Background: an optimization exercise with open tools, aiming at small area and a short achievable clock period. Do not read the settings as production practice. At most, simulation tests tie the RTL to the original design; equivalence was not proved. The series may have gaps, and a smaller design here may also do less where the tests do not look. The RTL of runs 2 to 4 was laid out without a check of its function.

**Run 1: supply network**

Bar = 100 um. Pins as bars on the die edge. Tap cells in gray.
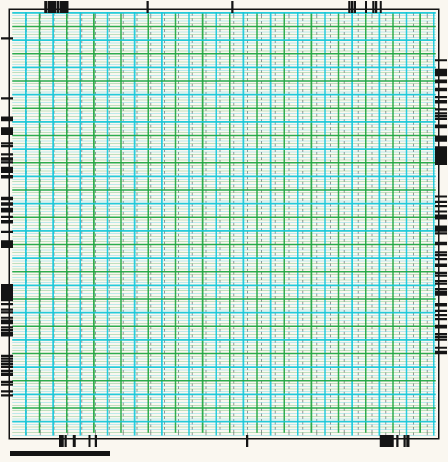
**Run 1: placed cells, one color a class**

Bar = 100 um.
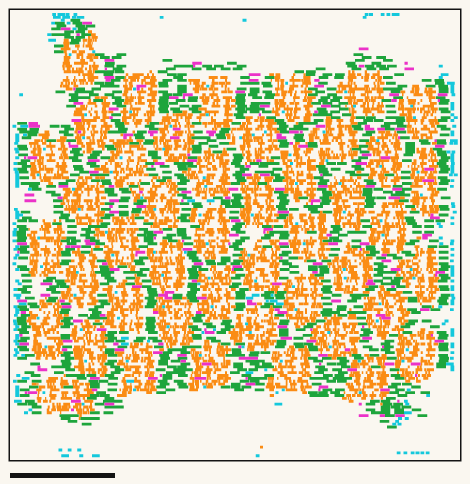
**Run 1: clock wires, drivers and flops**

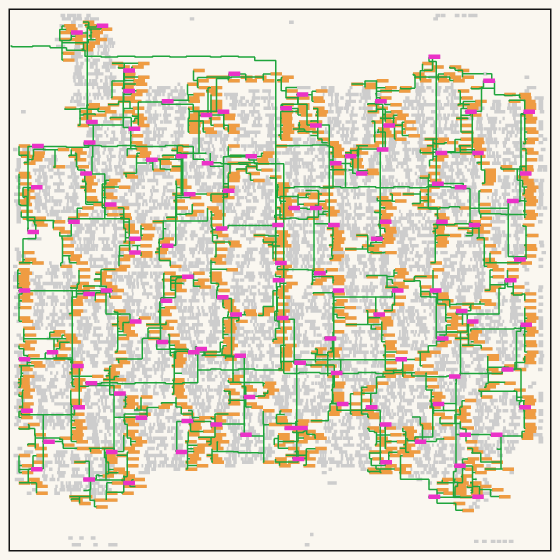
[design/flow/config.mk]
export PLATFORM = sky130hd
export DESIGN_NAME = sorting_network_top
export DESIGN_NICKNAME = sorting_network_top
export VERILOG_FILES = /design/flow/design.v
export SDC_FILE = /design/flow/constraint.sdc
export NUM_CORES = 4
export LEC_CHECK = 0
export CAP_MARGIN = 20
export CORE_MARGIN = 2
export CORE_UTILIZATION = 40
export SLEW_MARGIN = 20
[design/flow/constraint.sdc]
create_clock -name core_clock -period 5.0 [get_ports {clk_i}]
set_input_delay 1.0000 -clock core_clock [delete_from_list [all_inputs] [get_ports {clk_i}]]
set_output_delay 1.0000 -clock core_clock [all_outputs]
set_load 0.01 [all_outputs]
[design/flow/design.v]
module sorting_network_top (
  input          clk_i,
  input          rst_i,
  input  [99:0]  data_i,
  input          data_valid_i,
  output [99:0]  data_o,
  output         data_valid_o
);
  sorting_network #(
    .NUMBER_WIDTH   ( 10 ),
    .NUMBERS_AMOUNT ( 10 )
  ) u_sorting_network (
    .clk_i        ( clk_i        ),
    .rst_i        ( rst_i        ),
    .data_i       ( data_i       ),
    .data_valid_i ( data_valid_i ),
    .data_o       ( data_o       ),
    .data_valid_o ( data_valid_o )
  );
endmodule

module sorting_network #(
  parameter int NUMBER_WIDTH   = 10,
  parameter int NUMBERS_AMOUNT = 10
)(
  input                                                 clk_i,
  input                                                 rst_i,
  input  [NUMBERS_AMOUNT - 1 : 0][NUMBER_WIDTH - 1 : 0] data_i,
  input                                                 data_valid_i,
  output [NUMBERS_AMOUNT - 1 : 0][NUMBER_WIDTH - 1 : 0] data_o,
  output                                                data_valid_o
);
localparam int LAYERS_AMOUNT = NUMBERS_AMOUNT + 1;
function logic [2 * NUMBER_WIDTH - 1 : 0] comp_and_swap
(
  input logic [2 * NUMBER_WIDTH - 1 : 0] unsorted_data
);
  logic [2 * NUMBER_WIDTH - 1 : 0] sorted_data;
  if( unsorted_data[NUMBER_WIDTH - 1 : 0] > unsorted_data[2 * NUMBER_WIDTH - 1 : NUMBER_WIDTH] )
    begin
      sorted_data[NUMBER_WIDTH - 1 : 0]                = unsorted_data[2 * NUMBER_WIDTH - 1 : NUMBER_WIDTH];
      sorted_data[2 * NUMBER_WIDTH - 1 : NUMBER_WIDTH] = unsorted_data[NUMBER_WIDTH - 1 : 0];
    end
  else
    begin
      sorted_data[NUMBER_WIDTH - 1 : 0]                = unsorted_data[NUMBER_WIDTH - 1 : 0];
      sorted_data[2 * NUMBER_WIDTH - 1 : NUMBER_WIDTH] = unsorted_data[2 * NUMBER_WIDTH - 1 : NUMBER_WIDTH];
    end
  comp_and_swap = sorted_data;
endfunction
logic [LAYERS_AMOUNT - 1 : 0][NUMBERS_AMOUNT - 1 : 0][NUMBER_WIDTH - 1 : 0] network;
logic [LAYERS_AMOUNT - 1 : 0][NUMBERS_AMOUNT - 1 : 0][NUMBER_WIDTH - 1 : 0] network_comb;
logic [LAYERS_AMOUNT - 1 : 0]                                               data_valid_d;
always_comb
  begin
    network_comb[0] = data_i;
    network_comb[LAYERS_AMOUNT - 1 : 1] = network[LAYERS_AMOUNT - 1 : 1];
    for( int layer = 1; layer < LAYERS_AMOUNT; layer++ )
      if( layer % 2 )
        if( NUMBERS_AMOUNT % 2 )
          begin
            for( int pair = 0; pair < NUMBERS_AMOUNT - 1; pair += 2 )
              network_comb[layer][pair + 1 -: 2] = comp_and_swap( network[layer - 1][pair + 1 -: 2] );
            network_comb[layer][NUMBERS_AMOUNT - 1] = network[layer - 1][NUMBERS_AMOUNT - 1];
          end
        else
          for( int pair = 0; pair < NUMBERS_AMOUNT; pair += 2 )
            network_comb[layer][pair + 1 -: 2] = comp_and_swap( network[layer - 1][pair + 1 -: 2] );
      else
        if( NUMBERS_AMOUNT % 2 )
          begin
            network_comb[layer][0] = network[layer - 1][0];
            for( int pair = 1; pair < NUMBERS_AMOUNT; pair += 2 ) 
              network_comb[layer][pair + 1 -: 2] = comp_and_swap( network[layer - 1][pair + 1 -: 2] );
          end
        else
          begin
            network_comb[layer][0]                  = network[layer - 1][0];
            for( int pair = 1; pair < NUMBERS_AMOUNT - 1; pair += 2 ) 
              network_comb[layer][pair + 1 -: 2] = comp_and_swap( network[layer - 1][pair + 1 -: 2] );
            network_comb[layer][NUMBERS_AMOUNT - 1] = network[layer - 1][NUMBERS_AMOUNT - 1];
          end
  end
always_ff @( posedge clk_i, posedge rst_i )
  if( rst_i )
    network <= '0;
  else
    network <= network_comb;
always_ff @( posedge clk_i, posedge rst_i )
  if( rst_i )
    data_valid_d <= '0;
  else
    begin
      data_valid_d[0] <= data_valid_i;
      for( int i = 1; i < LAYERS_AMOUNT; i++ )
        data_valid_d[i] <= data_valid_d[i - 1];
    end
assign data_o       = network[LAYERS_AMOUNT - 1];
assign data_valid_o = data_valid_d[LAYERS_AMOUNT - 1];
endmodule
[design/flow/run.sh]
#!/bin/bash
# synth_recipe.tcl (not shown) runs the flow's synth.tcl, then flattens the netlist and writes it again
# the make line also repeats each setting of config.mk as NAME=value (left out here)
make -C /OpenROAD-flow-scripts/flow DESIGN_CONFIG=/design/flow/config.mk WORK_HOME=/design/flow/orfs CLKGATE_MAP_FILE= SYNTH_SCRIPT=/design/flow/synth_recipe.tcl finish
==> metrics.md, run 1 <==
| Metric | Value |
|---|---|
| Run status | `no timing/DRC/antenna violations` |
| Clock Tree Root | `clkbuf_16` |
| CTS Sinks | `1111` |
| CTS Buffer Depth | `3` |
| Nets@finish | `7411` |
| Antenna Cells | `0` |
| CP Capture Type | `output pin` |
| Met2 Usage GRT | `between 30% and 40%` |
| Required time of the worst setup path | `4.00 ns` |
| Busiest grt layer | `met2` |
| Largest net degree at the start of global routing | `156` |
| Most frequent cells after synthesis | `dfrtp_1 (1111), nand4_1 (990), o211ai_2 (945)` |
| Register Area | `0.02780 mm2` |
| Final setup skew | `0.03074 ns` |
| Number of port buffers | `between 200 and 250` |
| First-pass GRT wire length | `286300 um` |
| Initial Utilization | `40.20%` |
| Arr. time, crit path | `1.67 ns` |
| Routed WL per cell | `18.48 um` |
| Global route overflow | `0` |
| Synth top area share | `38.80%` |
| RSZ-0062 raised after global routing | `false` |
| Final min period | `2.671 ns` |
| Seq cells post-synth | `1111` |
| Remaining DRCs | `0` |
| Number of synthesized flops with an enable pin | `0` |
| Die H | `427.2 um` |
| CP startpoint kind | `flip-flop` |
| Largest area contributor in the netlist | `dfrtp_1` |
| Fill count | `~17000` |
| Share of cells above drive strength 1 | `19.55%` |
| Max stage delay cell, worst path | `clkdlybuf4s50_1` |
| Area of the multi-input gates | `0.03739 mm2` |
| Post-synth cell types | `23` |
| Hold_buf cts | `0` |
| DP HPWL | `118100 um` |
| Initial antenna violation count | `0` |
| Synth Warn # | `1` |
| Period utilisation layout | `53.43%` |
| CTS tree | `built` |
| Max incr delay on CP | `0.54 ns` |
| CTS buffer count | `119` |
| Crit-path cells | `clkdlybuf4s50_1` |
| Placed cell area | `roughly 0.073 mm2` |
| Vias in the first global route | `54440` |
| Grt met3 use | `under 10%` |
| Max Slew Vio Count | `0` |
| Mean Syn Cell Area | `9.894 um2` |
| Final WL | `172200 um` |
| Antenna viol nets, final | `0` |
| Fin util | `a little over two fifths` |
| Number of H-tree levels | `3` |
| Rows | `155` |
| Vias per cell | `6.087` |
| Max cap viols | `0` |
| Endpoints failing setup | `0` |
| Post-CTS Setup Bufs | `0` |
| Most frequent cell after synthesis | `dfrtp_1` |
| Clock latency on the worst-skew pair | `0.76 ns` |
| Worst path bufs/invs | `1` |
| Clock Pin Slew Worst Setup and Hold Paths | `0.06 ns` |
| Gp weighted congestion | `0.8739` |
| Fmax achieved | `0.3743 GHz` |
| Die X | `427.2 um` |
| Slew @ Worst Pin | `about 0.92 ns` |
| Leading post-synthesis cells by cell area | `dfrtp_1 (39%), o211ai_2 (17%), nand4_1 (8.6%), ha_1 (7.9%), nand3_1 (6.3%)` |
| Design Area, Final | `0.07722 mm2` |
| Register area share after synthesis | `roughly two fifths` |
| Global Route Usage Sum | `18.49%` |
| DR pass1 iterations | `6` |
| Async set or reset register ratio after synthesis | `100.0%` |
| Iteration-0 DRC Markers | `5383` |
| Core area | `0.1782 mm2` |
| Netlist Area Pre-Place | `0.07165 mm2` |
| Worst Hold Class | `reg2reg` |
| Layout area overhead | `7.771%` |
| # IOs | `204` |
| Setup TNS | `0 ns` |
| Crit path kind | `reg2out` |
| Vias after detailed routing | `about 57000` |
| PostCTS Resize Cnt | `0` |
| Most used DFF post-synth | `dfrtp_1` |
| Die ar. | `0.1825 mm2` |
| Met1 Usage GRT | `26.08%` |
| Max_slew headroom | `38.30%` |
| Mapped Nets | `7795` |
| Cell count after synthesis | `7242` |
| CP delay by family, top | `buffers and inverters` |
| Final Hold Vio Count | `0` |
| Critical Path Fanout Max | `1` |
## Picture notes: 'supply network'
Key: green = VDD; cyan = VSS
31 straps on met4. 2355 tap cells. 31 straps on met5.

## Picture notes: 'placed cells, one color a class'
Key: magenta = clock drivers and dummy loads [cells 226]; green = flip-flops [cells 1111]; cyan = other buffers and delay cells [cells 315]; orange = all other logic [cells 5311]

## Picture notes: 'clock wires, drivers and flops'
Key: orange = flip-flops [count 1111]; green = clock wires [length 13800 um]; magenta = cells driving clock nets [count 119]
There are 120 routed clock nets.

## run 1: metrics by stage
stage,hold WS [ns],setup WS [ns],std cells
2_1_floorplan,0.3312,-11.33,7242
3_3_place_gp,0.3321,2.356,9090
3_5_place_dp,0.3347,2.338,9092
4_1_cts,0.3422,2.232,9318
5_1_grt,0.3436,2.234,9318
6_report,0.3296,2.329,9318
## run 1: sequential cells by signal, summed over array words and instances (netlist names)
signal                          flops
u_sorting_network.network        1100
u_sorting_network.data_valid_d     11
## run 1: layout make-up
cell class,instances,area share (%)
sequential,1111,36.00
timing repair buffer,315,3.898
inverter,496,2.416
clock buffer,170,4.613
clock inverter,56,0.8328
tap,2355,3.816
multi-input combinational,4815,48.42
## run 1: cell usage in the layout (no fill, tap or decap), drive strengths merged
cell type	n
nand3	900
clkdlybuf4s50	203
bufinv	10
nand4	990
clkbuf	170
o211ai	990
nor2b	45
clkinvlp	7
a2bb2oi	45
o21ai	900
a21oi	135
and3	45
inv	505
o211a	90
and4	135
dfrtp	1111
nand2	90
buf	112
ha	450
clkinv	30
## run 1: cells by family after synthesis
family	count (synthesis)	synth area share, %
AOI/OAI and AO/OA	2160	26.01
adders and majority gates	450	7.858
DFF	1111	38.80
buffers and inverters	1316	9.024
and+or+nand+nor	2205	18.31
## run 1: layer usage
metal | wire length, um | share of wire (%)
met5 | 0 | 0
met2 | 82770 | 48
met4 | 3700 | 2.1
met3 | 7804 | 4.5
met1 | 77950 | 45
## run 1: worst paths after layout
kind	start	end	slack, ns	depth (start not counted)
hold reg to reg	u_sorting_network.network[796]	u_sorting_network.network[896]	0.33	0
setup / recovery	u_sorting_network.network[1017]	data_o[17]	2.33	1
min in group asynchronous	rst_i	u_sorting_network.network[505]	0.95	3
setup reg to reg	u_sorting_network.network[749]	u_sorting_network.network[833]	2.42	6
max in group asynchronous	rst_i	u_sorting_network.network[54]	3.16	4
hold / removal	u_sorting_network.network[796]	u_sorting_network.network[896]	0.33	0
**Run 1: signal routing as the flow saved it**

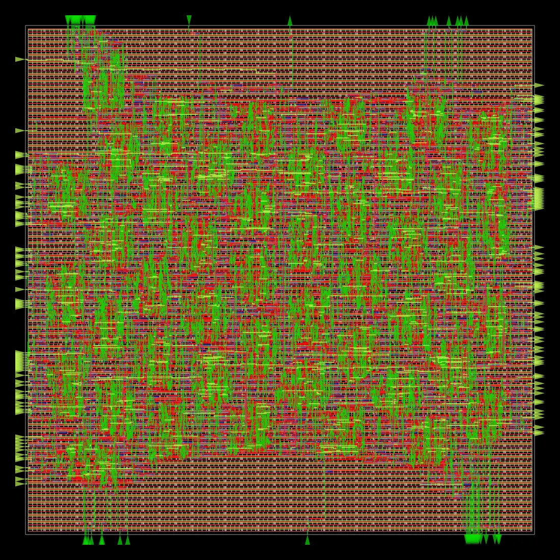

==> run 2: changes to the inputs <==
==> design/flow/design.v (replaced) <==
module sorting_network_top (
  input          clk_i,
  input          rst_i,
  input  [99:0]  data_i,
  input          data_valid_i,
  output [99:0]  data_o,
  output         data_valid_o
);
  sorting_network #(
    .NUMBER_WIDTH   ( 10 ),
    .NUMBERS_AMOUNT ( 10 )
  ) u_sorting_network (
    .clk_i        ( clk_i        ),
    .rst_i        ( rst_i        ),
    .data_i       ( data_i       ),
    .data_valid_i ( data_valid_i ),
    .data_o       ( data_o       ),
    .data_valid_o ( data_valid_o )
  );
endmodule

module sorting_network #(
  parameter int NUMBER_WIDTH   = 10,
  parameter int NUMBERS_AMOUNT = 10
)(
  input                                                 clk_i,
  input                                                 rst_i,
  input  [NUMBERS_AMOUNT - 1 : 0][NUMBER_WIDTH - 1 : 0] data_i,
  input                                                 data_valid_i,
  output [NUMBERS_AMOUNT - 1 : 0][NUMBER_WIDTH - 1 : 0] data_o,
  output                                                data_valid_o
);
localparam int N  = NUMBERS_AMOUNT;
localparam int W  = NUMBER_WIDTH;
localparam int RW = $clog2( N + 1 );
logic [N - 1 : 0][N - 1 : 0]         gt_comb;
logic [N - 1 : 0][N - 1 : 0]         gt_q;
logic [N - 1 : 0][W - 1 : 0]         data_q;
logic [N - 1 : 0][RW - 1 : 0]        rank;
logic [N - 1 : 0][W - 1 : 0]         sorted_comb;
logic [N - 1 : 0][W - 1 : 0]         sorted_q;
logic [1 : 0]                        valid_d;
always_comb
  begin
    gt_comb = '0;
    for( int i = 0; i < N; i++ )
      for( int j = i + 1; j < N; j++ )
        gt_comb[i][j] = data_i[i] > data_i[j];
  end
always_ff @( posedge clk_i )
  begin
    data_q <= data_i;
    for( int i = 0; i < N; i++ )
      for( int j = i + 1; j < N; j++ )
        gt_q[i][j] <= gt_comb[i][j];
  end
always_comb
  begin
    for( int i = 0; i < N; i++ )
      begin
        rank[i] = '0;
        for( int j = 0; j < N; j++ )
          if( j < i )
            rank[i] = rank[i] + RW'( !gt_q[j][i] );
          else if( j > i )
            rank[i] = rank[i] + RW'( gt_q[i][j] );
      end
    for( int k = 0; k < N; k++ )
      begin
        sorted_comb[k] = '0;
        for( int i = 0; i < N; i++ )
          sorted_comb[k] = sorted_comb[k] | ( data_q[i] & {W{rank[i] == RW'( k )}} );
      end
  end
always_ff @( posedge clk_i )
  sorted_q <= sorted_comb;
always_ff @( posedge clk_i, posedge rst_i )
  if( rst_i )
    valid_d <= '0;
  else
    valid_d <= { valid_d[0], data_valid_i };
assign data_o       = sorted_q;
assign data_valid_o = valid_d[1];
endmodule
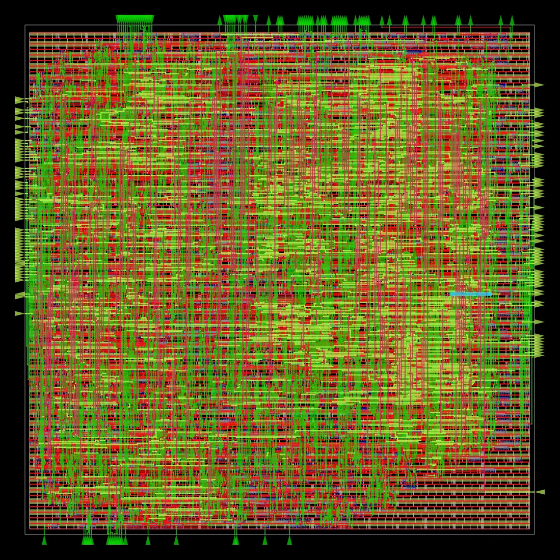
**Above:** run 2 (signal routing as the flow saved it).
vias after detailed routing: 27510
Routed met3 length: 16540 um
Routed WL per cell: 34.40 um

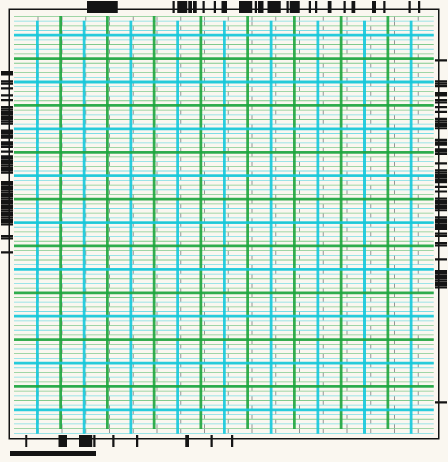
**Above:** run 2 (supply network).
Bar = 50 um. Pins as bars on the die edge. Tap cells in gray.
Key: green = VDD; cyan = VSS
90 met1 rails follow the rows. 204 signal pins sit on the boundary. The core has 89 rows. 17 straps on met5.

==> run 2 against run 1 <==
Design area down 63%. First-iteration DRC count down 26%. Critical path type is now reg2reg. Die area down 66%. Sequential cell count down 864. Synthesized cell count down 60%.
==> metrics.md, run 2 <==
| Metric | Value |
|---|---|
| Vias per cell | `roughly 7` |
| Max Slew Vio Count | `0` |
| DP HPWL | `97520 um` |
| RSZ-0062 raised after global routing | `false` |
| Met2 routed WL | `57320 um` |
| CP startpoint kind | `flip-flop` |
| Worst r2r src | `u_sorting_network.gt_q[1]` |
| Seq cells post-synth | `247` |
| PostCTS Resize Cnt | `0` |
| Design Area, Final | `0.02845 mm2` |
| Register area share after synthesis | `20.72%` |
| Die X | `248.5 um` |
| # IOs | `roughly 200` |
| Clock Pin Slew Worst Setup and Hold Paths | `0.07 ns` |
| Worst Setup EP | `u_sorting_network.sorted_q[2]` |
| Crit path kind | `reg2reg` |
| Async set or reset register ratio after synthesis | `0.8097%` |
| Most used DFF post-synth | `dfxtp_1` |
| Run status | `no timing/DRC/antenna violations` |
| Mean Syn Cell Area | `8.308 um2` |
| Nets@finish | `~3800` |
| Netlist Area Pre-Place | `0.02392 mm2` |
| Max cap viols | `0` |
| Cell count after synthesis | `around 2900` |
| Final setup skew | `0.01833 ns` |
| Hold_buf cts | `0` |
| Synth Warn # | `1` |
| Register Area | `0.004955 mm2` |
| Period utilisation layout | `94.23%` |
| Largest area contributor in the netlist | `ha_1` |
| Synth top area share | `26.68%` |
| DR pass1 iterations | `12` |
| CTS buffer count | `30` |
| Die H | `around 250 um` |
| Most frequent cell after synthesis | `ha_1` |
| Critical Path Fanout Max | `10` |
| Fin Hold WS | `0.3567 ns` |
| Crit path from | `u_sorting_network.gt_q[1]` |
| Worst Hold Class | `reg2reg` |
| Arr. time, crit path | `5.20 ns` |
| Worst R2R Setup Slack | `approximately 0.29 ns` |
| Area of the multi-input gates | `0.01780 mm2` |
| Clock latency on the worst-skew pair | `0.62 ns` |
| Remaining DRCs | `0` |
| Placed insts | `3850` |
| Slew @ Worst Pin | `1.106 ns` |
| Gp weighted congestion | `1.050` |
| Reg2Reg Depth | `15` |
| Leading post-synthesis cells by cell area | `ha_1 (27%), dfxtp_1 (21%), o22ai_1 (6.6%), nand2_1 (4.3%), fa_1 (4.2%)` |
| Most common cell after layout, fill and taps aside | `ha_1` |
| Post-synth cell types | `60` |
| Vias in the first global route | `26960` |
| Mapped Nets | `3542` |
| Final Hold Vio Count | `0` |
| CTS Buffer Depth | `3` |
| Share of cells above drive strength 1 | `6.224%` |
| DRT met1 WL | `49140 um` |
| Max_slew headroom | `25.96%` |
| CP Capture Type | `flip-flop` |
| Initial antenna violation count | `3` |
| Setup TNS | `0 ns` |
| Iteration-0 DRC Markers | `3958` |
| Top flop regs | `u_sorting_network.data_q: 100 flops, u_sorting_network.sorted_q: 100 flops, u_sorting_network.gt_q: 45 flops` |
| Fill count | `roughly 5600` |
| Global route overflow | `0` |
| CTS Sinks | `247` |
| First-pass GRT wire length | `190300 um` |
| Rows | `89` |
| Number of synthesized flops with an enable pin | `0` |
| Layout area overhead | `18.94%` |
| Number of H-tree levels | `1` |
| Final WL | `134500 um` |
| Fmax achieved | `0.2122 GHz` |
| Highest routed layer | `met5` |
| Largest net degree at the start of global routing | `26` |
| Setup ws final | `~0.29 ns` |
| Most frequent cells after synthesis | `ha_1 (510), nand2_1 (277), o22ai_1 (254)` |
| Final Instance Count excl. Fillers | `3910` |
| Antenna viol nets, final | `0` |
| Initial Utilization | `~40%` |
| Number of port buffers | `203` |
| Placed cell area | `0.02736 mm2` |
| Required time of the worst setup path | `5.48 ns` |
| Global Route Usage Sum | `between 40% and 50%` |
| Most frequent cells in the layout | `ha_1 (510), nand2_1 (277), o22ai_1 (254)` |
| RR Endpoint | `u_sorting_network.sorted_q[2]` |
| Core area | `0.05902 mm2` |
| Clock Tree Root | `clkbuf_16` |
| Post-CTS Setup Bufs | `0` |
| Final min period | `4.712 ns` |
| Post-placement setup slack | `0.2285 ns` |
| Die ar. | `0.06177 mm2` |
| Endpoints failing setup | `0` |
| CTS tree | `built` |
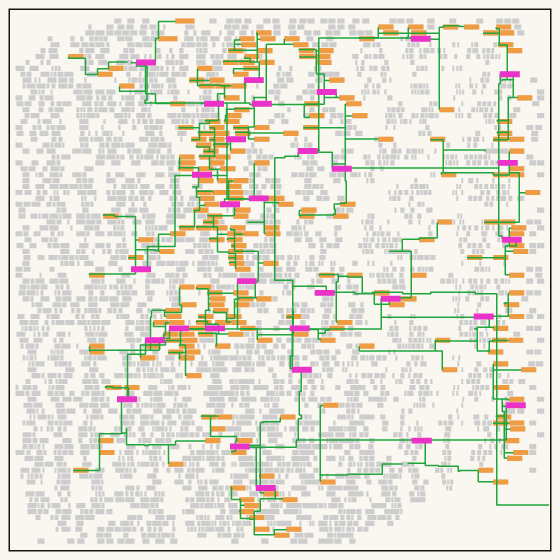
**Above:** run 2 (clock wires, drivers and flops).
Key: magenta = cells driving clock nets [count 30]; green = clock wires [length 3990 um]; orange = flip-flops [count 247]
There are 31 routed clock nets. Position of the flops: spread over the die.

## run 2: critical path: stages, from the launching register on
cell	delay, ns
dfxtp_1	0.33
inv_1	0.05
ha_1	0.27
inv_1	0.05
fa_1	0.49
fa_1	0.43
fa_1	0.49
inv_1	0.05
ha_1	0.20
fa_1	0.51
nor2b_1	0.18
a31o_1	0.53
nand3_1	0.21
o21ai_0	0.09
or3_1	0.33
or3_1	0.37
## run 2: area by class of cell
cell class              count  area share, %
well taps                 773          3.400
clock inverters            20         0.9588
diodes                      4        0.03518
repair buffers            298          9.957
inverters                 214          2.824
multi-input cells        2318          62.59
clock buffers              36          2.824
flip-flops and latches    247          17.42
## run 2: kinds of logic (layout without fill, tap and decap cells)
family,count (synthesis),count (layout),share of synthesized area [%]
other,0,4,0
adders and majority gates,560,560,30.86
AOI/OAI and AO/OA,839,839,24.34
DFF,247,247,20.72
buffers and inverters,314,568,5.121
and+or+nand+nor,919,919,18.96
## run 2: how the worst min path moves through the flow
stage,to,depth (start not counted),startpoint
2_1_floorplan,u_sorting_network.valid_d[1],0,u_sorting_network.valid_d[0]
3_3_place_gp,u_sorting_network.valid_d[1],0,u_sorting_network.valid_d[0]
3_5_place_dp,u_sorting_network.valid_d[1],0,u_sorting_network.valid_d[0]
4_1_cts,u_sorting_network.valid_d[1],0,u_sorting_network.valid_d[0]
5_1_grt,u_sorting_network.valid_d[1],0,u_sorting_network.valid_d[0]
6_report,u_sorting_network.valid_d[1],0,u_sorting_network.valid_d[0]
## run 2: routing by layer
layer,GRT usage [%],up-vias
li1,-,11460
met5,0,-
met4,29.03,2
met3,11.38,675
met1,49.89,13040
met2,64.75,2337
## run 2: per-stage QoR
step	util (%)
after floorplan	-
after global placement	46.36
after detailed placement	46.36
after CTS	48.18
after global routing	48.19
final	48.20
**Run 2: clock tree after CTS**

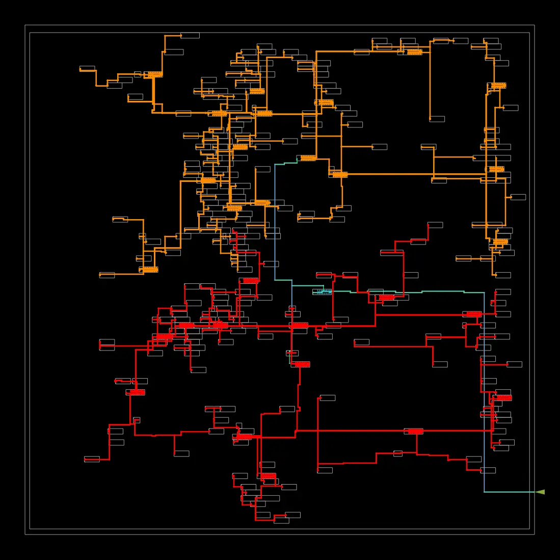

==> run 3: changes to the inputs <==
==> design/flow/design.v (replaced) <==
module sorting_network_top (
  input          clk_i,
  input          rst_i,
  input  [99:0]  data_i,
  input          data_valid_i,
  output [99:0]  data_o,
  output         data_valid_o
);
  sorting_network #(
    .NUMBER_WIDTH   ( 10 ),
    .NUMBERS_AMOUNT ( 10 )
  ) u_sorting_network (
    .clk_i        ( clk_i        ),
    .rst_i        ( rst_i        ),
    .data_i       ( data_i       ),
    .data_valid_i ( data_valid_i ),
    .data_o       ( data_o       ),
    .data_valid_o ( data_valid_o )
  );
endmodule

module sorting_network #(
  parameter int NUMBER_WIDTH   = 10,
  parameter int NUMBERS_AMOUNT = 10
)(
  input                                                 clk_i,
  input                                                 rst_i,
  input  [NUMBERS_AMOUNT - 1 : 0][NUMBER_WIDTH - 1 : 0] data_i,
  input                                                 data_valid_i,
  output [NUMBERS_AMOUNT - 1 : 0][NUMBER_WIDTH - 1 : 0] data_o,
  output                                                data_valid_o
);
localparam int N = NUMBERS_AMOUNT;
localparam int W = NUMBER_WIDTH;
function automatic logic gt_f( input logic [W - 1 : 0] a, input logic [W - 1 : 0] b );
  logic c;
  c = 1'b0;
  for( int i = 0; i < W; i++ )
    c = ( a[i] & ~b[i] ) | ( a[i] & c ) | ( ~b[i] & c );
  gt_f = c;
endfunction
function automatic logic [3 : 0] csa9_f( input logic [8 : 0] b );
  logic [2 : 0] s, c;
  logic         w1, w2a, w2b, w4;
  for( int g = 0; g < 3; g++ )
    begin
      s[g] = b[3 * g] ^ b[3 * g + 1] ^ b[3 * g + 2];
      c[g] = ( b[3 * g] & b[3 * g + 1] ) | ( b[3 * g] & b[3 * g + 2] ) | ( b[3 * g + 1] & b[3 * g + 2] );
    end
  w1  = s[0] ^ s[1] ^ s[2];
  w2a = ( s[0] & s[1] ) | ( s[0] & s[2] ) | ( s[1] & s[2] );
  w2b = c[0] ^ c[1] ^ c[2];
  w4  = ( c[0] & c[1] ) | ( c[0] & c[2] ) | ( c[1] & c[2] );
  csa9_f = { w4, w2b, w2a, w1 };
endfunction
function automatic logic [9 : 0] dec_f( input logic [3 : 0] r );
  logic [4 : 0] m;
  m[0] = ~r[3] & ~r[2] & ~r[1];
  m[1] = ~r[3] & ( r[2] ^ r[1] );
  m[2] = ( ~r[3] & r[2] & r[1] ) | ( r[3] & ~r[2] & ~r[1] );
  m[3] = r[3] & ( r[2] ^ r[1] );
  m[4] = r[3] & r[2] & r[1];
  for( int k = 0; k < 10; k++ )
    dec_f[k] = m[k / 2] & ( r[0] == k[0] );
endfunction
logic [N - 1 : 0][N - 1 : 0]  gt;
logic [N - 1 : 0][8 : 0]      votes;
logic [N - 1 : 0][3 : 0]      rank;
logic [N - 1 : 0][9 : 0]      sel;
logic [N - 1 : 0][W - 1 : 0]  sorted;
logic [N - 1 : 0][W - 1 : 0]  data_q1;
logic [N - 1 : 0][W - 1 : 0]  sorted_q;
logic [N - 1 : 0][3 : 0]      rank_q;
logic [1 : 0]                 valid_d;
always_comb
  begin
    gt = '0;
    for( int i = 0; i < N; i++ )
      for( int j = i + 1; j < N; j++ )
        gt[i][j] = gt_f( data_i[i], data_i[j] );
  end
always_comb
  for( int i = 0; i < N; i++ )
    begin
      for( int j = 0; j < N - 1; j++ )
        votes[i][j] = ( j < i ) ? !gt[j][i] : gt[i][j + 1];
      rank[i] = csa9_f( votes[i] );
    end
always_comb
  for( int k = 0; k < N; k++ )
    begin
      sorted[k] = '0;
      for( int i = 0; i < N; i++ )
        begin
          sel[i]    = dec_f( rank_q[i] );
          sorted[k] = sorted[k] | ( data_q1[i] & {W{sel[i][k]}} );
        end
    end
always_ff @( posedge clk_i )
  begin
    data_q1  <= data_i;
    rank_q   <= rank;
    sorted_q <= sorted;
  end
always_ff @( posedge clk_i, posedge rst_i )
  if( rst_i )
    valid_d <= '0;
  else
    valid_d <= { valid_d[0], data_valid_i };
assign data_o       = sorted_q;
assign data_valid_o = valid_d[1];
endmodule
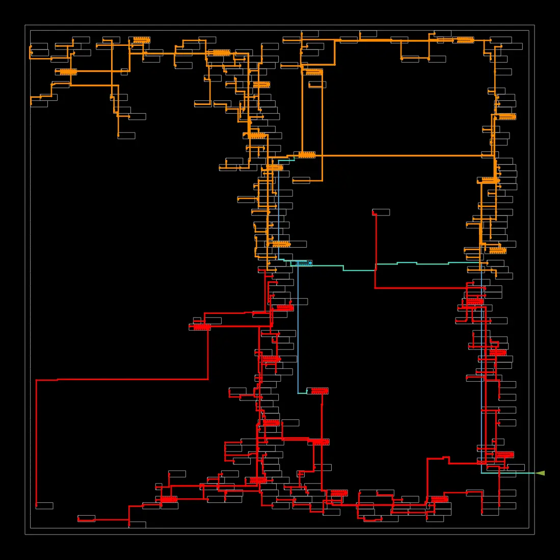
**Above:** run 3 (clock tree after CTS).
Clock Tree Root: clkbuf_16
sequential cell count: 242
CTS buffer count: 27
number of H-tree levels: 1
CTS Sinks: 242

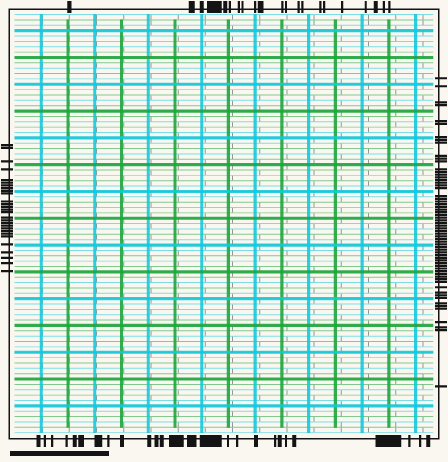
**Above:** run 3 (supply network).
Bar = 50 um. Pins as bars on the die edge. Tap cells in gray.
Key: cyan = VSS; green = VDD
15 straps on met5. The core has 78 rows. 204 signal pins sit on the boundary. 600 tap cells. 79 met1 rails follow the rows.

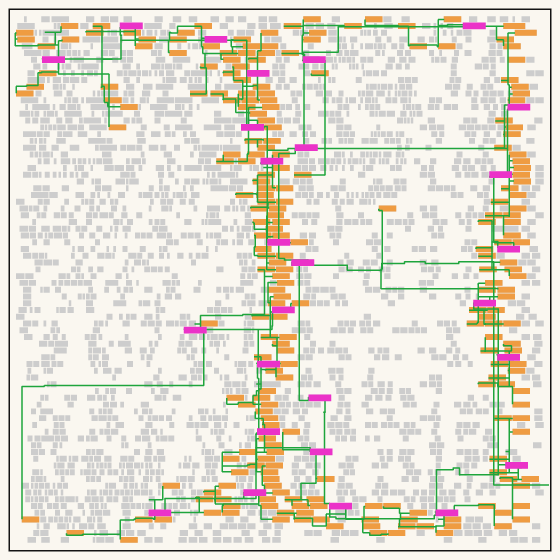
**Above:** run 3 (clock wires, drivers and flops).
Key: magenta = cells driving clock nets [count 27]; orange = flip-flops [count 242]; green = clock wires [length 3290 um]
Position of the flops: spread over the die. There are 28 routed clock nets.

==> run 3 against run 2 <==
Maximum frequency is 1.9% higher. Worst setup slack better by 0.087 ns. Global-route usage is 4.0 points higher. Synthesized cell count is 22% lower. Highest routed layer is now met4.
==> metrics.md, run 3 <==
| Metric | Value |
|---|---|
| Fmax achieved | `0.2162 GHz` |
| PostCTS Resize Cnt | `0` |
| Worst Hold Class | `reg2reg` |
| Global route overflow | `0` |
| Met1 Usage GRT | `58.23%` |
| Clock Pin Slew Worst Setup and Hold Paths | `around 0.060 ns` |
| Largest area contributor in the netlist | `dfxtp_1` |
| Number of port buffers | `203` |
| Rows | `78` |
| Share of cells above drive strength 1 | `13.43%` |
| Antenna Cells | `0` |
| Core area | `0.04509 mm2` |
| Async set or reset register ratio after synthesis | `less than 1%` |
| CTS tree | `built` |
| Most frequent cell after synthesis | `a22oi_1` |
| Most frequent cells in the layout | `a22oi_1 (370), dfxtp_1 (240), clkdlybuf4s50_1 (203)` |
| First-pass GRT wire length | `158400 um` |
| Hold_buf cts | `0` |
| Initial Utilization | `between 40 and 50%` |
| Post-synthesis mux area share | `0%` |
| Seq cells post-synth | `242` |
| Routed WL per cell | `36.93 um` |
| DR pass1 iterations | `7` |
| Vias after detailed routing | `22970` |
| Initial antenna violation count | `1` |
| Final setup skew | `0.02060 ns` |
| Max_slew headroom | `9.646%` |
| Met2 Usage GRT | `69.11%` |
| Arr. time, crit path | `5.06 ns` |
| Iteration-0 DRC Markers | `4266` |
| Layout area overhead | `22.12%` |
| Final WL | `111300 um` |
| Endpoints failing setup | `0` |
| Most common cell after layout, fill and taps aside | `a22oi_1` |
| Leading post-synthesis cells by cell area | `dfxtp_1 (26%), a22oi_1 (15%), a221oi_1 (5.7%), a22o_1 (4.8%), fa_1 (4.7%)` |
| Netlist Area Pre-Place | `around 0.018 mm2` |
| Slew @ Worst Pin | `1.350 ns` |
| Gp weighted congestion | `1.086` |
| RSZ-0062 raised after global routing | `false` |
| XOR/XNOR share of the synthesized area | `0.8671%` |
| Most frequent cells after synthesis | `a22oi_1 (370), dfxtp_1 (240), nor2_1 (142)` |
| Required time of the worst setup path | `between 5 and 6 ns` |
| Run status | `no timing/DRC/antenna violations` |
| CTS Buffer Depth | `3` |
| Most used DFF post-synth | `dfxtp_1` |
| Global Route Usage Sum | `45.68%` |
| Die ar. | `0.04718 mm2` |
| Top flop regs | `u_sorting_network.data_q1: 100 flops, u_sorting_network.sorted_q: 100 flops, u_sorting_network.rank_q: 40 flops` |
| Vias per cell | `7.625` |
| Post-Synth Simple-Gate Area | `between 10% and 20%` |
| Max Slew Vio Count | `0` |
| Fin util | `49.25%` |
| Nets@finish | `2550` |
| Period utilisation layout | `between 90% and 100%` |
| Vias in the first global route | `21660` |
| CP startpoint kind | `primary input` |
| Clock latency on the worst-skew pair | `0.57 ns` |
| Largest net degree at the start of global routing | `19` |
| Mean Syn Cell Area | `8.110 um2` |
| DP HPWL | `around 80000 um` |
| Max cap viols | `0` |
| Post-placement setup slack | `-0.07094 ns` |
==> run 3: cell count changes in the layout (fill, tap and decap cells not counted), moves of 34 or more <==
| cell | before | now |
|---|---|---|
| ha_1 | 510 | 6 |
| a22oi_1 | 60 | 370 |
| nand2_1 | 277 | 57 |
| o22ai_1 | 254 | 82 |
| inv_1 | 214 | 98 |
| nand3_1 | 120 | 5 |
| buf_4 | 88 | 189 |
| a221oi_1 | 25 | 118 |
| nor3_1 | 95 | 15 |
| a22o_1 | 29 | 100 |
| nor2b_1 | 83 | 19 |
| a21oi_1 | 132 | 95 |
| nand2b_1 | 40 | 74 |
==> run 3: per-stage QoR <==
step                setup TNS [ns]  cells  instance area [um2]
global placement          -0.04951   2966                21280
floorplan                        0   2242                18180
detailed placement        -0.07094   2967                21300
CTS                              0   3011                22170
global route                     0   3013                22210
finish                           0   3013                22210
==> run 3: worst max-delay path: stages <==
cell and delay (ns):
clkdlybuf4s50_1 0.75, buf_4 0.34, a222oi_1 0.34, o221ai_1 0.18, o21ai_0 0.60, buf_4 0.21, o21ai_0 0.08, a222oi_1 0.36
a21oi_1 0.14, fa_1 0.51, inv_1 0.05, fa_1 0.49
==> run 3: layout make-up <==
class | instances | area, um2
Inverter | 126 | 475.5
Clock inverter | 10 | 142.6
Clock buffer | 34 | 721.9
Fill cell | 4386 | 22880
Tap cell | 600 | 750.7
Timing Repair Buffer | 393 | 3471
Multi-Input combinational cell | 1608 | 11790
Sequential cell | 242 | 4855
==> run 3: routing by layer <==
| layer | part of all wire [%] | up-vias |
|---|---|---|
| met3 | 13 | 578 |
| li1 | - | 9156 |
| met5 | 0 | - |
| met1 | 37 | 10970 |
| met2 | 43 | 2270 |
| met4 | 8.2 | 0 |
==> run 3: path summary, 6_finish.rpt <==
kind                       slack, ns                              to                         start  cells after the start
setup / recovery                0.38    u_sorting_network.rank_q[28]                    data_i[24]                     12
hold / removal                  0.37    u_sorting_network.valid_d[1]  u_sorting_network.valid_d[0]                      0
setup reg to reg                2.55  u_sorting_network.sorted_q[55]  u_sorting_network.rank_q[14]                      7
hold reg to reg                 0.37    u_sorting_network.valid_d[1]  u_sorting_network.valid_d[0]                      0
max in group asynchronous       4.31    u_sorting_network.valid_d[1]                         rst_i                      2
min in group asynchronous       0.58    u_sorting_network.valid_d[0]                         rst_i                      2
**Run 3: placed cells, one color a class**

Bar = 50 um.
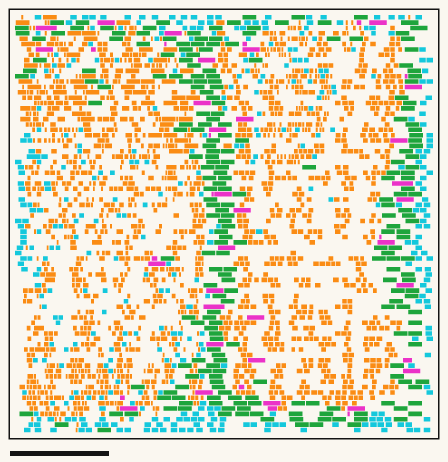

==> run 4: changes to the inputs <==
--- a/design/flow/config.mk
+++ b/design/flow/config.mk
@@ -8,4 +8,5 @@
 export CAP_MARGIN = 20
 export CORE_MARGIN = 2
 export CORE_UTILIZATION = 40
+export SETUP_SLACK_MARGIN = 2.5
 export SLEW_MARGIN = 20
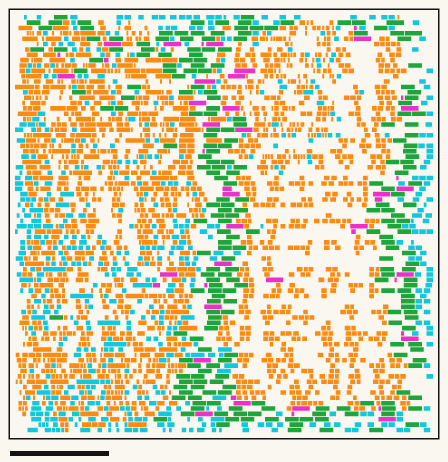
**Above:** run 4 (placed cells, one color a class).
Bar = 50 um.
Key: orange = all other logic [cells 1739]; green = flip-flops [cells 242]; cyan = other buffers and delay cells [cells 570]; magenta = clock drivers and dummy loads [cells 46]

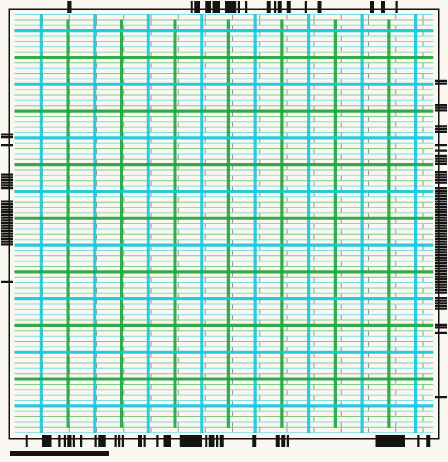
**Above:** run 4 (supply network).
Bar = 50 um. Pins as bars on the die edge. Tap cells in gray.
Key: green = VDD; cyan = VSS
600 tap cells. 204 signal pins sit on the boundary. The core has 78 rows.

==> run 4 against run 3 <==
Die area is the same. Register-to-register slack hardly changed. Synthesized cell count unchanged. Sequential share of layout area is 2.7 points lower. Largest cell class unchanged.
==> metrics.md, run 4 <==
| Metric | Value |
|---|---|
| Run status | `no timing/DRC/antenna violations` |
| CP startpoint kind | `primary input` |
| Period utilisation layout | `between 70% and 80%` |
| RSZ-0062 raised after global routing | `true` |
| Seq cells post-synth | `242` |
| Most common cell after layout, fill and taps aside | `a22oi_1` |
| Crit-path cells | `buf_4 > inv_4 > a222oi_1 > o221ai_1 > o21ai_2 > o21ai_1 > a222oi_1 > a21oi_1 > fa_2 > inv_2 > fa_2` |
| Largest area contributor in the netlist | `dfxtp_1` |
| Async set or reset register ratio after synthesis | `0.8264%` |
| Max incr delay on CP | `0.56 ns` |
| Critical Path Fanout Max | `6` |
| Final min period | `3.611 ns` |
| CTS Buffer Depth | `3` |
| Synth Area in Adders | `7.005%` |
| Number of port buffers | `between 200 and 250` |
| Clock latency on the worst-skew pair | `about 0.58 ns` |
| Final WL | `118700 um` |
| Main combinational cell family by area after synthesis | `compound AO/OA/AOI/OAI gates` |
| Die H | `217.2 um` |
| # IOs | `204` |
| Max_slew headroom | `14.91%` |
| CTS Sinks | `242` |
| Mean Syn Cell Area | `8.110 um2` |
| Fmax achieved | `0.2769 GHz` |
| Most frequent cells in the layout | `a22oi_1 (366), buf_4 (311), dfxtp_1 (240)` |
| Netlist Area Pre-Place | `around 0.018 mm2` |
| Antenna viol nets, final | `0` |
| Nets@finish | `2731` |
| Design Area, Final | `0.02539 mm2` |
| Arr. time, crit path | `4.12 ns` |
| Clock Tree Root | `clkbuf_16` |
| Remaining DRCs | `0` |
| Routed WL per cell | `37.09 um` |
| Post-synthesis mux area share | `0%` |
| Post-placement setup slack | `0.1741 ns` |
| Die X | `roughly 220 um` |
| Final setup skew | `0.02916 ns` |
| Most frequent cell after synthesis | `a22oi_1` |
| Fill count | `around 4100` |
| Vias per cell | `7.589` |
| Most used DFF post-synth | `dfxtp_1` |
| Final Hold Vio Count | `0` |
| Global Route Usage Sum | `48.72%` |
| Register Area | `0.004855 mm2` |
| Crit path kind | `in2reg` |
| Global route overflow | `0` |
| Core area | `0.04509 mm2` |
| Slew @ Worst Pin | `1.272 ns` |
| DR pass1 iterations | `13` |
| Initial Utilization | `roughly two fifths` |
| Share of cells above drive strength 1 | `32.92%` |
| Clock Pin Slew Worst Setup and Hold Paths | `0.07 ns` |
| Final Instance Count excl. Fillers | `3201` |
| XOR/XNOR share of the synthesized area | `0.8671%` |
| Post-synth cell types | `64` |
| Fin util | `56.31%` |
| Synth top area share | `about a quarter` |
| Placed insts | `2964` |
| DP HPWL | `81990 um` |
| Largest net degree at the start of global routing | `19` |
| Placed cell area | `0.02153 mm2` |
| Number of H-tree levels | `1` |
| Register area share after synthesis | `around a quarter` |
| Top flop regs | `u_sorting_network.data_q1: 100 flops, u_sorting_network.sorted_q: 100 flops, u_sorting_network.rank_q: 40 flops` |
| Area of the multi-input gates | `0.01311 mm2` |
| Worst Hold Class | `reg2reg` |
| Required time of the worst setup path | `around 5.5 ns` |
| Mapped Nets | `2394` |
| Vias after detailed routing | `24290` |
| Post-synthesis compound-gate area fraction | `43.55%` |
| Iteration-0 DRC Markers | `4315` |
| Setup TNS | `0 ns` |
| Layout area overhead | `39.63%` |
| CP Capture Type | `flip-flop` |
| First-pass GRT wire length | `roughly 170000 um` |
| Initial antenna violation count | `4` |
| Gp weighted congestion | `around 1.1` |
| Most frequent cells after synthesis | `a22oi_1 (370), dfxtp_1 (240), nor2_1 (142)` |
| Die ar. | `0.04718 mm2` |
| Leading post-synthesis cells by cell area | `dfxtp_1 (26%), a22oi_1 (15%), a221oi_1 (5.7%), a22o_1 (4.8%), fa_1 (4.7%)` |
| Hold_buf cts | `0` |
| Endpoints failing setup | `0` |
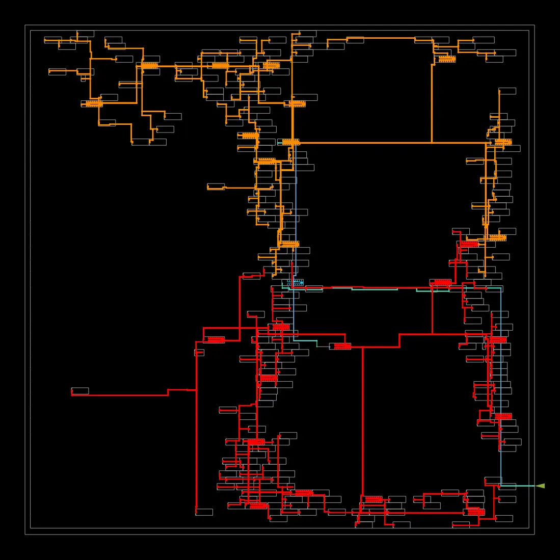
**Above:** run 4 (clock tree after CTS).
CTS buffer count: 26

run 4: cell counts after synthesis:
No cell type changed its count.
run 4: layout make-up:
type                            count  share of cell area, %
Tap cell                          600                  2.957
Timing Repair Buffer              570                  20.31
Timing Repair inverter              5                 0.1429
Antenna cell                        4                0.03943
Clock buffer                       33                  2.789
Inverter                          126                  2.459
Sequential cell                   242                  19.12
Clock inverter                     13                 0.5372
Multi-Input combinational cell   1608                  51.64
run 4: cells by family after synthesis:
kind of cell	after synthesis
AOI/OAI and AO/OA	1057
and+or+nand+nor	453
buffers and inverters	392
DFF	242
adders and majority gates	80
xor gates and xnor gates	18
run 4: repair_timing:
action | CTS | global route
buffers inserted | 128 | 43
gates resized for setup | 635 | 118
setup endpoints to repair | 40 | 44
cloned | 12 | 1
pin swaps | 141 | 85
run 4: critical path, delay by kind of cell:
family | cells | cell delay [ns]
buffers and inverters | 3 | 0.25
AOI/OAI and AO/OA | 6 | 1.78
adders and majority gates | 2 | 1.07
run 4: layer usage:
metal	part of all wire, %	wire [um]	track usage [%]
met1	36	42650	61.49
met2	41	48270	70.88
met3	14	16730	14.54
met4	9.3	11070	34.13
met5	0.012	14	0
run 4: final timing paths:
| kind | from | depth (start not counted) | to | slack (ns) |
|---|---|---|---|---|
| max in group asynchronous | rst_i | 2 | u_sorting_network.valid_d[0] | 4.30 |
| min reg2reg | u_sorting_network.valid_d[0] | 0 | u_sorting_network.valid_d[1] | 0.35 |
| max reg2reg | u_sorting_network.rank_q[17] | 7 | u_sorting_network.sorted_q[43] | 2.54 |
| min | u_sorting_network.valid_d[0] | 0 | u_sorting_network.valid_d[1] | 0.35 |
| max | data_i[86] | 11 | u_sorting_network.rank_q[32] | 1.39 |
| min in group asynchronous | rst_i | 2 | u_sorting_network.valid_d[1] | 0.59 |
run 4: stage by stage:
stage                     hold slack [ns]
after floorplan                    0.3312
after global routing               0.3760
after CTS                          0.3564
after global placement             0.3357
final                              0.3541
after detailed placement           0.3426
**Run 4: signal routing as the flow saved it**

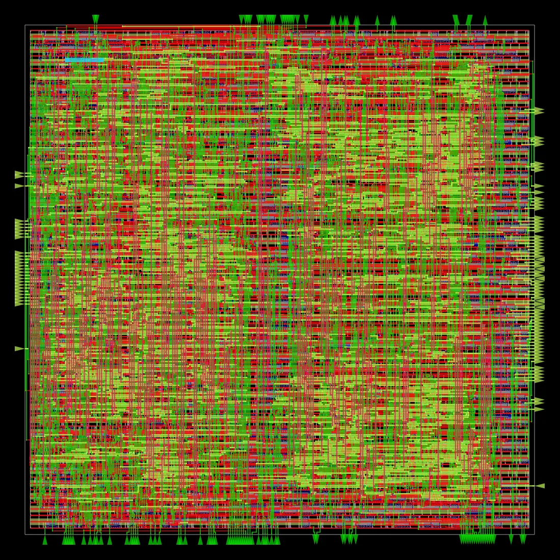

==> run 5: changes to the inputs <==
--- a/design/flow/design.v
+++ b/design/flow/design.v
@@ -69,9 +69,11 @@
 logic [N - 1 : 0][9 : 0]      sel;
 logic [N - 1 : 0][W - 1 : 0]  sorted;
 logic [N - 1 : 0][W - 1 : 0]  data_q1;
+logic [N - 1 : 0][W - 1 : 0]  data_q2;
 logic [N - 1 : 0][W - 1 : 0]  sorted_q;
+logic [N - 1 : 0][N - 1 : 0]  gt_q;
 logic [N - 1 : 0][3 : 0]      rank_q;
-logic [1 : 0]                 valid_d;
+logic [2 : 0]                 valid_d;
 always_comb
   begin
     gt = '0;
@@ -83,7 +85,7 @@
   for( int i = 0; i < N; i++ )
     begin
       for( int j = 0; j < N - 1; j++ )
-        votes[i][j] = ( j < i ) ? !gt[j][i] : gt[i][j + 1];
+        votes[i][j] = ( j < i ) ? !gt_q[j][i] : gt_q[i][j + 1];
       rank[i] = csa9_f( votes[i] );
     end
 always_comb
@@ -93,12 +95,16 @@
       for( int i = 0; i < N; i++ )
         begin
           sel[i]    = dec_f( rank_q[i] );
-          sorted[k] = sorted[k] | ( data_q1[i] & {W{sel[i][k]}} );
+          sorted[k] = sorted[k] | ( data_q2[i] & {W{sel[i][k]}} );
         end
     end
 always_ff @( posedge clk_i )
   begin
     data_q1  <= data_i;
+    for( int i = 0; i < N; i++ )
+      for( int j = i + 1; j < N; j++ )
+        gt_q[i][j] <= gt[i][j];
+    data_q2  <= data_q1;
     rank_q   <= rank;
     sorted_q <= sorted;
   end
@@ -106,7 +112,7 @@
   if( rst_i )
     valid_d <= '0;
   else
-    valid_d <= { valid_d[0], data_valid_i };
+    valid_d <= { valid_d[1 : 0], data_valid_i };
 assign data_o       = sorted_q;
-assign data_valid_o = valid_d[1];
+assign data_valid_o = valid_d[2];
 endmodule
--- a/design/flow/config.mk
+++ b/design/flow/config.mk
@@ -8,5 +8,5 @@
 export CAP_MARGIN = 20
 export CORE_MARGIN = 2
 export CORE_UTILIZATION = 40
-export SETUP_SLACK_MARGIN = 2.5
+export SETUP_SLACK_MARGIN = 2.7
 export SLEW_MARGIN = 20
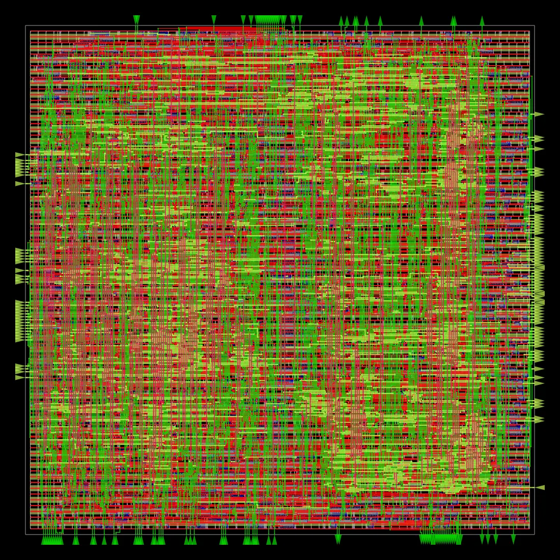
**Above:** run 5 (signal routing as the flow saved it).
Global Route Usage Sum: 42.24%
Routed WL per cell: 37.60 um
DRT met1 WL: 44990 um
Routed met3 length: 13120 um

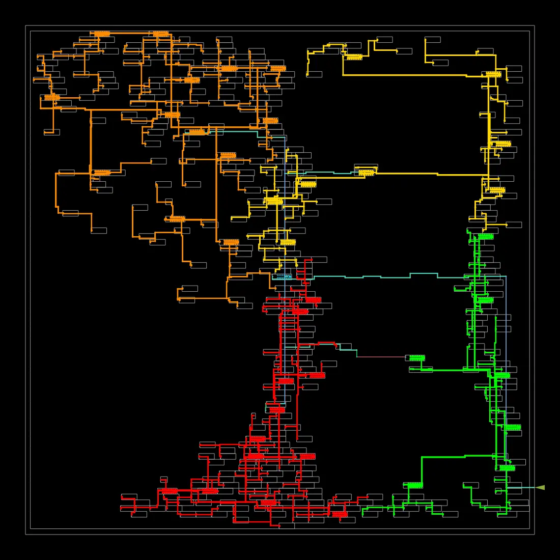
**Above:** run 5 (clock tree after CTS).
CTS Sinks: 388
number of H-tree levels: 2
sequential cell count: 388
CTS buffer count: 41

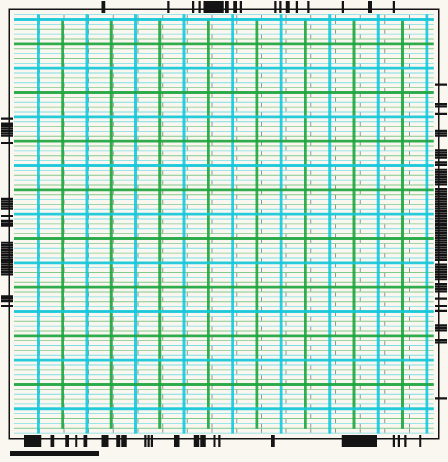
**Above:** run 5 (supply network).
Bar = 50 um. Pins as bars on the die edge. Tap cells in gray.
Key: cyan = VSS; green = VDD
17 straps on met5. 87 met1 rails follow the rows.

==> run 5 against run 4 <==
Routed wire length rose by 4.5%. Worst hold slack worse by 0.036 ns. Highest routed layer is now met4. Register-to-register slack better by 0.03 ns. Sequential cell count is 146 higher. Non-clock buffer count down 243. Largest cell class unchanged.
==> metrics.md, run 5 <==
| Metric | Value |
|---|---|
| Max_slew headroom | `between 10 and 15%` |
| Largest net degree at the start of global routing | `21` |
| Final setup skew | `about 0.035 ns` |
| Worst R2R Setup Slack | `between 2 and 3 ns` |
| DR pass1 iterations | `10` |
| Required time of the worst setup path | `5.47 ns` |
| Rows | `86` |
| Most frequent cells in the layout | `dfxtp_1 (384), a22oi_1 (282), nor2b_1 (223)` |
| Run status | `no timing/DRC/antenna violations` |
| CP delay by family, top | `simple AND/OR/NAND/NOR gates` |
| Crit-path cells | `nand2b_1 > nor3_2 > a221oi_1 > nand4_1` |
| Largest area contributor in the netlist | `dfxtp_1` |
| PostCTS Resize Cnt | `455` |
| Final min period | `approximately 2.4 ns` |
| Die X | `around 240 um` |
| Worst path bufs/invs | `0` |
| Register Area | `just under 0.008 mm2` |
| Non-clk bufs | `327` |
| Area of the multi-input gates | `0.01397 mm2` |
| Number of port buffers | `203` |
| Worst Hold End | `u_sorting_network.data_q2[81]` |
| Most common cell after layout, fill and taps aside | `dfxtp_1` |
| Layout area overhead | `24.33%` |
| CP Capture Type | `flip-flop` |
| Vias after detailed routing | `24300` |
| Max incr delay on CP | `0.99 ns` |
| Core area | `0.05488 mm2` |
| Max stage delay cell, worst path | `nor3_2` |
| Setup TNS | `0 ns` |
| Final WL | `approximately 120000 um` |
| RR Endpoint | `u_sorting_network.sorted_q[15]` |
| Multi-input gates | `~1700` |
| Gp weighted congestion | `0.9970` |
| # IOs | `204` |
| Mapped Nets | `~2600` |
| Most used DFF post-synth | `dfxtp_1` |
| Inverters | `101` |
| Nets@finish | `2716` |
| Most frequent cells after synthesis | `dfxtp_1 (385), a22oi_1 (304), nor2b_1 (224)` |
| Final Hold Vio Count | `0` |
| Global route overflow | `0` |
| Leading post-synthesis cells by cell area | `dfxtp_1 (35%), a22oi_1 (10%), nor2b_1 (6.3%), fa_1 (4.5%), nand2b_1 (4.5%)` |
| Antenna Cells | `0` |
| Top flop regs | `u_sorting_network.data_q1: 100 flops, u_sorting_network.data_q2: 100 flops, u_sorting_network.sorted_q: 100 flops` |
| Share of cells above drive strength 1 | `18.23%` |
| Async set or reset register ratio after synthesis | `0.7732%` |
| Worst r2r src | `u_sorting_network.rank_q[16]` |
| Fill count | `5125` |
| Max cap viols | `0` |
| Netlist Area Pre-Place | `0.02213 mm2` |
| Die H | `239.2 um` |
| Clock latency on the worst-skew pair | `between 0.5 and 0.6 ns` |
| Initial antenna violation count | `2` |
| Post-CTS Setup Bufs | `40` |
| Largest cell class by area | `multi-input gates` |
| Multi-input combinational area share | `50.76%` |
==> run 5: cell count changes after synthesis, sizes merged, moves of 36 or more <==
| cell | previous run | this run |
|---|---|---|
| inv | 115 | 79 |
| o21ai | 107 | 45 |
| nor2 | 142 | 55 |
| dfxtp | 240 | 385 |
| a211oi | 2 | 46 |
| nor2b | 23 | 224 |
| a22oi | 370 | 307 |
| a21oi | 95 | 51 |
| o22ai | 82 | 46 |
| a211o | 3 | 43 |
| o2111ai | 2 | 45 |
| nand2b | 74 | 160 |
| o311ai | 0 | 45 |
==> run 5: per-layer routing <==
layer / share of wire (%) / GRT usage, % / up-vias
met4: 9.4 / 32.39 / 0
li1: - / - / 9770
met5: 0 / 0 / -
met3: 11 / 9.462 / 639
met2: 44 / 66.00 / 2178
met1: 36 / 50.57 / 11720
==> run 5: through the flow <==
step           util, %  setup slack (ns)  instances  hold WS (ns)  area (um2)
6_report         50.15             2.569       3299        0.3182       27520
5_1_grt          50.15             2.546       3299        0.3213       27520
4_1_cts          49.16             2.650       3266        0.3222       26980
3_5_place_dp     44.56             1.039       3150        0.3121       24450
3_3_place_gp     44.53            0.9761       3150        0.3103       24440
2_1_floorplan        -             2.721       2434        0.3096       22140
==> run 5: logic make-up (layout without fill, tap and decap cells) <==
| family | after synthesis | count (layout) | share of synthesized area (%) |
|---|---|---|---|
| simple gates | 705 | 705 | 19.58 |
| compound gates | 938 | 938 | 33.80 |
| xor+xnor | 10 | 10 | 0.7009 |
| flops | 388 | 388 | 35.16 |
| fa+ha+maj | 51 | 51 | 4.567 |
| buf+inv | 342 | 503 | 6.190 |
==> run 5: worst max path at each step <==
| stage | startpoint | to | depth (start not counted) |
|---|---|---|---|
| after global placement | data_i[5] | u_sorting_network.gt_q[7] | 6 |
| after global routing | u_sorting_network.rank_q[16] | u_sorting_network.sorted_q[17] | 4 |
| after detailed placement | data_i[5] | u_sorting_network.gt_q[7] | 6 |
| final | u_sorting_network.rank_q[16] | u_sorting_network.sorted_q[15] | 4 |
| after CTS | data_i[48] | u_sorting_network.gt_q[34] | 4 |
| after floorplan | data_i[92] | u_sorting_network.gt_q[89] | 7 |
**Run 5: wiring by layer**

Bar = 50 um.
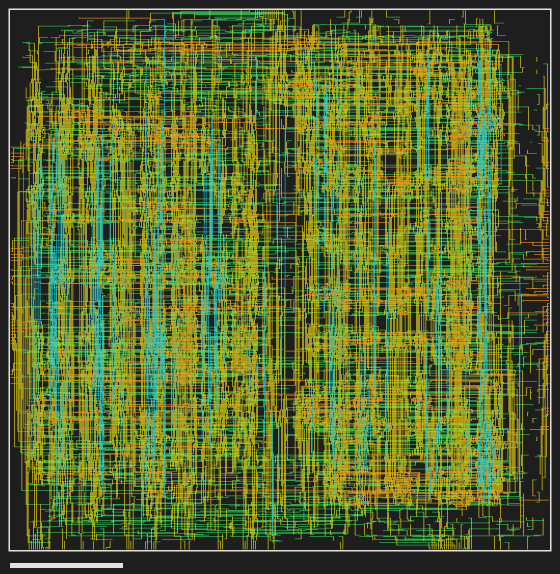

==> run 6: changes to the inputs <==
==> design/flow/flow/run.sh (new file) <==
#!/bin/bash
# The standard layout (standard.sh: ORFS synthesis through finish), with two
# changes to how ORFS builds it:
#  - the port buffers that buffer_ports inserts are buf_4 cells instead of the delay-cell
#    footprint it picks by default, and
#  - timing repair may resize cells across footprints (MATCH_CELL_FOOTPRINT=0).
# Every tool's output goes to ORFS's own logs; make's output goes to flow_make.log here.
set -euo pipefail
bash standard.sh MATCH_CELL_FOOTPRINT=0 "BUFFER_PORTS_ARGS=-buffer_cell sky130_fd_sc_hd__buf_4" finish > flow_make.log 2>&1
==> design/flow/standard.sh (new file) <==
#!/bin/bash
# synth_recipe.tcl (not shown) runs the flow's synth.tcl, then flattens the netlist and writes it again
# the make line also repeats each setting of config.mk as NAME=value (left out here)
make -C /OpenROAD-flow-scripts/flow DESIGN_CONFIG=/design/flow/config.mk WORK_HOME=/design/flow/orfs CLKGATE_MAP_FILE= SYNTH_SCRIPT=/design/flow/synth_recipe.tcl "${@:-finish}"
--- a/design/flow/config.mk
+++ b/design/flow/config.mk
@@ -8,5 +8,5 @@
 export CAP_MARGIN = 20
 export CORE_MARGIN = 2
 export CORE_UTILIZATION = 40
-export SETUP_SLACK_MARGIN = 2.7
+export SETUP_SLACK_MARGIN = 2.9
 export SLEW_MARGIN = 20
removed: design/flow/run.sh
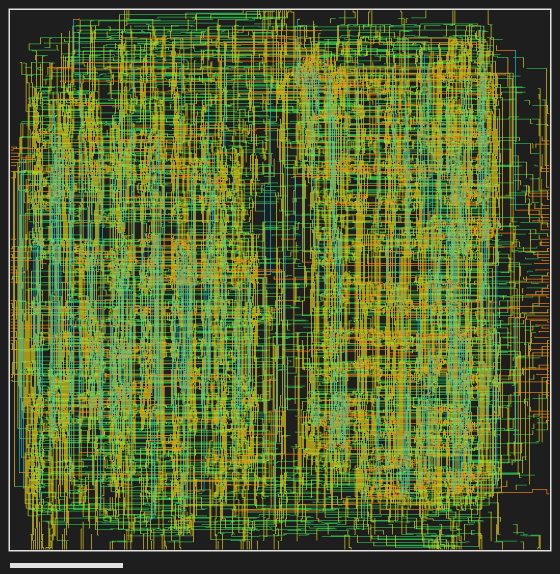
**Above:** run 6 (wiring by layer).
Bar = 50 um.
Key: orange = met3 [wire length 13000 um]; yellow = met2 [wire length 53.1 mm]; cyan = met4 [wire length 12300 um]; green = met1 [wire length 45.0 mm]

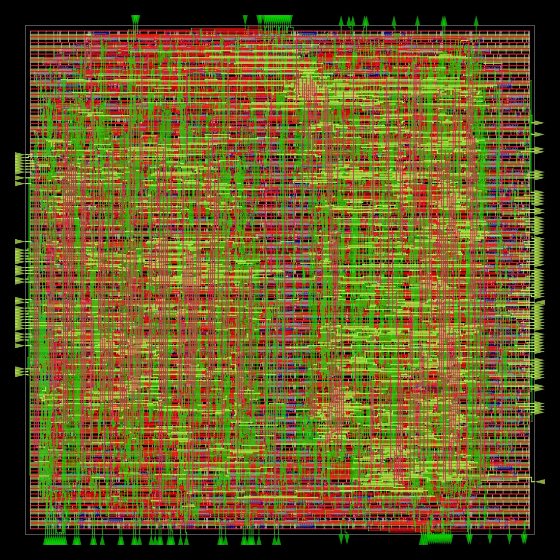
**Above:** run 6 (signal routing as the flow saved it).
highest routed layer: met4
final WL: 123300 um
vias after detailed routing: 24080
Routed met3 length: 13000 um
Routed WL per cell: 37.80 um

==> run 6 against run 5 <==
Global-route usage down 0.33 points. Critical path depth up 2. Sequential share of layout area up 0.72 points. Sequential cell count unchanged. Highest routed layer unchanged. Still clean. Synthesized cell count unchanged. Design area down 2.4%.
==> metrics.md, run 6 <==
| Metric | Value |
|---|---|
| Netlist Area Pre-Place | `0.02213 mm2` |
| Post-synth cell types | `63` |
| Vias per cell | `7.378` |
| Die H | `239.2 um` |
| Synth top area share | `34.82%` |
| Number of H-tree levels | `2` |
| Global Route Usage Sum | `41.90%` |
| Register area share after synthesis | `35.16%` |
| Arr. time, crit path | `2.83 ns` |
| Placed cell area | `0.02385 mm2` |
| Most common cell after layout, fill and taps aside | `dfxtp_1` |
| DR pass1 iterations | `11` |
| CTS buffer count | `41` |
| Async set or reset register ratio after synthesis | `0.7732%` |
| Most frequent cells after synthesis | `dfxtp_1 (385), a22oi_1 (304), nor2b_1 (224)` |
| Post-placement setup slack | `1.654 ns` |
| Final min period | `approximately 2.4 ns` |
| Setup ws final | `roughly 2.6 ns` |
| Number of port buffers | `203` |
| Fin util | `48.95%` |
| Layout area overhead | `21.35%` |
| Slew @ Worst Pin | `around 0.96 ns` |
| Placed insts | `3126` |
| Gp weighted congestion | `1.042` |
| Fill count | `5095` |
| Endpoints failing setup | `0` |
| Core area | `between 0.05 and 0.06 mm2` |
| Max cap viols | `0` |
| Mapped Nets | `roughly 2600` |
| Final Hold Vio Count | `0` |
| Required time of the worst setup path | `between 5 and 6 ns` |
| Max_slew headroom | `35.67%` |
| Critical Path Fanout Max | `19` |
| Synth Warn # | `1` |
| Hold_buf cts | `0` |
| Nets@finish | `about 2700` |
| CTS Buffer Depth | `3` |
| Design Area, Final | `0.02686 mm2` |
| Iteration-0 DRC Markers | `4490` |
| Register Area | `0.007790 mm2` |
| RSZ-0062 raised after global routing | `true` |
| CP startpoint kind | `primary input` |
| Most used DFF post-synth | `dfxtp_1` |
| Final Instance Count excl. Fillers | `3263` |
| Max Slew Vio Count | `0` |
| # IOs | `204` |
| CP Capture Type | `flip-flop` |
| Clock Tree Root | `clkbuf_16` |
| Die X | `239.2 um` |
| Remaining DRCs | `0` |
| Area of the multi-input gates | `~0.014 mm2` |
| Worst Hold Class | `in2async` |
| Mean Syn Cell Area | `9.094 um2` |
| Cell count after synthesis | `~2400` |
| DP HPWL | `88060 um` |
| Top flop regs | `u_sorting_network.data_q1: 100 flops, u_sorting_network.data_q2: 100 flops, u_sorting_network.sorted_q: 100 flops` |
| Crit path kind | `in2reg` |
| Seq cells post-synth | `388` |
| Largest area contributor in the netlist | `dfxtp_1` |
| Vias in the first global route | `22570` |
| Final setup skew | `0.04151 ns` |
| Clock latency on the worst-skew pair | `a little under 0.6 ns` |
| Fmax achieved | `around 0.41 GHz` |
| Run status | `no timing/DRC/antenna violations` |
| Rows | `86` |
| Global route overflow | `0` |
| Number of synthesized flops with an enable pin | `0` |
| Share of cells above drive strength 1 | `22.28%` |
| Leading post-synthesis cells by cell area | `dfxtp_1 (35%), a22oi_1 (10%), nor2b_1 (6.3%), fa_1 (4.5%), nand2b_1 (4.5%)` |
| Largest net degree at the start of global routing | `21` |
| Clock Pin Slew Worst Setup and Hold Paths | `0.06 ns` |
| Most frequent cell after synthesis | `dfxtp_1` |
| Initial Utilization | `40.34%` |
| Period utilisation layout | `48.29%` |
| CTS tree | `built` |
| CTS Sinks | `approximately 390` |
| Die ar. | `0.05724 mm2` |
| Most frequent cells in the layout | `dfxtp_1 (379), a22oi_1 (292), buf_4 (264)` |
| First-pass GRT wire length | `about 170000 um` |
| Fin Hold WS | `0.3165 ns` |
| Initial antenna violation count | `7` |
| Setup TNS | `0 ns` |
| Antenna viol nets, final | `0` |
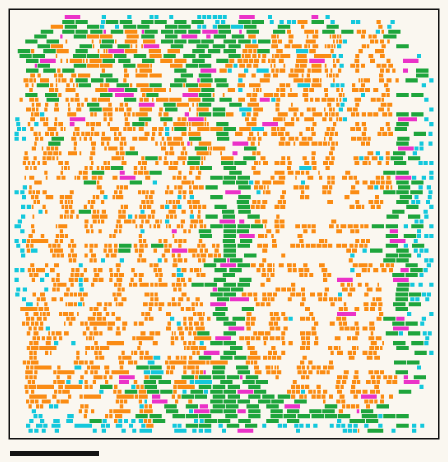
**Above:** run 6 (placed cells, one color a class).
Bar = 50 um.
Key: magenta = clock drivers and dummy loads [cells 75]; orange = all other logic [cells 1803]; cyan = other buffers and delay cells [cells 292]; green = flip-flops [cells 388]

## run 6: cell counts after synthesis
No cell type changed its count.
## run 6: path summary, 6_finish.rpt
path / slack, ns / endpoint / from / cells past startpoint
setup / recovery: 2.59 / u_sorting_network.gt_q[59] / data_i[94] / 6
hold / removal: 0.32 / u_sorting_network.valid_d[2] / rst_i / 2
setup reg to reg: 2.85 / u_sorting_network.sorted_q[41] / u_sorting_network.rank_q[10] / 5
hold reg to reg: 0.32 / u_sorting_network.data_q2[94] / u_sorting_network.data_q1[94] / 0
max in group asynchronous: 4.55 / u_sorting_network.valid_d[1] / rst_i / 2
min in group core_clock: 0.32 / u_sorting_network.data_q2[94] / u_sorting_network.data_q1[94] / 0
## run 6: layout make-up
| class | instances | area share, % |
|---|---|---|
| Sequential cell | 388 | 29.00 |
| Clock inverter | 23 | 1.029 |
| Timing Repair Buffer | 292 | 8.990 |
| Clock buffer | 52 | 4.197 |
| Multi-Input combinational cell | 1704 | 51.91 |
| Inverter | 99 | 1.588 |
| Tap cell | 704 | 3.279 |
| Antenna cell | 1 | 0.009316 |
## run 6: cells by family (layout without fill, tap and decap cells)
family          count (synthesis)  count (layout)  share of synthesized area, %
compound gates                938             938                         33.80
other cells                     0               1                             0
simple gates                  705             705                         19.58
xor+xnor                       10              10                        0.7009
flops                         388             388                         35.16
fa+ha+maj                      51              51                         4.567
buf+inv                       342             466                         6.190
## run 6: what timing repair did
item | 4_1_cts | 5_1_grt
setup endpoints to repair | 93 | 105
setup buffers | 25 | 36
resized for setup | 99 | 134
pin swaps | 16 | 48
cloned | 0 | 0
## run 6: worst max-delay path, cell delays in order
cell and delay [ns]:
buf_4 0.28, nor2b_1 0.12, a211oi_1 0.69, o21ai_0 0.35
o2111ai_1 0.17, o311ai_0 0.21
## run 6: layer usage
| metal | GRT usage (%) | vias to the layer above | wire length (um) |
|---|---|---|---|
| li1 | - | 9687 | - |
| met1 | 50.51 | 11670 | 44970 |
| met2 | 64.79 | 2089 | 53080 |
| met3 | 9.750 | 628 | 13000 |
| met4 | 32.14 | 0 | 12290 |
| met5 | 0 | - | 0 |
**Run 6: clock tree after CTS**

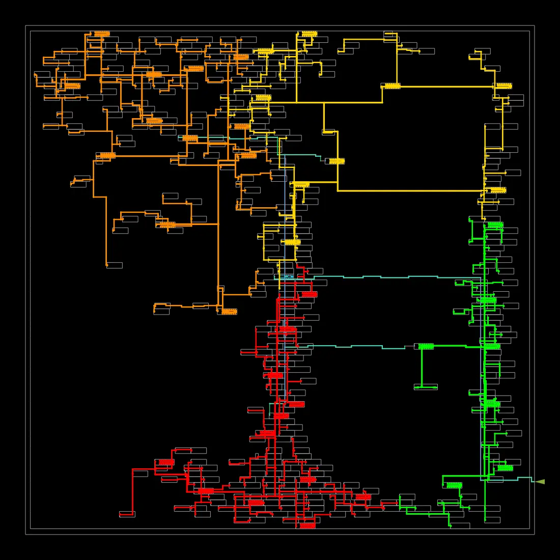

==> run 7: changes to the inputs <==
--- a/design/flow/config.mk
+++ b/design/flow/config.mk
@@ -8,5 +8,7 @@
 export CAP_MARGIN = 20
 export CORE_MARGIN = 2
 export CORE_UTILIZATION = 40
+export CTS_CLUSTER_DIAMETER = 150
+export CTS_CLUSTER_SIZE = 30
 export SETUP_SLACK_MARGIN = 2.9
 export SLEW_MARGIN = 20
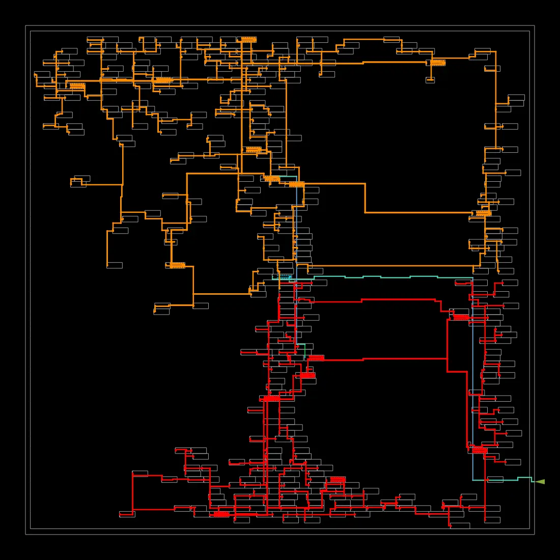
**Above:** run 7 (clock tree after CTS).
CTS buffer count: 17
number of H-tree levels: 1

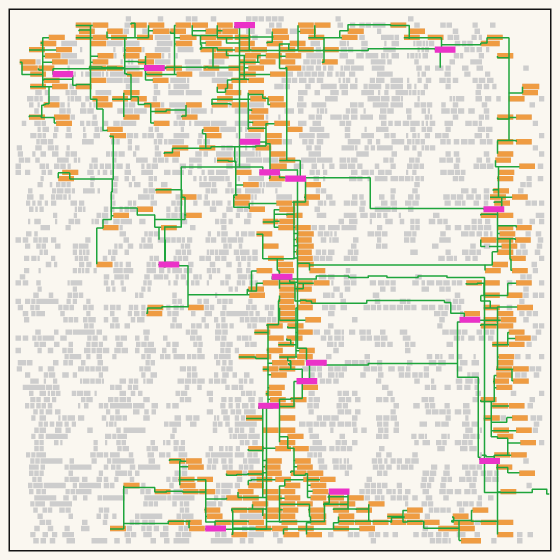
**Above:** run 7 (clock wires, drivers and flops).
Key: orange = flip-flops [count 388]; magenta = cells driving clock nets [count 17]; green = clock wires [length 4190 um]
There are 18 routed clock nets. Position of the flops: spread over the die.

==> run 7 against run 6 <==
Register-to-register slack improved by 0.02 ns. Clock-buffer cell count down 33. Final cell count fell by 1.7%. Area after synthesis did not move. Non-clock buffer count is 5 lower. Sequential share of layout area up 1.1 points. Maximum frequency rose by 2.0%.
==> metrics.md, run 7 <==
| Metric | Value |
|---|---|
| Register area share after synthesis | `35.16%` |
| Die X | `239.2 um` |
| Arr. time, crit path | `2.81 ns` |
| Number of port buffers | `203` |
| Remaining DRCs | `0` |
| Netlist Area Pre-Place | `0.02213 mm2` |
| Vias in the first global route | `22230` |
| Setup TNS | `0 ns` |
| Final Instance Count excl. Fillers | `3209` |
| Required time of the worst setup path | `about 5.4 ns` |
| Area of the multi-input gates | `0.01391 mm2` |
| Async set or reset register ratio after synthesis | `0.7732%` |
| # IOs | `204` |
| Largest net degree at the start of global routing | `32` |
| CTS Buffer Depth | `3` |
| CP delay by family, top | `compound AO/OA/AOI/OAI gates` |
| Share of cells above drive strength 1 | `20.58%` |
| Most used DFF post-synth | `dfxtp_1` |
| Run status | `no timing/DRC/antenna violations` |
| Max cap viols | `0` |
| Worst path bufs/invs | `2` |
| Most common cell after layout, fill and taps aside | `dfxtp_1` |
| Rows | `86` |
| Placed insts | `3126` |
| Critical Path Fanout Max | `12` |
| Cell count after synthesis | `2434` |
| Most frequent cells after synthesis | `dfxtp_1 (385), a22oi_1 (304), nor2b_1 (224)` |
| RR Endpoint | `u_sorting_network.sorted_q[40]` |
| Design Area, Final | `0.02589 mm2` |
| DR pass1 iterations | `10` |
| Vias per cell | `7.433` |
| Vias after detailed routing | `between 20000 and 25000` |
| Post-synth cell types | `63` |
| Reg2Reg Depth | `5` |
| Number of synthesized flops with an enable pin | `0` |
| Worst R2R Setup Slack | `2.87 ns` |
| Final setup skew | `between 0.03 and 0.04 ns` |
| Core area | `0.05488 mm2` |
| Mean Syn Cell Area | `around 9.1 um2` |
| Crit-path cells | `buf_4 > inv_1 > a22oi_2 > nand4_1 > o2111ai_2 > o311ai_1` |
| Antenna viol nets, final | `0` |
| Fill count | `between 5000 and 6000` |
| Max_slew headroom | `33.50%` |
| Die H | `239.2 um` |
| Final min period | `between 2 and 2.5 ns` |
| Synth Warn # | `1` |
| Max stage delay cell, worst path | `nand4_1` |
| CP startpoint kind | `primary input` |
| Clock latency on the worst-skew pair | `~0.57 ns` |
| Largest area contributor in the netlist | `dfxtp_1` |
| Setup ws final | `2.632 ns` |
| Hold_buf cts | `0` |
| Iteration-0 DRC Markers | `4550` |
| Top flop regs | `u_sorting_network.data_q1: 100 flops, u_sorting_network.data_q2: 100 flops, u_sorting_network.sorted_q: 100 flops` |
| Mapped Nets | `2587` |
| Leading post-synthesis cells by cell area | `dfxtp_1 (35%), a22oi_1 (10%), nor2b_1 (6.3%), fa_1 (4.5%), nand2b_1 (4.5%)` |
| Fin util | `47.18%` |
| Most frequent cell after synthesis | `dfxtp_1` |
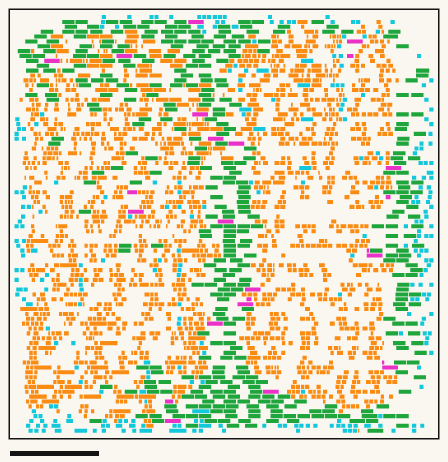
**Above:** run 7 (placed cells, one color a class).
Bar = 50 um.
Key: magenta = clock drivers and dummy loads [cells 24]; green = flip-flops [cells 388]; orange = all other logic [cells 1804]; cyan = other buffers and delay cells [cells 287]

## run 7: cell counts after synthesis
Identical to the previous run, type by type.
## run 7: how the worst max path moves through the flow
| stage | slack, ns | cells after the start | startpoint | endpoint |
|---|---|---|---|---|
| finish | 2.63 | 6 | data_i[66] | u_sorting_network.gt_q[26] |
| global route | 2.62 | 6 | data_i[64] | u_sorting_network.gt_q[26] |
| CTS | 2.77 | 6 | data_i[47] | u_sorting_network.gt_q[4] |
| detailed placement | 1.65 | 6 | data_i[42] | u_sorting_network.gt_q[4] |
| global placement | 1.38 | 6 | data_i[72] | u_sorting_network.gt_q[27] |
| floorplan | 2.88 | 7 | data_i[92] | u_sorting_network.gt_q[89] |
## run 7: cell families after synthesis
family,after synthesis,synth area share (%)
XOR/XNOR,10,0.7009
AO/OA/AOI/OAI,938,33.80
adder cells (fa/ha/maj),51,4.567
buffers and inverters,342,6.190
flip-flops,388,35.16
AND/OR/NAND/NOR,705,19.58
## run 7: worst reg2reg max path, stage by stage (launching register included)
cell and delay (ns):
dfxtp_1 0.70, nand3b_1 0.32, a21oi_4 0.50, a22oi_1 0.19, nand2_1 0.09, nand3b_1 0.22
## run 7: area by class of cell
class / count / area share (%)
timing repair inverter: 1 / 0.02900
antenna: 2 / 0.01933
tap: 704 / 3.402
sequential: 388 / 30.11
inverter: 99 / 1.648
multi-input combinational: 1704 / 53.72
clock buffer: 19 / 1.711
timing repair buffer: 287 / 9.167
clock inverter: 5 / 0.1933
## run 7: repair_timing
| item | 4_1_cts | 5_1_grt |
|---|---|---|
| pin swaps | 20 | 47 |
| setup endpoints to repair | 92 | 102 |
| cloned | 1 | 0 |
| buffers inserted | 18 | 38 |
| gates resized for setup | 110 | 122 |
## run 7: per-layer routing
layer / up-vias / global-route usage, % / share of wire (%)
met5: - / 0 / 0
met4: 0 / 29.68 / 9.6
met2: 2050 / 65.30 / 43
li1: 9598 / - / -
met3: 627 / 9.312 / 10
met1: 11580 / 50.82 / 37
**Run 7: signal routing as the flow saved it**

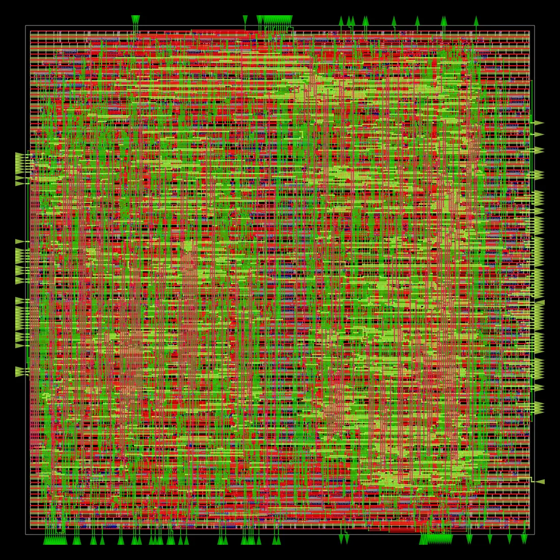

==> run 8: changes to the inputs <==
==> design/flow/flow/run.sh (replaced) <==
#!/bin/bash
# The standard layout (standard.sh: ORFS synthesis through finish), with three
# changes to how ORFS builds it:
#  - the port buffers that buffer_ports inserts are buf_4 cells instead of the delay-cell
#    footprint it picks by default,
#  - timing repair may resize cells across footprints (MATCH_CELL_FOOTPRINT=0), and
#  - the pins are placed with inputs on the left edge and outputs on the right (flow/io.tcl).
# Every tool's output goes to ORFS's own logs; make's output goes to flow_make.log here.
set -euo pipefail
bash standard.sh MATCH_CELL_FOOTPRINT=0 "BUFFER_PORTS_ARGS=-buffer_cell sky130_fd_sc_hd__buf_4" \
  "IO_CONSTRAINTS=$PWD/flow/io.tcl" finish > flow_make.log 2>&1
==> design/flow/flow/io.tcl (new file) <==
# Pin placement: every input on the left edge, every output on the right edge, so the
# pipeline runs from left to right and the all-pairs comparators sit near their inputs.
set_io_pin_constraint -direction INPUT -region left:*
set_io_pin_constraint -direction OUTPUT -region right:*
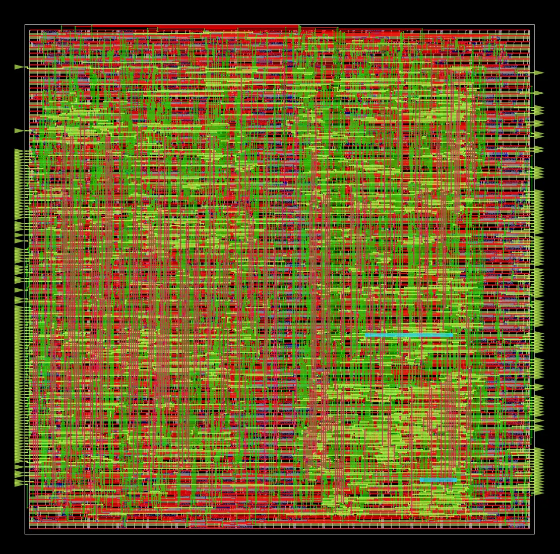
**Above:** run 8 (signal routing as the flow saved it).
vias after detailed routing: 23920
met2 routed WL: 53310 um

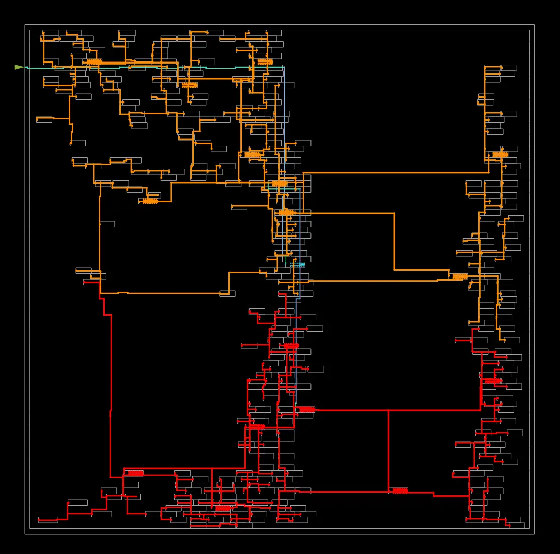
**Above:** run 8 (clock tree after CTS).

==> run 8 against run 7 <==
Still clean on timing, DRC and antenna. Die area is the same. Global-route usage up 0.94 points. Critical path depth fell by 5. Clock-buffer cell count shrank 1. Core utilization rose by 0.10 points. Via count up 0.26%. Maximum frequency is 6.9% higher. Register-to-register slack got worse by 0.05 ns. Worst setup slack improved by 0.15 ns. Highest routed layer is now met5.
==> metrics.md, run 8 <==
| Metric | Value |
|---|---|
| DR pass1 iterations | `10` |
| Fmax achieved | `0.4514 GHz` |
| Arr. time, crit path | `~1.2 ns` |
| Worst r2r src | `u_sorting_network.rank_q[36]` |
| Mapped Nets | `2587` |
| CTS Sinks | `388` |
| Run status | `no timing/DRC/antenna violations` |
| CTS Buffer Depth | `3` |
| Max incr delay on CP | `0.51 ns` |
| Most frequent cells in the layout | `dfxtp_1 (367), a22oi_1 (294), buf_4 (270)` |
| Global route overflow | `0` |
| Largest area contributor in the netlist | `dfxtp_1` |
| Core area | `0.05488 mm2` |
| Slew @ Worst Pin | `1.032 ns` |
| Cell count after synthesis | `2434` |
| Die ar. | `around 0.057 mm2` |
| Initial Utilization | `40.34%` |
| Netlist Area Pre-Place | `0.02213 mm2` |
| Clock Tree Root | `clkbuf_16` |
| Period utilisation layout | `44.30%` |
| Top flop regs | `u_sorting_network.data_q1: 100 flops, u_sorting_network.data_q2: 100 flops, u_sorting_network.sorted_q: 100 flops` |
| CP startpoint kind | `flip-flop` |
| Crit path kind | `reg2out` |
| Routed WL per cell | `39.02 um` |
| Die H | `239.2 um` |
| Die X | `~240 um` |
| Most common cell after layout, fill and taps aside | `dfxtp_1` |
| Final setup skew | `0.04788 ns` |
| DRT met1 WL | `46790 um` |
| Final Instance Count excl. Fillers | `3212` |
| Async set or reset register ratio after synthesis | `0.7732%` |
| Global Route Usage Sum | `42.68%` |
| CP Capture Type | `output pin` |
| Critical Path Fanout Max | `1` |
| Vias in the first global route | `approximately 23000` |
| Clock Pin Slew Worst Setup and Hold Paths | `0.12 ns` |
| Placed insts | `3148` |
| Max cap viols | `0` |
| Rows | `86` |
| Highest routed layer | `met5` |
| # IOs | `slightly above 200` |
| Seq cells post-synth | `388` |
| Final WL | `roughly 130000 um` |
| Number of H-tree levels | `1` |
| Synth Warn # | `1` |
| Worst Hold Class | `reg2reg` |
| Register area share after synthesis | `35.16%` |
| Number of port buffers | `203` |
| First-pass GRT wire length | `between 150000 and 200000 um` |
| Post-synth cell types | `63` |
| Most frequent cell after synthesis | `dfxtp_1` |
| Crit path from | `u_sorting_network.valid_d[2]` |
| Crit-path cells | `buf_6` |
| Routed met3 length | `13670 um` |
| Largest net degree at the start of global routing | `31` |
| Max_slew headroom | `30.83%` |
| RR Endpoint | `u_sorting_network.sorted_q[34]` |
| Endpoints failing setup | `0` |
| Share of cells above drive strength 1 | `20.77%` |
| CTS buffer count | `17` |
| Leading post-synthesis cells by cell area | `dfxtp_1 (35%), a22oi_1 (10%), nor2b_1 (6.3%), fa_1 (4.5%), nand2b_1 (4.5%)` |
| Remaining DRCs | `0` |
| Initial antenna violation count | `7` |
| Vias per cell | `7.446` |
| Max stage delay cell, worst path | `dfrtp_2` |
| Mean Syn Cell Area | `~9.1 um2` |
| Number of synthesized flops with an enable pin | `0` |
| Reg2Reg Depth | `5` |
| CTS tree | `built` |
| RSZ-0062 raised after global routing | `true` |
| Worst path depth | `1` |
| Nets@finish | `2659` |
| Layout area overhead | `17.22%` |
| Max Slew Vio Count | `0` |
| DP HPWL | `90730 um` |
| Placed cell area | `0.02403 mm2` |
| Clock latency on the worst-skew pair | `0.58 ns` |
| CP delay by family, top | `flip-flops` |
| Fill count | `5211` |
| Required time of the worst setup path | `around 4 ns` |
| Worst R2R Setup Slack | `2.82 ns` |
| Most frequent cells after synthesis | `dfxtp_1 (385), a22oi_1 (304), nor2b_1 (224)` |
| Iteration-0 DRC Markers | `4033` |
| Worst path bufs/invs | `1` |
| Antenna viol nets, final | `0` |
| Synth top area share | `34.82%` |
| Design Area, Final | `around 0.026 mm2` |
| Gp weighted congestion | `1.075` |
| Final min period | `2.215 ns` |
| Worst Setup EP | `data_valid_o` |
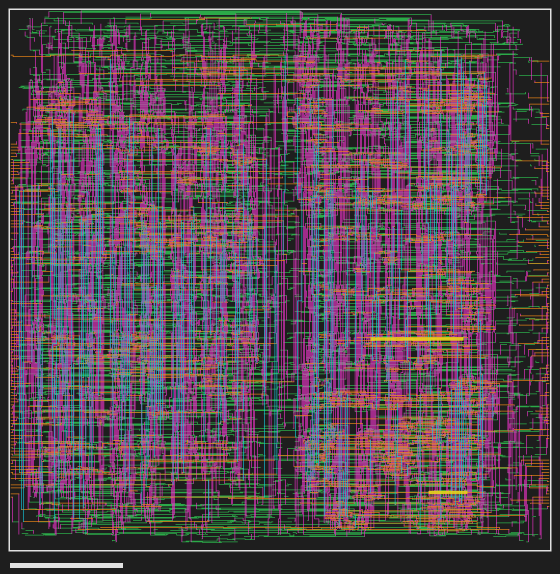
**Above:** run 8 (wiring by layer).
Bar = 50 um.
Key: cyan = met4 [wire length 11500 um]; green = met1 [wire length 46.8 mm]; yellow = met5 [wire length 55.2 um]; magenta = met2 [wire length 53.3 mm]; orange = met3 [wire length 13700 um]

run 8: cell counts after synthesis:
No cell type changed its count.
run 8: layer usage:
metal | up-vias | GRT usage (%)
li1 | 9604 | -
met5 | - | 0.5195
met1 | 11620 | 52.89
met3 | 547 | 9.923
met4 | 4 | 30.97
met2 | 2146 | 65.00
run 8: per-stage QoR:
stage | worst slack [ns] | hold WS [ns] | utilization [%]
floorplan | 2.876 | 0.3096 | -
global placement | 1.284 | 0.3113 | 43.69
detailed placement | 1.771 | 0.3121 | 43.79
CTS | 2.780 | 0.2994 | 45.91
global route | 2.751 | 0.3046 | 47.28
finish | 2.785 | 0.2943 | 47.28
run 8: worst min path at each step:
stage / start / end / cells after the start
final: u_sorting_network.data_q1[5] / u_sorting_network.data_q2[5] / 0
after detailed placement: u_sorting_network.data_q1[2] / u_sorting_network.data_q2[2] / 0
after global placement: u_sorting_network.data_q1[5] / u_sorting_network.data_q2[5] / 0
after floorplan: u_sorting_network.data_q1[0] / u_sorting_network.data_q2[0] / 0
after global routing: u_sorting_network.data_q1[5] / u_sorting_network.data_q2[5] / 0
after CTS: rst_i / u_sorting_network.valid_d[0] / 2
run 8: timing repair:
action	CTS	global route
cloned	1	0
pin swaps	28	44
hold buffers	0	0
gates resized for setup	110	107
setup endpoints to repair	83	89
setup buffers	15	27
run 8: final cells by class:
| class | instances | area [um2] | area share [%] |
|---|---|---|---|
| clock buffers | 18 | 429.2 | 1.654 |
| inverters | 99 | 421.7 | 1.625 |
| repair inverters | 1 | 7.507 | 0.02893 |
| flip-flops and latches | 388 | 7809 | 30.10 |
| repair buffers | 295 | 2462 | 9.490 |
| clock inverters | 3 | 45.04 | 0.1736 |
| well taps | 704 | 880.8 | 3.395 |
| multi-input cells | 1704 | 13890 | 53.54 |
run 8: kinds of logic (layout without fill, tap and decap cells):
group | count (synthesis) | count (layout) | share of synthesized area, %
flip-flops | 388 | 388 | 35.16
AND/OR/NAND/NOR | 705 | 705 | 19.58
buffers and inverters | 342 | 416 | 6.190
AO/OA/AOI/OAI | 938 | 938 | 33.80
adder cells (fa/ha/maj) | 51 | 51 | 4.567
XOR/XNOR | 10 | 10 | 0.7009
**Run 8: clock wires, drivers and flops**

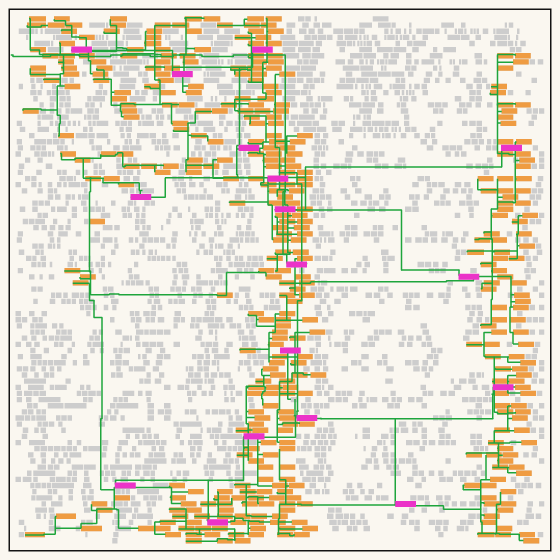

==> run 9: changes to the inputs <==
--- a/design/flow/design.v
+++ b/design/flow/design.v
@@ -53,26 +53,25 @@
   w4  = ( c[0] & c[1] ) | ( c[0] & c[2] ) | ( c[1] & c[2] );
   csa9_f = { w4, w2b, w2a, w1 };
 endfunction
-function automatic logic [9 : 0] dec_f( input logic [3 : 0] r );
+function automatic logic [5 : 0] half_f( input logic [3 : 0] r );
   logic [4 : 0] m;
   m[0] = ~r[3] & ~r[2] & ~r[1];
   m[1] = ~r[3] & ( r[2] ^ r[1] );
   m[2] = ( ~r[3] & r[2] & r[1] ) | ( r[3] & ~r[2] & ~r[1] );
   m[3] = r[3] & ( r[2] ^ r[1] );
   m[4] = r[3] & r[2] & r[1];
-  for( int k = 0; k < 10; k++ )
-    dec_f[k] = m[k / 2] & ( r[0] == k[0] );
+  half_f = { m, r[0] };
 endfunction
 logic [N - 1 : 0][N - 1 : 0]  gt;
 logic [N - 1 : 0][8 : 0]      votes;
-logic [N - 1 : 0][3 : 0]      rank;
+logic [N - 1 : 0][5 : 0]      rank;
 logic [N - 1 : 0][9 : 0]      sel;
 logic [N - 1 : 0][W - 1 : 0]  sorted;
 logic [N - 1 : 0][W - 1 : 0]  data_q1;
 logic [N - 1 : 0][W - 1 : 0]  data_q2;
 logic [N - 1 : 0][W - 1 : 0]  sorted_q;
 logic [N - 1 : 0][N - 1 : 0]  gt_q;
-logic [N - 1 : 0][3 : 0]      rank_q;
+logic [N - 1 : 0][5 : 0]      rank_q;
 logic [2 : 0]                 valid_d;
 always_comb
   begin
@@ -86,7 +85,7 @@
     begin
       for( int j = 0; j < N - 1; j++ )
         votes[i][j] = ( j < i ) ? !gt_q[j][i] : gt_q[i][j + 1];
-      rank[i] = csa9_f( votes[i] );
+      rank[i] = half_f( csa9_f( votes[i] ) );
     end
 always_comb
   for( int k = 0; k < N; k++ )
@@ -94,7 +93,8 @@
       sorted[k] = '0;
       for( int i = 0; i < N; i++ )
         begin
-          sel[i]    = dec_f( rank_q[i] );
+          for( int m = 0; m < N; m++ )
+            sel[i][m] = rank_q[i][1 + m / 2] & ( rank_q[i][0] == m[0] );
           sorted[k] = sorted[k] | ( data_q2[i] & {W{sel[i][k]}} );
         end
     end
--- a/design/flow/config.mk
+++ b/design/flow/config.mk
@@ -8,7 +8,7 @@
 export CAP_MARGIN = 20
 export CORE_MARGIN = 2
 export CORE_UTILIZATION = 40
-export CTS_CLUSTER_DIAMETER = 150
-export CTS_CLUSTER_SIZE = 30
+export CTS_CLUSTER_DIAMETER = 100
+export CTS_CLUSTER_SIZE = 20
 export SETUP_SLACK_MARGIN = 2.9
 export SLEW_MARGIN = 20
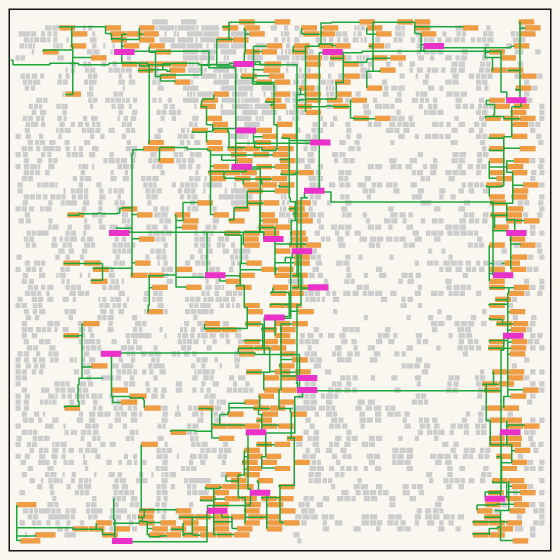
**Above:** run 9 (clock wires, drivers and flops).
Key: magenta = cells driving clock nets [count 27]; green = clock wires [length 4800 um]; orange = flip-flops [count 408]
There are 28 routed clock nets.

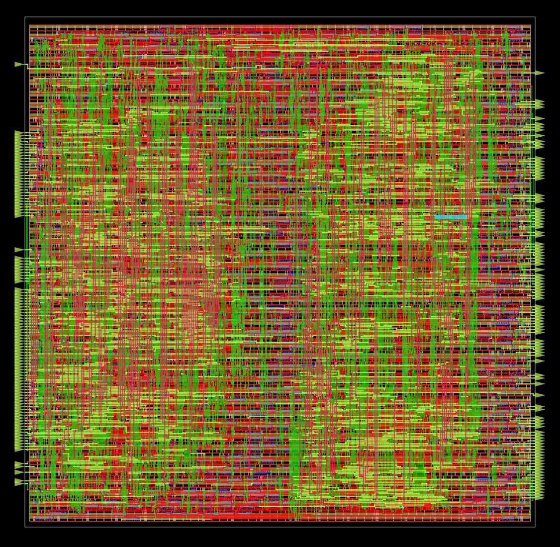
**Above:** run 9 (signal routing as the flow saved it).
Routed WL per cell: 39.94 um
Routed met3 length: 16510 um
final WL: 131500 um
DRT met1 WL: 49320 um

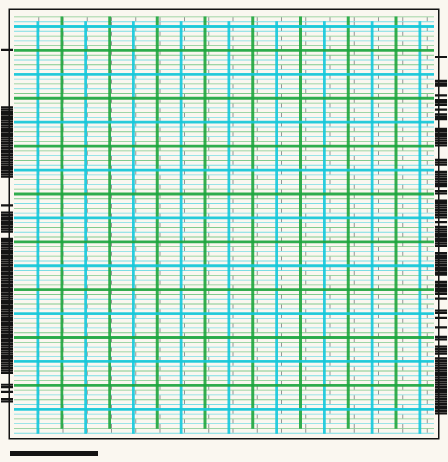
**Above:** run 9 (supply network).
Bar = 50 um. Pins as bars on the die edge. Tap cells in gray.
Key: green = VDD; cyan = VSS
756 tap cells. 17 straps on met4.

==> run 9 against run 8 <==
Clock skew rose by 0.0033 ns. Sequential cell count grew 20. Design area fell by 1.5%. Global-route usage shrank 0.12 points. Via count increased by 3.1%. Worst setup slack lost 0.040 ns. Die area grew 3.4%. Worst hold slack got worse by 0.023 ns. Non-clock buffer count decreased by 59. Final cell count is 2.5% higher. Synthesized cell count grew 4.4%. Critical endpoint unchanged. Largest cell class unchanged.
==> metrics.md, run 9 <==
| Metric | Value |
|---|---|
| Synth Area in Adders | `under 10%` |
| Crit path kind | `reg2out` |
| Most used DFF post-synth | `dfxtp_1` |
| CTS Sinks | `408` |
| Core area | `0.05650 mm2` |
| Mapped Nets | `about 2700` |
| Layout area overhead | `11.58%` |
| Final min period | `between 2 and 2.5 ns` |
| Placed insts | `about 3200` |
| Remaining DRCs | `0` |
| Fmax achieved | `0.4434 GHz` |
| Worst r2r src | `u_sorting_network.rank_q[30]` |
| XOR/XNOR share of the synthesized area | `0.3824%` |
| CTS Buffer Depth | `3` |
| CTS buffer count | `27` |
| Required time of the worst setup path | `approximately 4.0 ns` |
| Cell count after synthesis | `2540` |
| Post-synthesis compound-gate area fraction | `33.10%` |
| Worst path depth | `1` |
| Run status | `no timing/DRC/antenna violations` |
| Global route overflow | `0` |
| Number of port buffers | `roughly 200` |
| Register Area | `0.008207 mm2` |
| Slew @ Worst Pin | `1.307 ns` |
| Worst Hold Class | `in2async` |
| Number of H-tree levels | `1` |
| Synth top area share | `35.40%` |
| Post-Synth Simple-Gate Area | `between 10% and 20%` |
| Leading post-synthesis cells by cell area | `dfxtp_1 (35%), nor2b_1 (8.6%), a22oi_1 (8.2%), fa_1 (4.4%), nand2b_1 (4.0%)` |
| Fill count | `around 5500` |
| Reg2Reg Depth | `4` |
| CP Capture Type | `output pin` |
| Post-placement setup slack | `2.070 ns` |
| Final Instance Count excl. Fillers | `about 3300` |
| Post-synth cell types | `45` |
| DP HPWL | `92310 um` |
| Most frequent cells after synthesis | `dfxtp_1 (405), nor2b_1 (314), a22oi_1 (249)` |
| Largest net degree at the start of global routing | `55` |
| Max cap viols | `0` |
| CP startpoint kind | `flip-flop` |
| Post-synthesis mux area share | `0%` |
| Clock Tree Root | `clkbuf_16` |
| Die ar. | `~0.06 mm2` |
| Arr. time, crit path | `~1.3 ns` |
| Most frequent cells in the layout | `dfxtp_1 (387), nor2b_1 (304), a22oi_1 (249)` |
| Critical Path Fanout Max | `1` |
| Area of the multi-input gates | `approximately 0.013 mm2` |
| CTS tree | `built` |
| Largest area contributor in the netlist | `dfxtp_1` |
| Async set or reset register ratio after synthesis | `less than 1%` |
| Number of synthesized flops with an enable pin | `0` |
| Vias in the first global route | `23840` |
| Register area share after synthesis | `35.72%` |
[run 9: cell type report]
| class | instances | share of cell area [%] |
|---|---|---|
| Inverter | 105 | 1.723 |
| Clock buffer | 27 | 2.644 |
| Antenna cell | 3 | 0.02937 |
| Tap cell | 756 | 3.701 |
| Sequential cell | 408 | 32.11 |
| Clock inverter | 9 | 0.4798 |
| Multi-Input combinational cell | 1748 | 52.28 |
| Timing Repair Buffer | 236 | 7.030 |
[run 9: logic make-up (layout without fill, tap and decap cells)]
| kind of cell | count (synthesis) | after routing |
|---|---|---|
| flops | 408 | 408 |
| xor+xnor | 10 | 10 |
| compound gates | 951 | 951 |
| fa+ha+maj | 51 | 51 |
| buf+inv | 384 | 377 |
| other cells | 0 | 3 |
| simple gates | 736 | 736 |
[run 9: worst max-delay path by stage]
stage                                            start                    endpoint
after global routing      u_sorting_network.valid_d[2]                data_valid_o
after detailed placement                    data_i[72]  u_sorting_network.gt_q[27]
after global placement                      data_i[72]  u_sorting_network.gt_q[27]
after CTS                 u_sorting_network.valid_d[2]                data_valid_o
after floorplan                             data_i[12]   u_sorting_network.gt_q[1]
final                     u_sorting_network.valid_d[2]                data_valid_o
[run 9: repair_timing]
item | CTS | global route
setup buffers | 5 | 1
resized for setup | 28 | 57
pin swaps | 0 | 2
endpoints found under the hold margin | 0 | 0
setup endpoints to repair | 44 | 63
[run 9: metrics by stage]
stage               utilization [%]  cell area, um2  hold WS, ns
finish                        45.24           25560       0.2716
global route                  45.23           25550       0.2703
CTS                           44.89           25360       0.2526
detailed placement            43.30           24460       0.3121
global placement              43.28           24450       0.3105
floorplan                         -           22930       0.3096
[run 9: metal layers]
metal | global-route usage, % | wire [um] | up-vias
met4 | 31.78 | 12460 | 2
met3 | 11.65 | 16510 | 727
li1 | - | - | 9796
met5 | 0 | 13 | -
met1 | 53.16 | 49320 | 11820
met2 | 62.56 | 53180 | 2328
**Run 9: placed cells, one color a class**

Bar = 50 um.
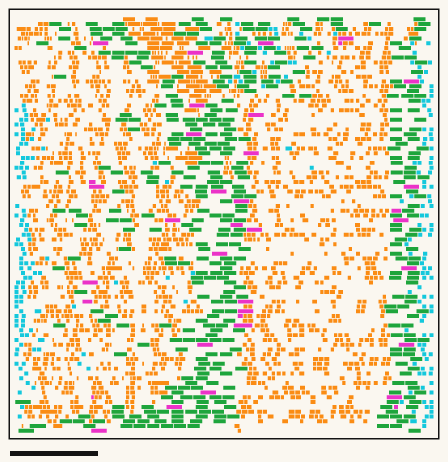

==> run 10: changes to the inputs <==
==> design/flow/flow/run.sh (replaced) <==
#!/bin/bash
# The standard layout (standard.sh: ORFS synthesis through finish), with these
# changes to how ORFS builds it:
#  - port buffers: buf_4 on every input, buf_2 on every output (flow/pre_gpl.tcl), instead
#    of the delay-cell footprint that buffer_ports picks by default,
#  - timing repair may resize cells across footprints (MATCH_CELL_FOOTPRINT=0), and
#  - the pins are placed with inputs on the left edge and outputs on the right (flow/io.tcl).
# Every tool's output goes to ORFS's own logs; make's output goes to flow_make.log here.
set -euo pipefail
bash standard.sh MATCH_CELL_FOOTPRINT=0 \
  "PRE_GLOBAL_PLACE_TCL=$PWD/flow/pre_gpl.tcl" \
  "BUFFER_PORTS_ARGS=-inputs -buffer_cell sky130_fd_sc_hd__buf_4" \
  "IO_CONSTRAINTS=$PWD/flow/io.tcl" finish > flow_make.log 2>&1
==> design/flow/flow/pre_gpl.tcl (new file) <==
# Output ports get buf_2 buffers (the standard buffer_ports call that follows then buffers
# the inputs only, with the cell BUFFER_PORTS_ARGS names).
buffer_ports -outputs -buffer_cell sky130_fd_sc_hd__buf_2
--- a/design/flow/config.mk
+++ b/design/flow/config.mk
@@ -8,7 +8,5 @@
 export CAP_MARGIN = 20
 export CORE_MARGIN = 2
 export CORE_UTILIZATION = 40
-export CTS_CLUSTER_DIAMETER = 100
-export CTS_CLUSTER_SIZE = 20
 export SETUP_SLACK_MARGIN = 2.9
 export SLEW_MARGIN = 20
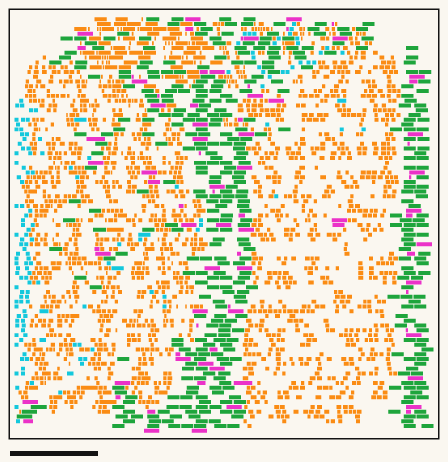
**Above:** run 10 (placed cells, one color a class).
Bar = 50 um.
Key: green = flip-flops [cells 408]; cyan = other buffers and delay cells [cells 147]; magenta = clock drivers and dummy loads [cells 80]; orange = all other logic [cells 1854]

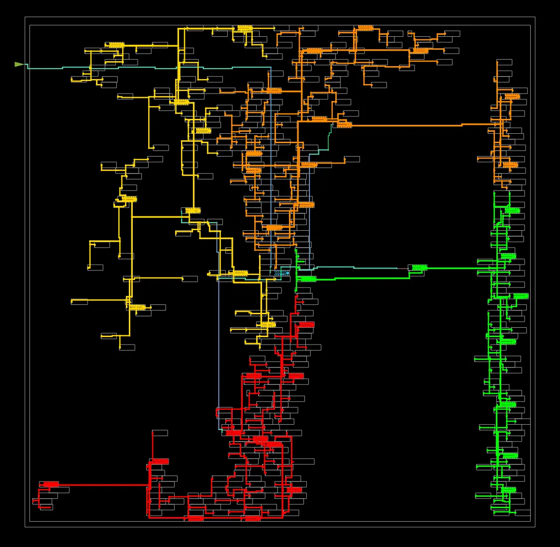
**Above:** run 10 (clock tree after CTS).
CTS Sinks: 408
CTS buffer count: 43

==> run 10 against run 9 <==
Core utilization grew 0.20 points. Sequential cell count is the same. Critical path type is now in2reg. Highest routed layer unchanged.
==> metrics.md, run 10 <==
| Metric | Value |
|---|---|
| Die ar. | `0.05919 mm2` |
| Die X | `243.3 um` |
| Reg2Reg Depth | `3` |
| Crit path from | `data_i[82]` |
| Final setup skew | `0.03735 ns` |
| Max cap viols | `0` |
| Vias per cell | `7.696` |
| Rows | `87` |
| Final Hold Vio Count | `0` |
| Worst R2R Setup Slack | `2.86 ns` |
| Final WL | `around 130000 um` |
| Global route overflow | `0` |
| DR pass1 iterations | `9` |
| Fin Hold WS | `0.2900 ns` |
| Netlist Area Pre-Place | `0.02291 mm2` |
| Synth top area share | `between 30 and 40%` |
| Async set or reset register ratio after synthesis | `0.7353%` |
| Final min period | `2.220 ns` |
| Antenna viol nets, final | `0` |
| Global Route Usage Sum | `42.81%` |
| Register area share after synthesis | `between 30 and 40%` |
| Number of port buffers | `a little over 200` |
| Crit-path cells | `buf_8 > clkinvlp_4 > buf_12 > a2111oi_4 > nand4_1 > o2111ai_2 > o311ai_2` |
| Synth Warn # | `1` |
| Largest area contributor in the netlist | `dfxtp_1` |
| Clock Tree Root | `clkbuf_16` |
| Worst path depth | `7` |
| Worst r2r src | `u_sorting_network.rank_q[43]` |
| Core area | `about 0.056 mm2` |
| Endpoints failing setup | `0` |
| Required time of the worst setup path | `5.45 ns` |
| Largest net degree at the start of global routing | `40` |
| Fill count | `5419` |
| Worst path bufs/invs | `3` |
| Slew @ Worst Pin | `between 1 and 1.5 ns` |
| Most used DFF post-synth | `dfxtp_1` |
| Clock latency on the worst-skew pair | `just over 0.6 ns` |
| RSZ-0062 raised after global routing | `true` |
| Run status | `no timing/DRC/antenna violations` |
| Setup TNS | `0 ns` |
| RR Endpoint | `u_sorting_network.sorted_q[2]` |
| Number of synthesized flops with an enable pin | `0` |
| Arr. time, crit path | `2.67 ns` |
| Post-synth cell types | `45` |
| Period utilisation layout | `44.40%` |
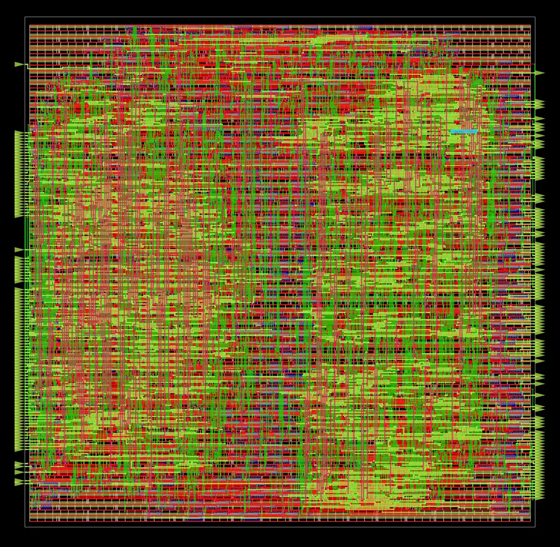
**Above:** run 10 (signal routing as the flow saved it).
vias after detailed routing: 25010
Routed met3 length: 18360 um
highest routed layer: met5

run 10: changes by cell type in the layout (fill, tap and decap cells not counted), sizes merged:
| cell | previous run | this run |
|---|---|---|
| buf | 235 | 147 |
| bufinv | 1 | 2 |
| clkbuf | 28 | 61 |
| clkinv | 11 | 21 |
| clkinvlp | 13 | 12 |
| diode | 3 | 4 |
| inv | 89 | 90 |
run 10: cell families after synthesis:
family,Yosys count,share of synthesized area (%)
buf+inv,384,6.708
xor+xnor,10,0.3823
flops,408,35.72
compound gates,951,33.10
simple gates,736,19.67
fa+ha+maj,51,4.414
run 10: how the worst min path moves through the flow:
stage	slack, ns	start	cells past startpoint	endpoint
5_1_grt	0.29	rst_i	2	u_sorting_network.valid_d[0]
6_report	0.29	rst_i	2	u_sorting_network.valid_d[0]
2_1_floorplan	0.31	u_sorting_network.data_q1[0]	0	u_sorting_network.data_q2[0]
3_5_place_dp	0.31	u_sorting_network.data_q1[0]	0	u_sorting_network.data_q2[0]
4_1_cts	0.26	rst_i	2	u_sorting_network.valid_d[0]
3_3_place_gp	0.31	u_sorting_network.data_q1[63]	0	u_sorting_network.data_q2[63]
run 10: per-stage QoR:
stage	worst slack (ns)	cells	area, um2	util [%]
after floorplan	2.884	2540	22930	-
after global placement	1.692	3151	23730	42.01
after detailed placement	1.691	3151	23740	42.02
after CTS	2.798	3239	25330	44.84
after global routing	2.806	3245	25660	45.42
final	2.780	3249	25670	45.44
run 10: per-layer routing:
metal	wire length [um]	global-route usage (%)	vias up
met1	49060	53.63	11970
met3	18360	15.41	761
met4	11640	29.83	2
met2	52410	60.88	2571
met5	11	0.4085	-
li1	-	-	9701
run 10: area by class of cell:
class / instances / area, um2 / share of cell area (%)
repair inverters: 1 / 7.507 / 0.02924
inverters: 105 / 436.7 / 1.701
diodes: 4 / 10.01 / 0.03899
flip-flops and latches: 408 / 8199 / 31.94
clock inverters: 19 / 224.0 / 0.8724
multi-input cells: 1748 / 13450 / 52.40
well taps: 756 / 945.9 / 3.685
repair buffers: 147 / 1164 / 4.533
clock buffers: 61 / 1234 / 4.806
**Run 10: clock wires, drivers and flops**

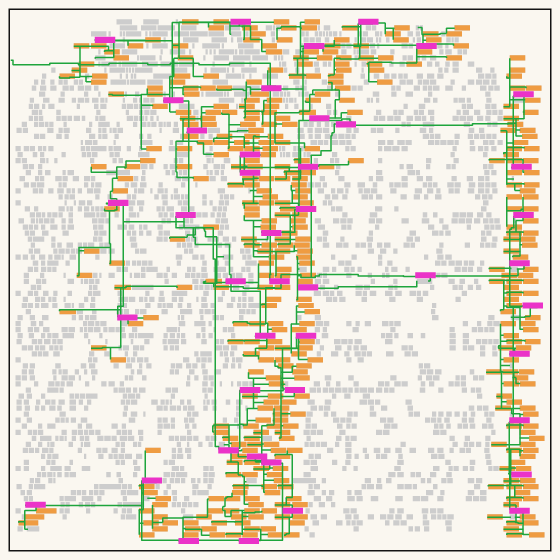

==> run 11: changes to the inputs <==
--- a/design/flow/config.mk
+++ b/design/flow/config.mk
@@ -7,6 +7,8 @@
 export LEC_CHECK = 0
 export CAP_MARGIN = 20
 export CORE_MARGIN = 2
-export CORE_UTILIZATION = 40
+export CORE_UTILIZATION = 50
+export CTS_CLUSTER_DIAMETER = 100
+export CTS_CLUSTER_SIZE = 20
 export SETUP_SLACK_MARGIN = 2.9
 export SLEW_MARGIN = 20
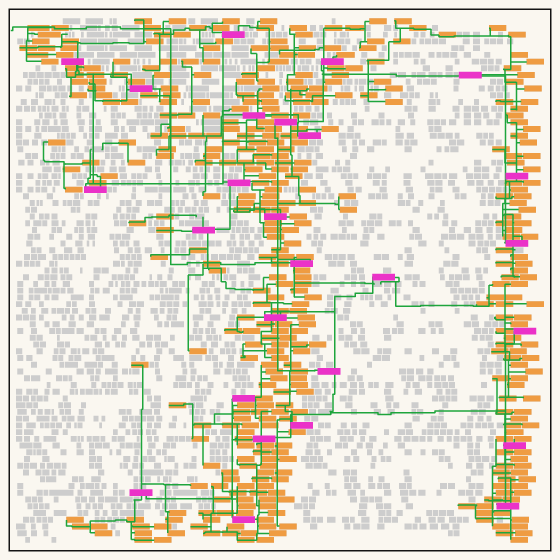
**Above:** run 11 (clock wires, drivers and flops).
Key: magenta = cells driving clock nets [count 26]; green = clock wires [length 4290 um]; orange = flip-flops [count 408]
Position of the flops: spread over the die.

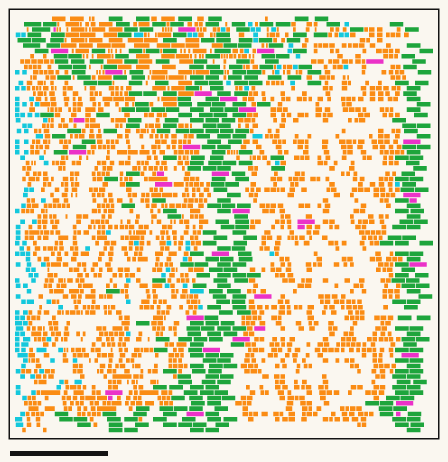
**Above:** run 11 (placed cells, one color a class).
Bar = 50 um.
Key: orange = all other logic [cells 1855]; green = flip-flops [cells 408]; magenta = clock drivers and dummy loads [cells 34]; cyan = other buffers and delay cells [cells 148]

==> run 11 against run 10 <==
Global-route usage grew 7.6 points. Area after synthesis is the same. Largest cell class unchanged. Core utilization grew 9.6 points. Register-to-register slack lost 0.06 ns. Highest routed layer unchanged. Sequential share of layout area grew 0.94 points. Die area shrank 20%.
==> metrics.md, run 11 <==
| Metric | Value |
|---|---|
| Fill count | `4100` |
| DR pass1 iterations | `9` |
| Critical Path Fanout Max | `12` |
| Number of port buffers | `203` |
| Largest net degree at the start of global routing | `50` |
| Number of synthesized flops with an enable pin | `0` |
| Final min period | `2.398 ns` |
| Largest area contributor in the netlist | `dfxtp_1` |
| Crit path kind | `in2reg` |
| Remaining DRCs | `0` |
| Setup TNS | `0 ns` |
| Max incr delay on CP | `0.61 ns` |
| Worst Hold Class | `in2async` |
| Mapped Nets | `2693` |
| Design Area, Final | `0.02493 mm2` |
| Placed cell area | `0.02351 mm2` |
| Setup ws final | `around 2.6 ns` |
| Core area | `0.04528 mm2` |
| RR Endpoint | `u_sorting_network.sorted_q[15]` |
| Synth top area share | `35.40%` |
| DP HPWL | `84530 um` |
| Worst R2R Setup Slack | `about 2.8 ns` |
| Die X | `between 200 and 250 um` |
| Most frequent cells in the layout | `dfxtp_1 (398), nor2b_1 (304), a22oi_1 (243)` |
| RSZ-0062 raised after global routing | `true` |
| Reg2Reg Depth | `5` |
| Max Slew Vio Count | `0` |
| Arr. time, crit path | `approximately 2.9 ns` |
| Endpoints failing setup | `0` |
| Initial antenna violation count | `7` |
| Layout area overhead | `8.838%` |
| Mean Syn Cell Area | `9.018 um2` |
| Routed WL per cell | `just over 40 um` |
| Leading post-synthesis cells by cell area | `dfxtp_1 (35%), nor2b_1 (8.6%), a22oi_1 (8.2%), fa_1 (4.4%), nand2b_1 (4.0%)` |
| CP delay by family, top | `compound AO/OA/AOI/OAI gates` |
| Period utilisation layout | `approximately 48%` |
| CTS tree | `built` |
| Vias in the first global route | `23740` |
| Final WL | `about 120000 um` |
| Initial Utilization | `50.58%` |
| Most common cell after layout, fill and taps aside | `dfxtp_1` |
| Gp weighted congestion | `1.129` |
| Global route overflow | `0` |
| Number of H-tree levels | `1` |
| Run status | `no timing/DRC/antenna violations` |
| Synth Warn # | `1` |
| Max stage delay cell, worst path | `nand4_1` |
| Most frequent cells after synthesis | `dfxtp_1 (405), nor2b_1 (314), a22oi_1 (249)` |
| Fin util | `around 55%` |
| Cell count after synthesis | `between 2000 and 3000` |
| CTS Sinks | `408` |
| Nets@finish | `2592` |
| Die ar. | `0.04754 mm2` |
| Vias after detailed routing | `25210` |
| Share of cells above drive strength 1 | `a little under an eighth` |
| CP startpoint kind | `primary input` |
| Die H | `around 220 um` |
| Worst path depth | `6` |
| Global Route Usage Sum | `50.43%` |
| Vias per cell | `8.263` |
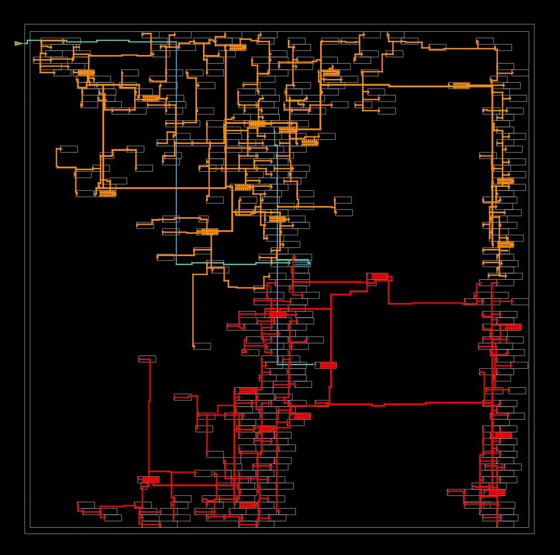
**Above:** run 11 (clock tree after CTS).
sequential cell count: 408
CTS buffer count: 26

==> run 11: cell counts after synthesis <==
Identical to the previous run, type by type.
==> run 11: worst max-delay path by stage <==
stage,start,to,slack (ns)
after floorplan,data_i[12],u_sorting_network.gt_q[1],2.88
final,data_i[67],u_sorting_network.gt_q[16],2.60
after global routing,data_i[62],u_sorting_network.gt_q[16],2.69
after global placement,data_i[42],u_sorting_network.gt_q[14],2.00
after detailed placement,data_i[72],u_sorting_network.gt_q[47],1.99
after CTS,u_sorting_network.valid_d[2],data_valid_o,2.88
==> run 11: metal layers <==
layer  routed length [um]  track usage, %  part of all wire, %  vias to the layer above
met3                18960           19.57                   15                      903
met5                   30          0.2083                0.024                        -
li1                     -               -                    -                     9637
met4                12670           37.28                   10                        4
met2                48450           71.37                   39                     2843
met1                43260           61.82                   35                    11820
==> run 11: cells by family after synthesis <==
kind of cell,Yosys count,share of synthesized area [%]
adders and majority gates,51,4.414
and+or+nand+nor,736,19.67
buffers and inverters,384,6.708
AOI/OAI and AO/OA,951,33.10
xor gates and xnor gates,10,0.3823
DFF,408,35.72
==> run 11: final cells by class <==
type / instances / area [um2] / share of cell area (%)
Inverter: 105 / 435.4 / 1.747
Clock buffer: 27 / 654.4 / 2.625
Clock inverter: 7 / 81.33 / 0.3262
Sequential cell: 408 / 8195 / 32.87
Timing Repair inverter: 2 / 12.51 / 0.05019
Timing Repair Buffer: 148 / 1186 / 4.758
Tap cell: 600 / 750.7 / 3.011
Multi-Input combinational cell: 1748 / 13600 / 54.55
Antenna cell: 6 / 15.01 / 0.06023
==> run 11: timing repair <==
action / in CTS / in global routing
setup buffers: 9 / 9
gates cloned: 0 / 2
endpoints found under the setup margin: 51 / 88
pin swaps: 7 / 32
resized for setup: 40 / 92
==> run 11: stage by stage <==
step                      hold WS, ns  instances
after global routing           0.2599       3047
final                          0.2552       3051
after global placement         0.3100       2990
after floorplan                0.3096       2540
after detailed placement       0.3121       2991
after CTS                      0.2510       3034

==> screenshots <==
Supply network.
Bar = 50 um. Pins as bars on the die edge. Tap cells in gray.
shot_01.png
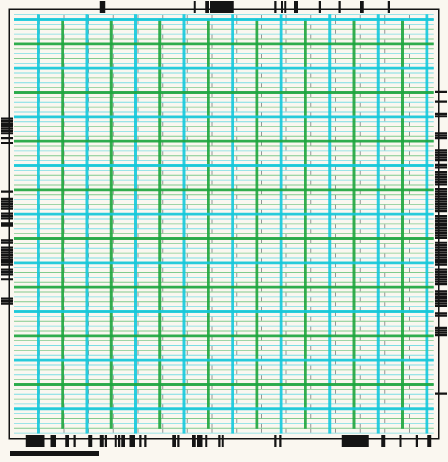
shot_02.png
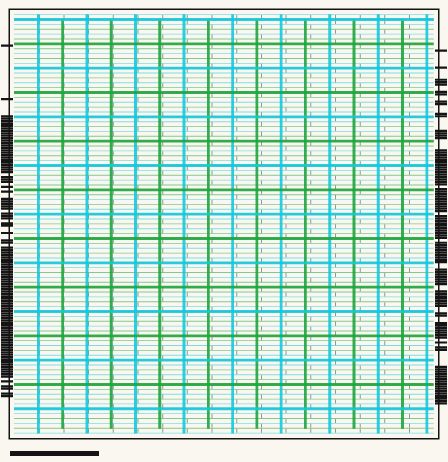
| from | picture |
|---|---|
| run 7 | shot_01.png |
| run 8 | shot_02.png |

Key to shot_01.png:
Key: green = VDD; cyan = VSS
204 signal pins sit on the boundary. 17 straps on met4. 87 met1 rails follow the rows. The core has 86 rows.


==> notes/layouts.md <==
Pictures saved along the way, in no particular order.

Placed cells, one color a class.
Bar = 50 um.
image #1
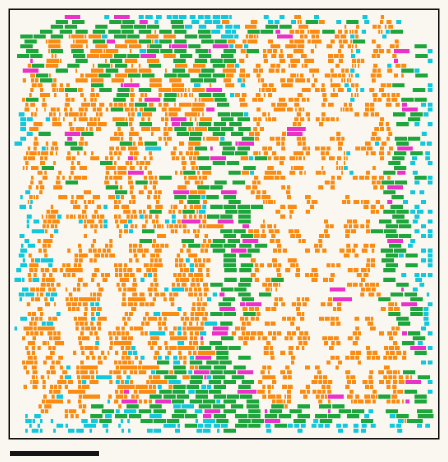
image #2
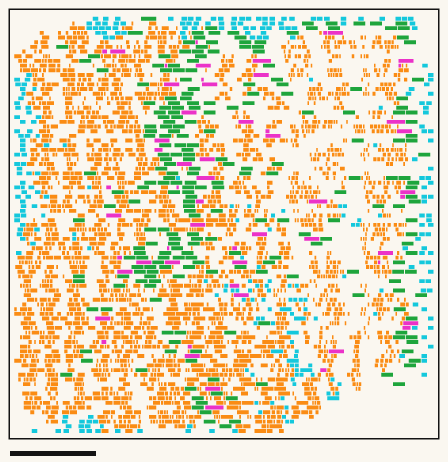
| from | picture |
|---|---|
| run 2 | image #2 |
| run 5 | image #1 |
Of these, most sequential cells: image #1
Of these, most cells: image #2

-- what the ideal ports hide --
In the flow no input, the clock included, has a driving cell. The finished layouts below were timed again as built, in two steps.
Step 1, drivers: a clkbuf_16 drives clk_i and a buf_2 each remaining input, both assumed.
Step 2 adds t to the input delays and takes it off the output delays; t is the mean of the earliest and latest rising clock arrival at the registers after step 1. Input paths then give back, and output paths get back, about the clock's delay inside the block.
Three values: ideal, step 1, step 2; two values: the first two.
| run | t, ns | slack for setup (ns) | worst hold slack (ns) | slew at the worst register clock pin (ns) |
|---|---|---|---|---|
| run 1 | 0.820 | 2.329 / 2.251 / 2.395 | 0.330 / 0.330 / 0.330 | 0.07 / 0.07 |
| run 2 | 0.671 | 0.288 / 0.288 / 0.288 | 0.357 / 0.357 / 0.357 | 0.07 / 0.07 |
| run 3 | 0.626 | 0.375 / 0.397 / -0.229 | 0.367 / 0.367 / 0.367 | 0.07 / 0.07 |
| run 4 | 0.624 | 1.389 / 1.362 / 0.738 | 0.354 / 0.354 / 0.354 | 0.08 / 0.08 |
| run 5 | 0.639 | 2.569 / 2.569 / 1.979 | 0.318 / 0.318 / 0.318 | 0.07 / 0.07 |
| run 6 | 0.633 | 2.585 / 2.624 / 1.991 | 0.316 / 0.280 / 0.322 | 0.07 / 0.07 |
| run 7 | 0.625 | 2.632 / 2.661 / 2.036 | 0.304 / 0.264 / 0.332 | 0.12 / 0.12 |
| run 8 | 0.617 | 2.785 / 2.725 / 2.219 | 0.294 / 0.275 / 0.294 | 0.12 / 0.12 |
| run 9 | 0.663 | 2.745 / 2.678 / 2.211 | 0.272 / 0.228 / 0.323 | 0.09 / 0.09 |
| run 10 | 0.649 | 2.780 / 2.777 / 2.127 | 0.290 / 0.256 / 0.323 | 0.07 / 0.07 |
| run 11 | 0.655 | 2.602 / 2.637 / 1.983 | 0.255 / 0.217 / 0.324 | 0.09 / 0.09 |
With both steps, setup timing fails in run 3, where it was met with ideal ports. For run 10, which loses most, drivers alone change the setup slack by -0.003 ns; drivers and shift together by -0.653 ns. The worst setup slack also covers recovery checks on asynchronous resets.
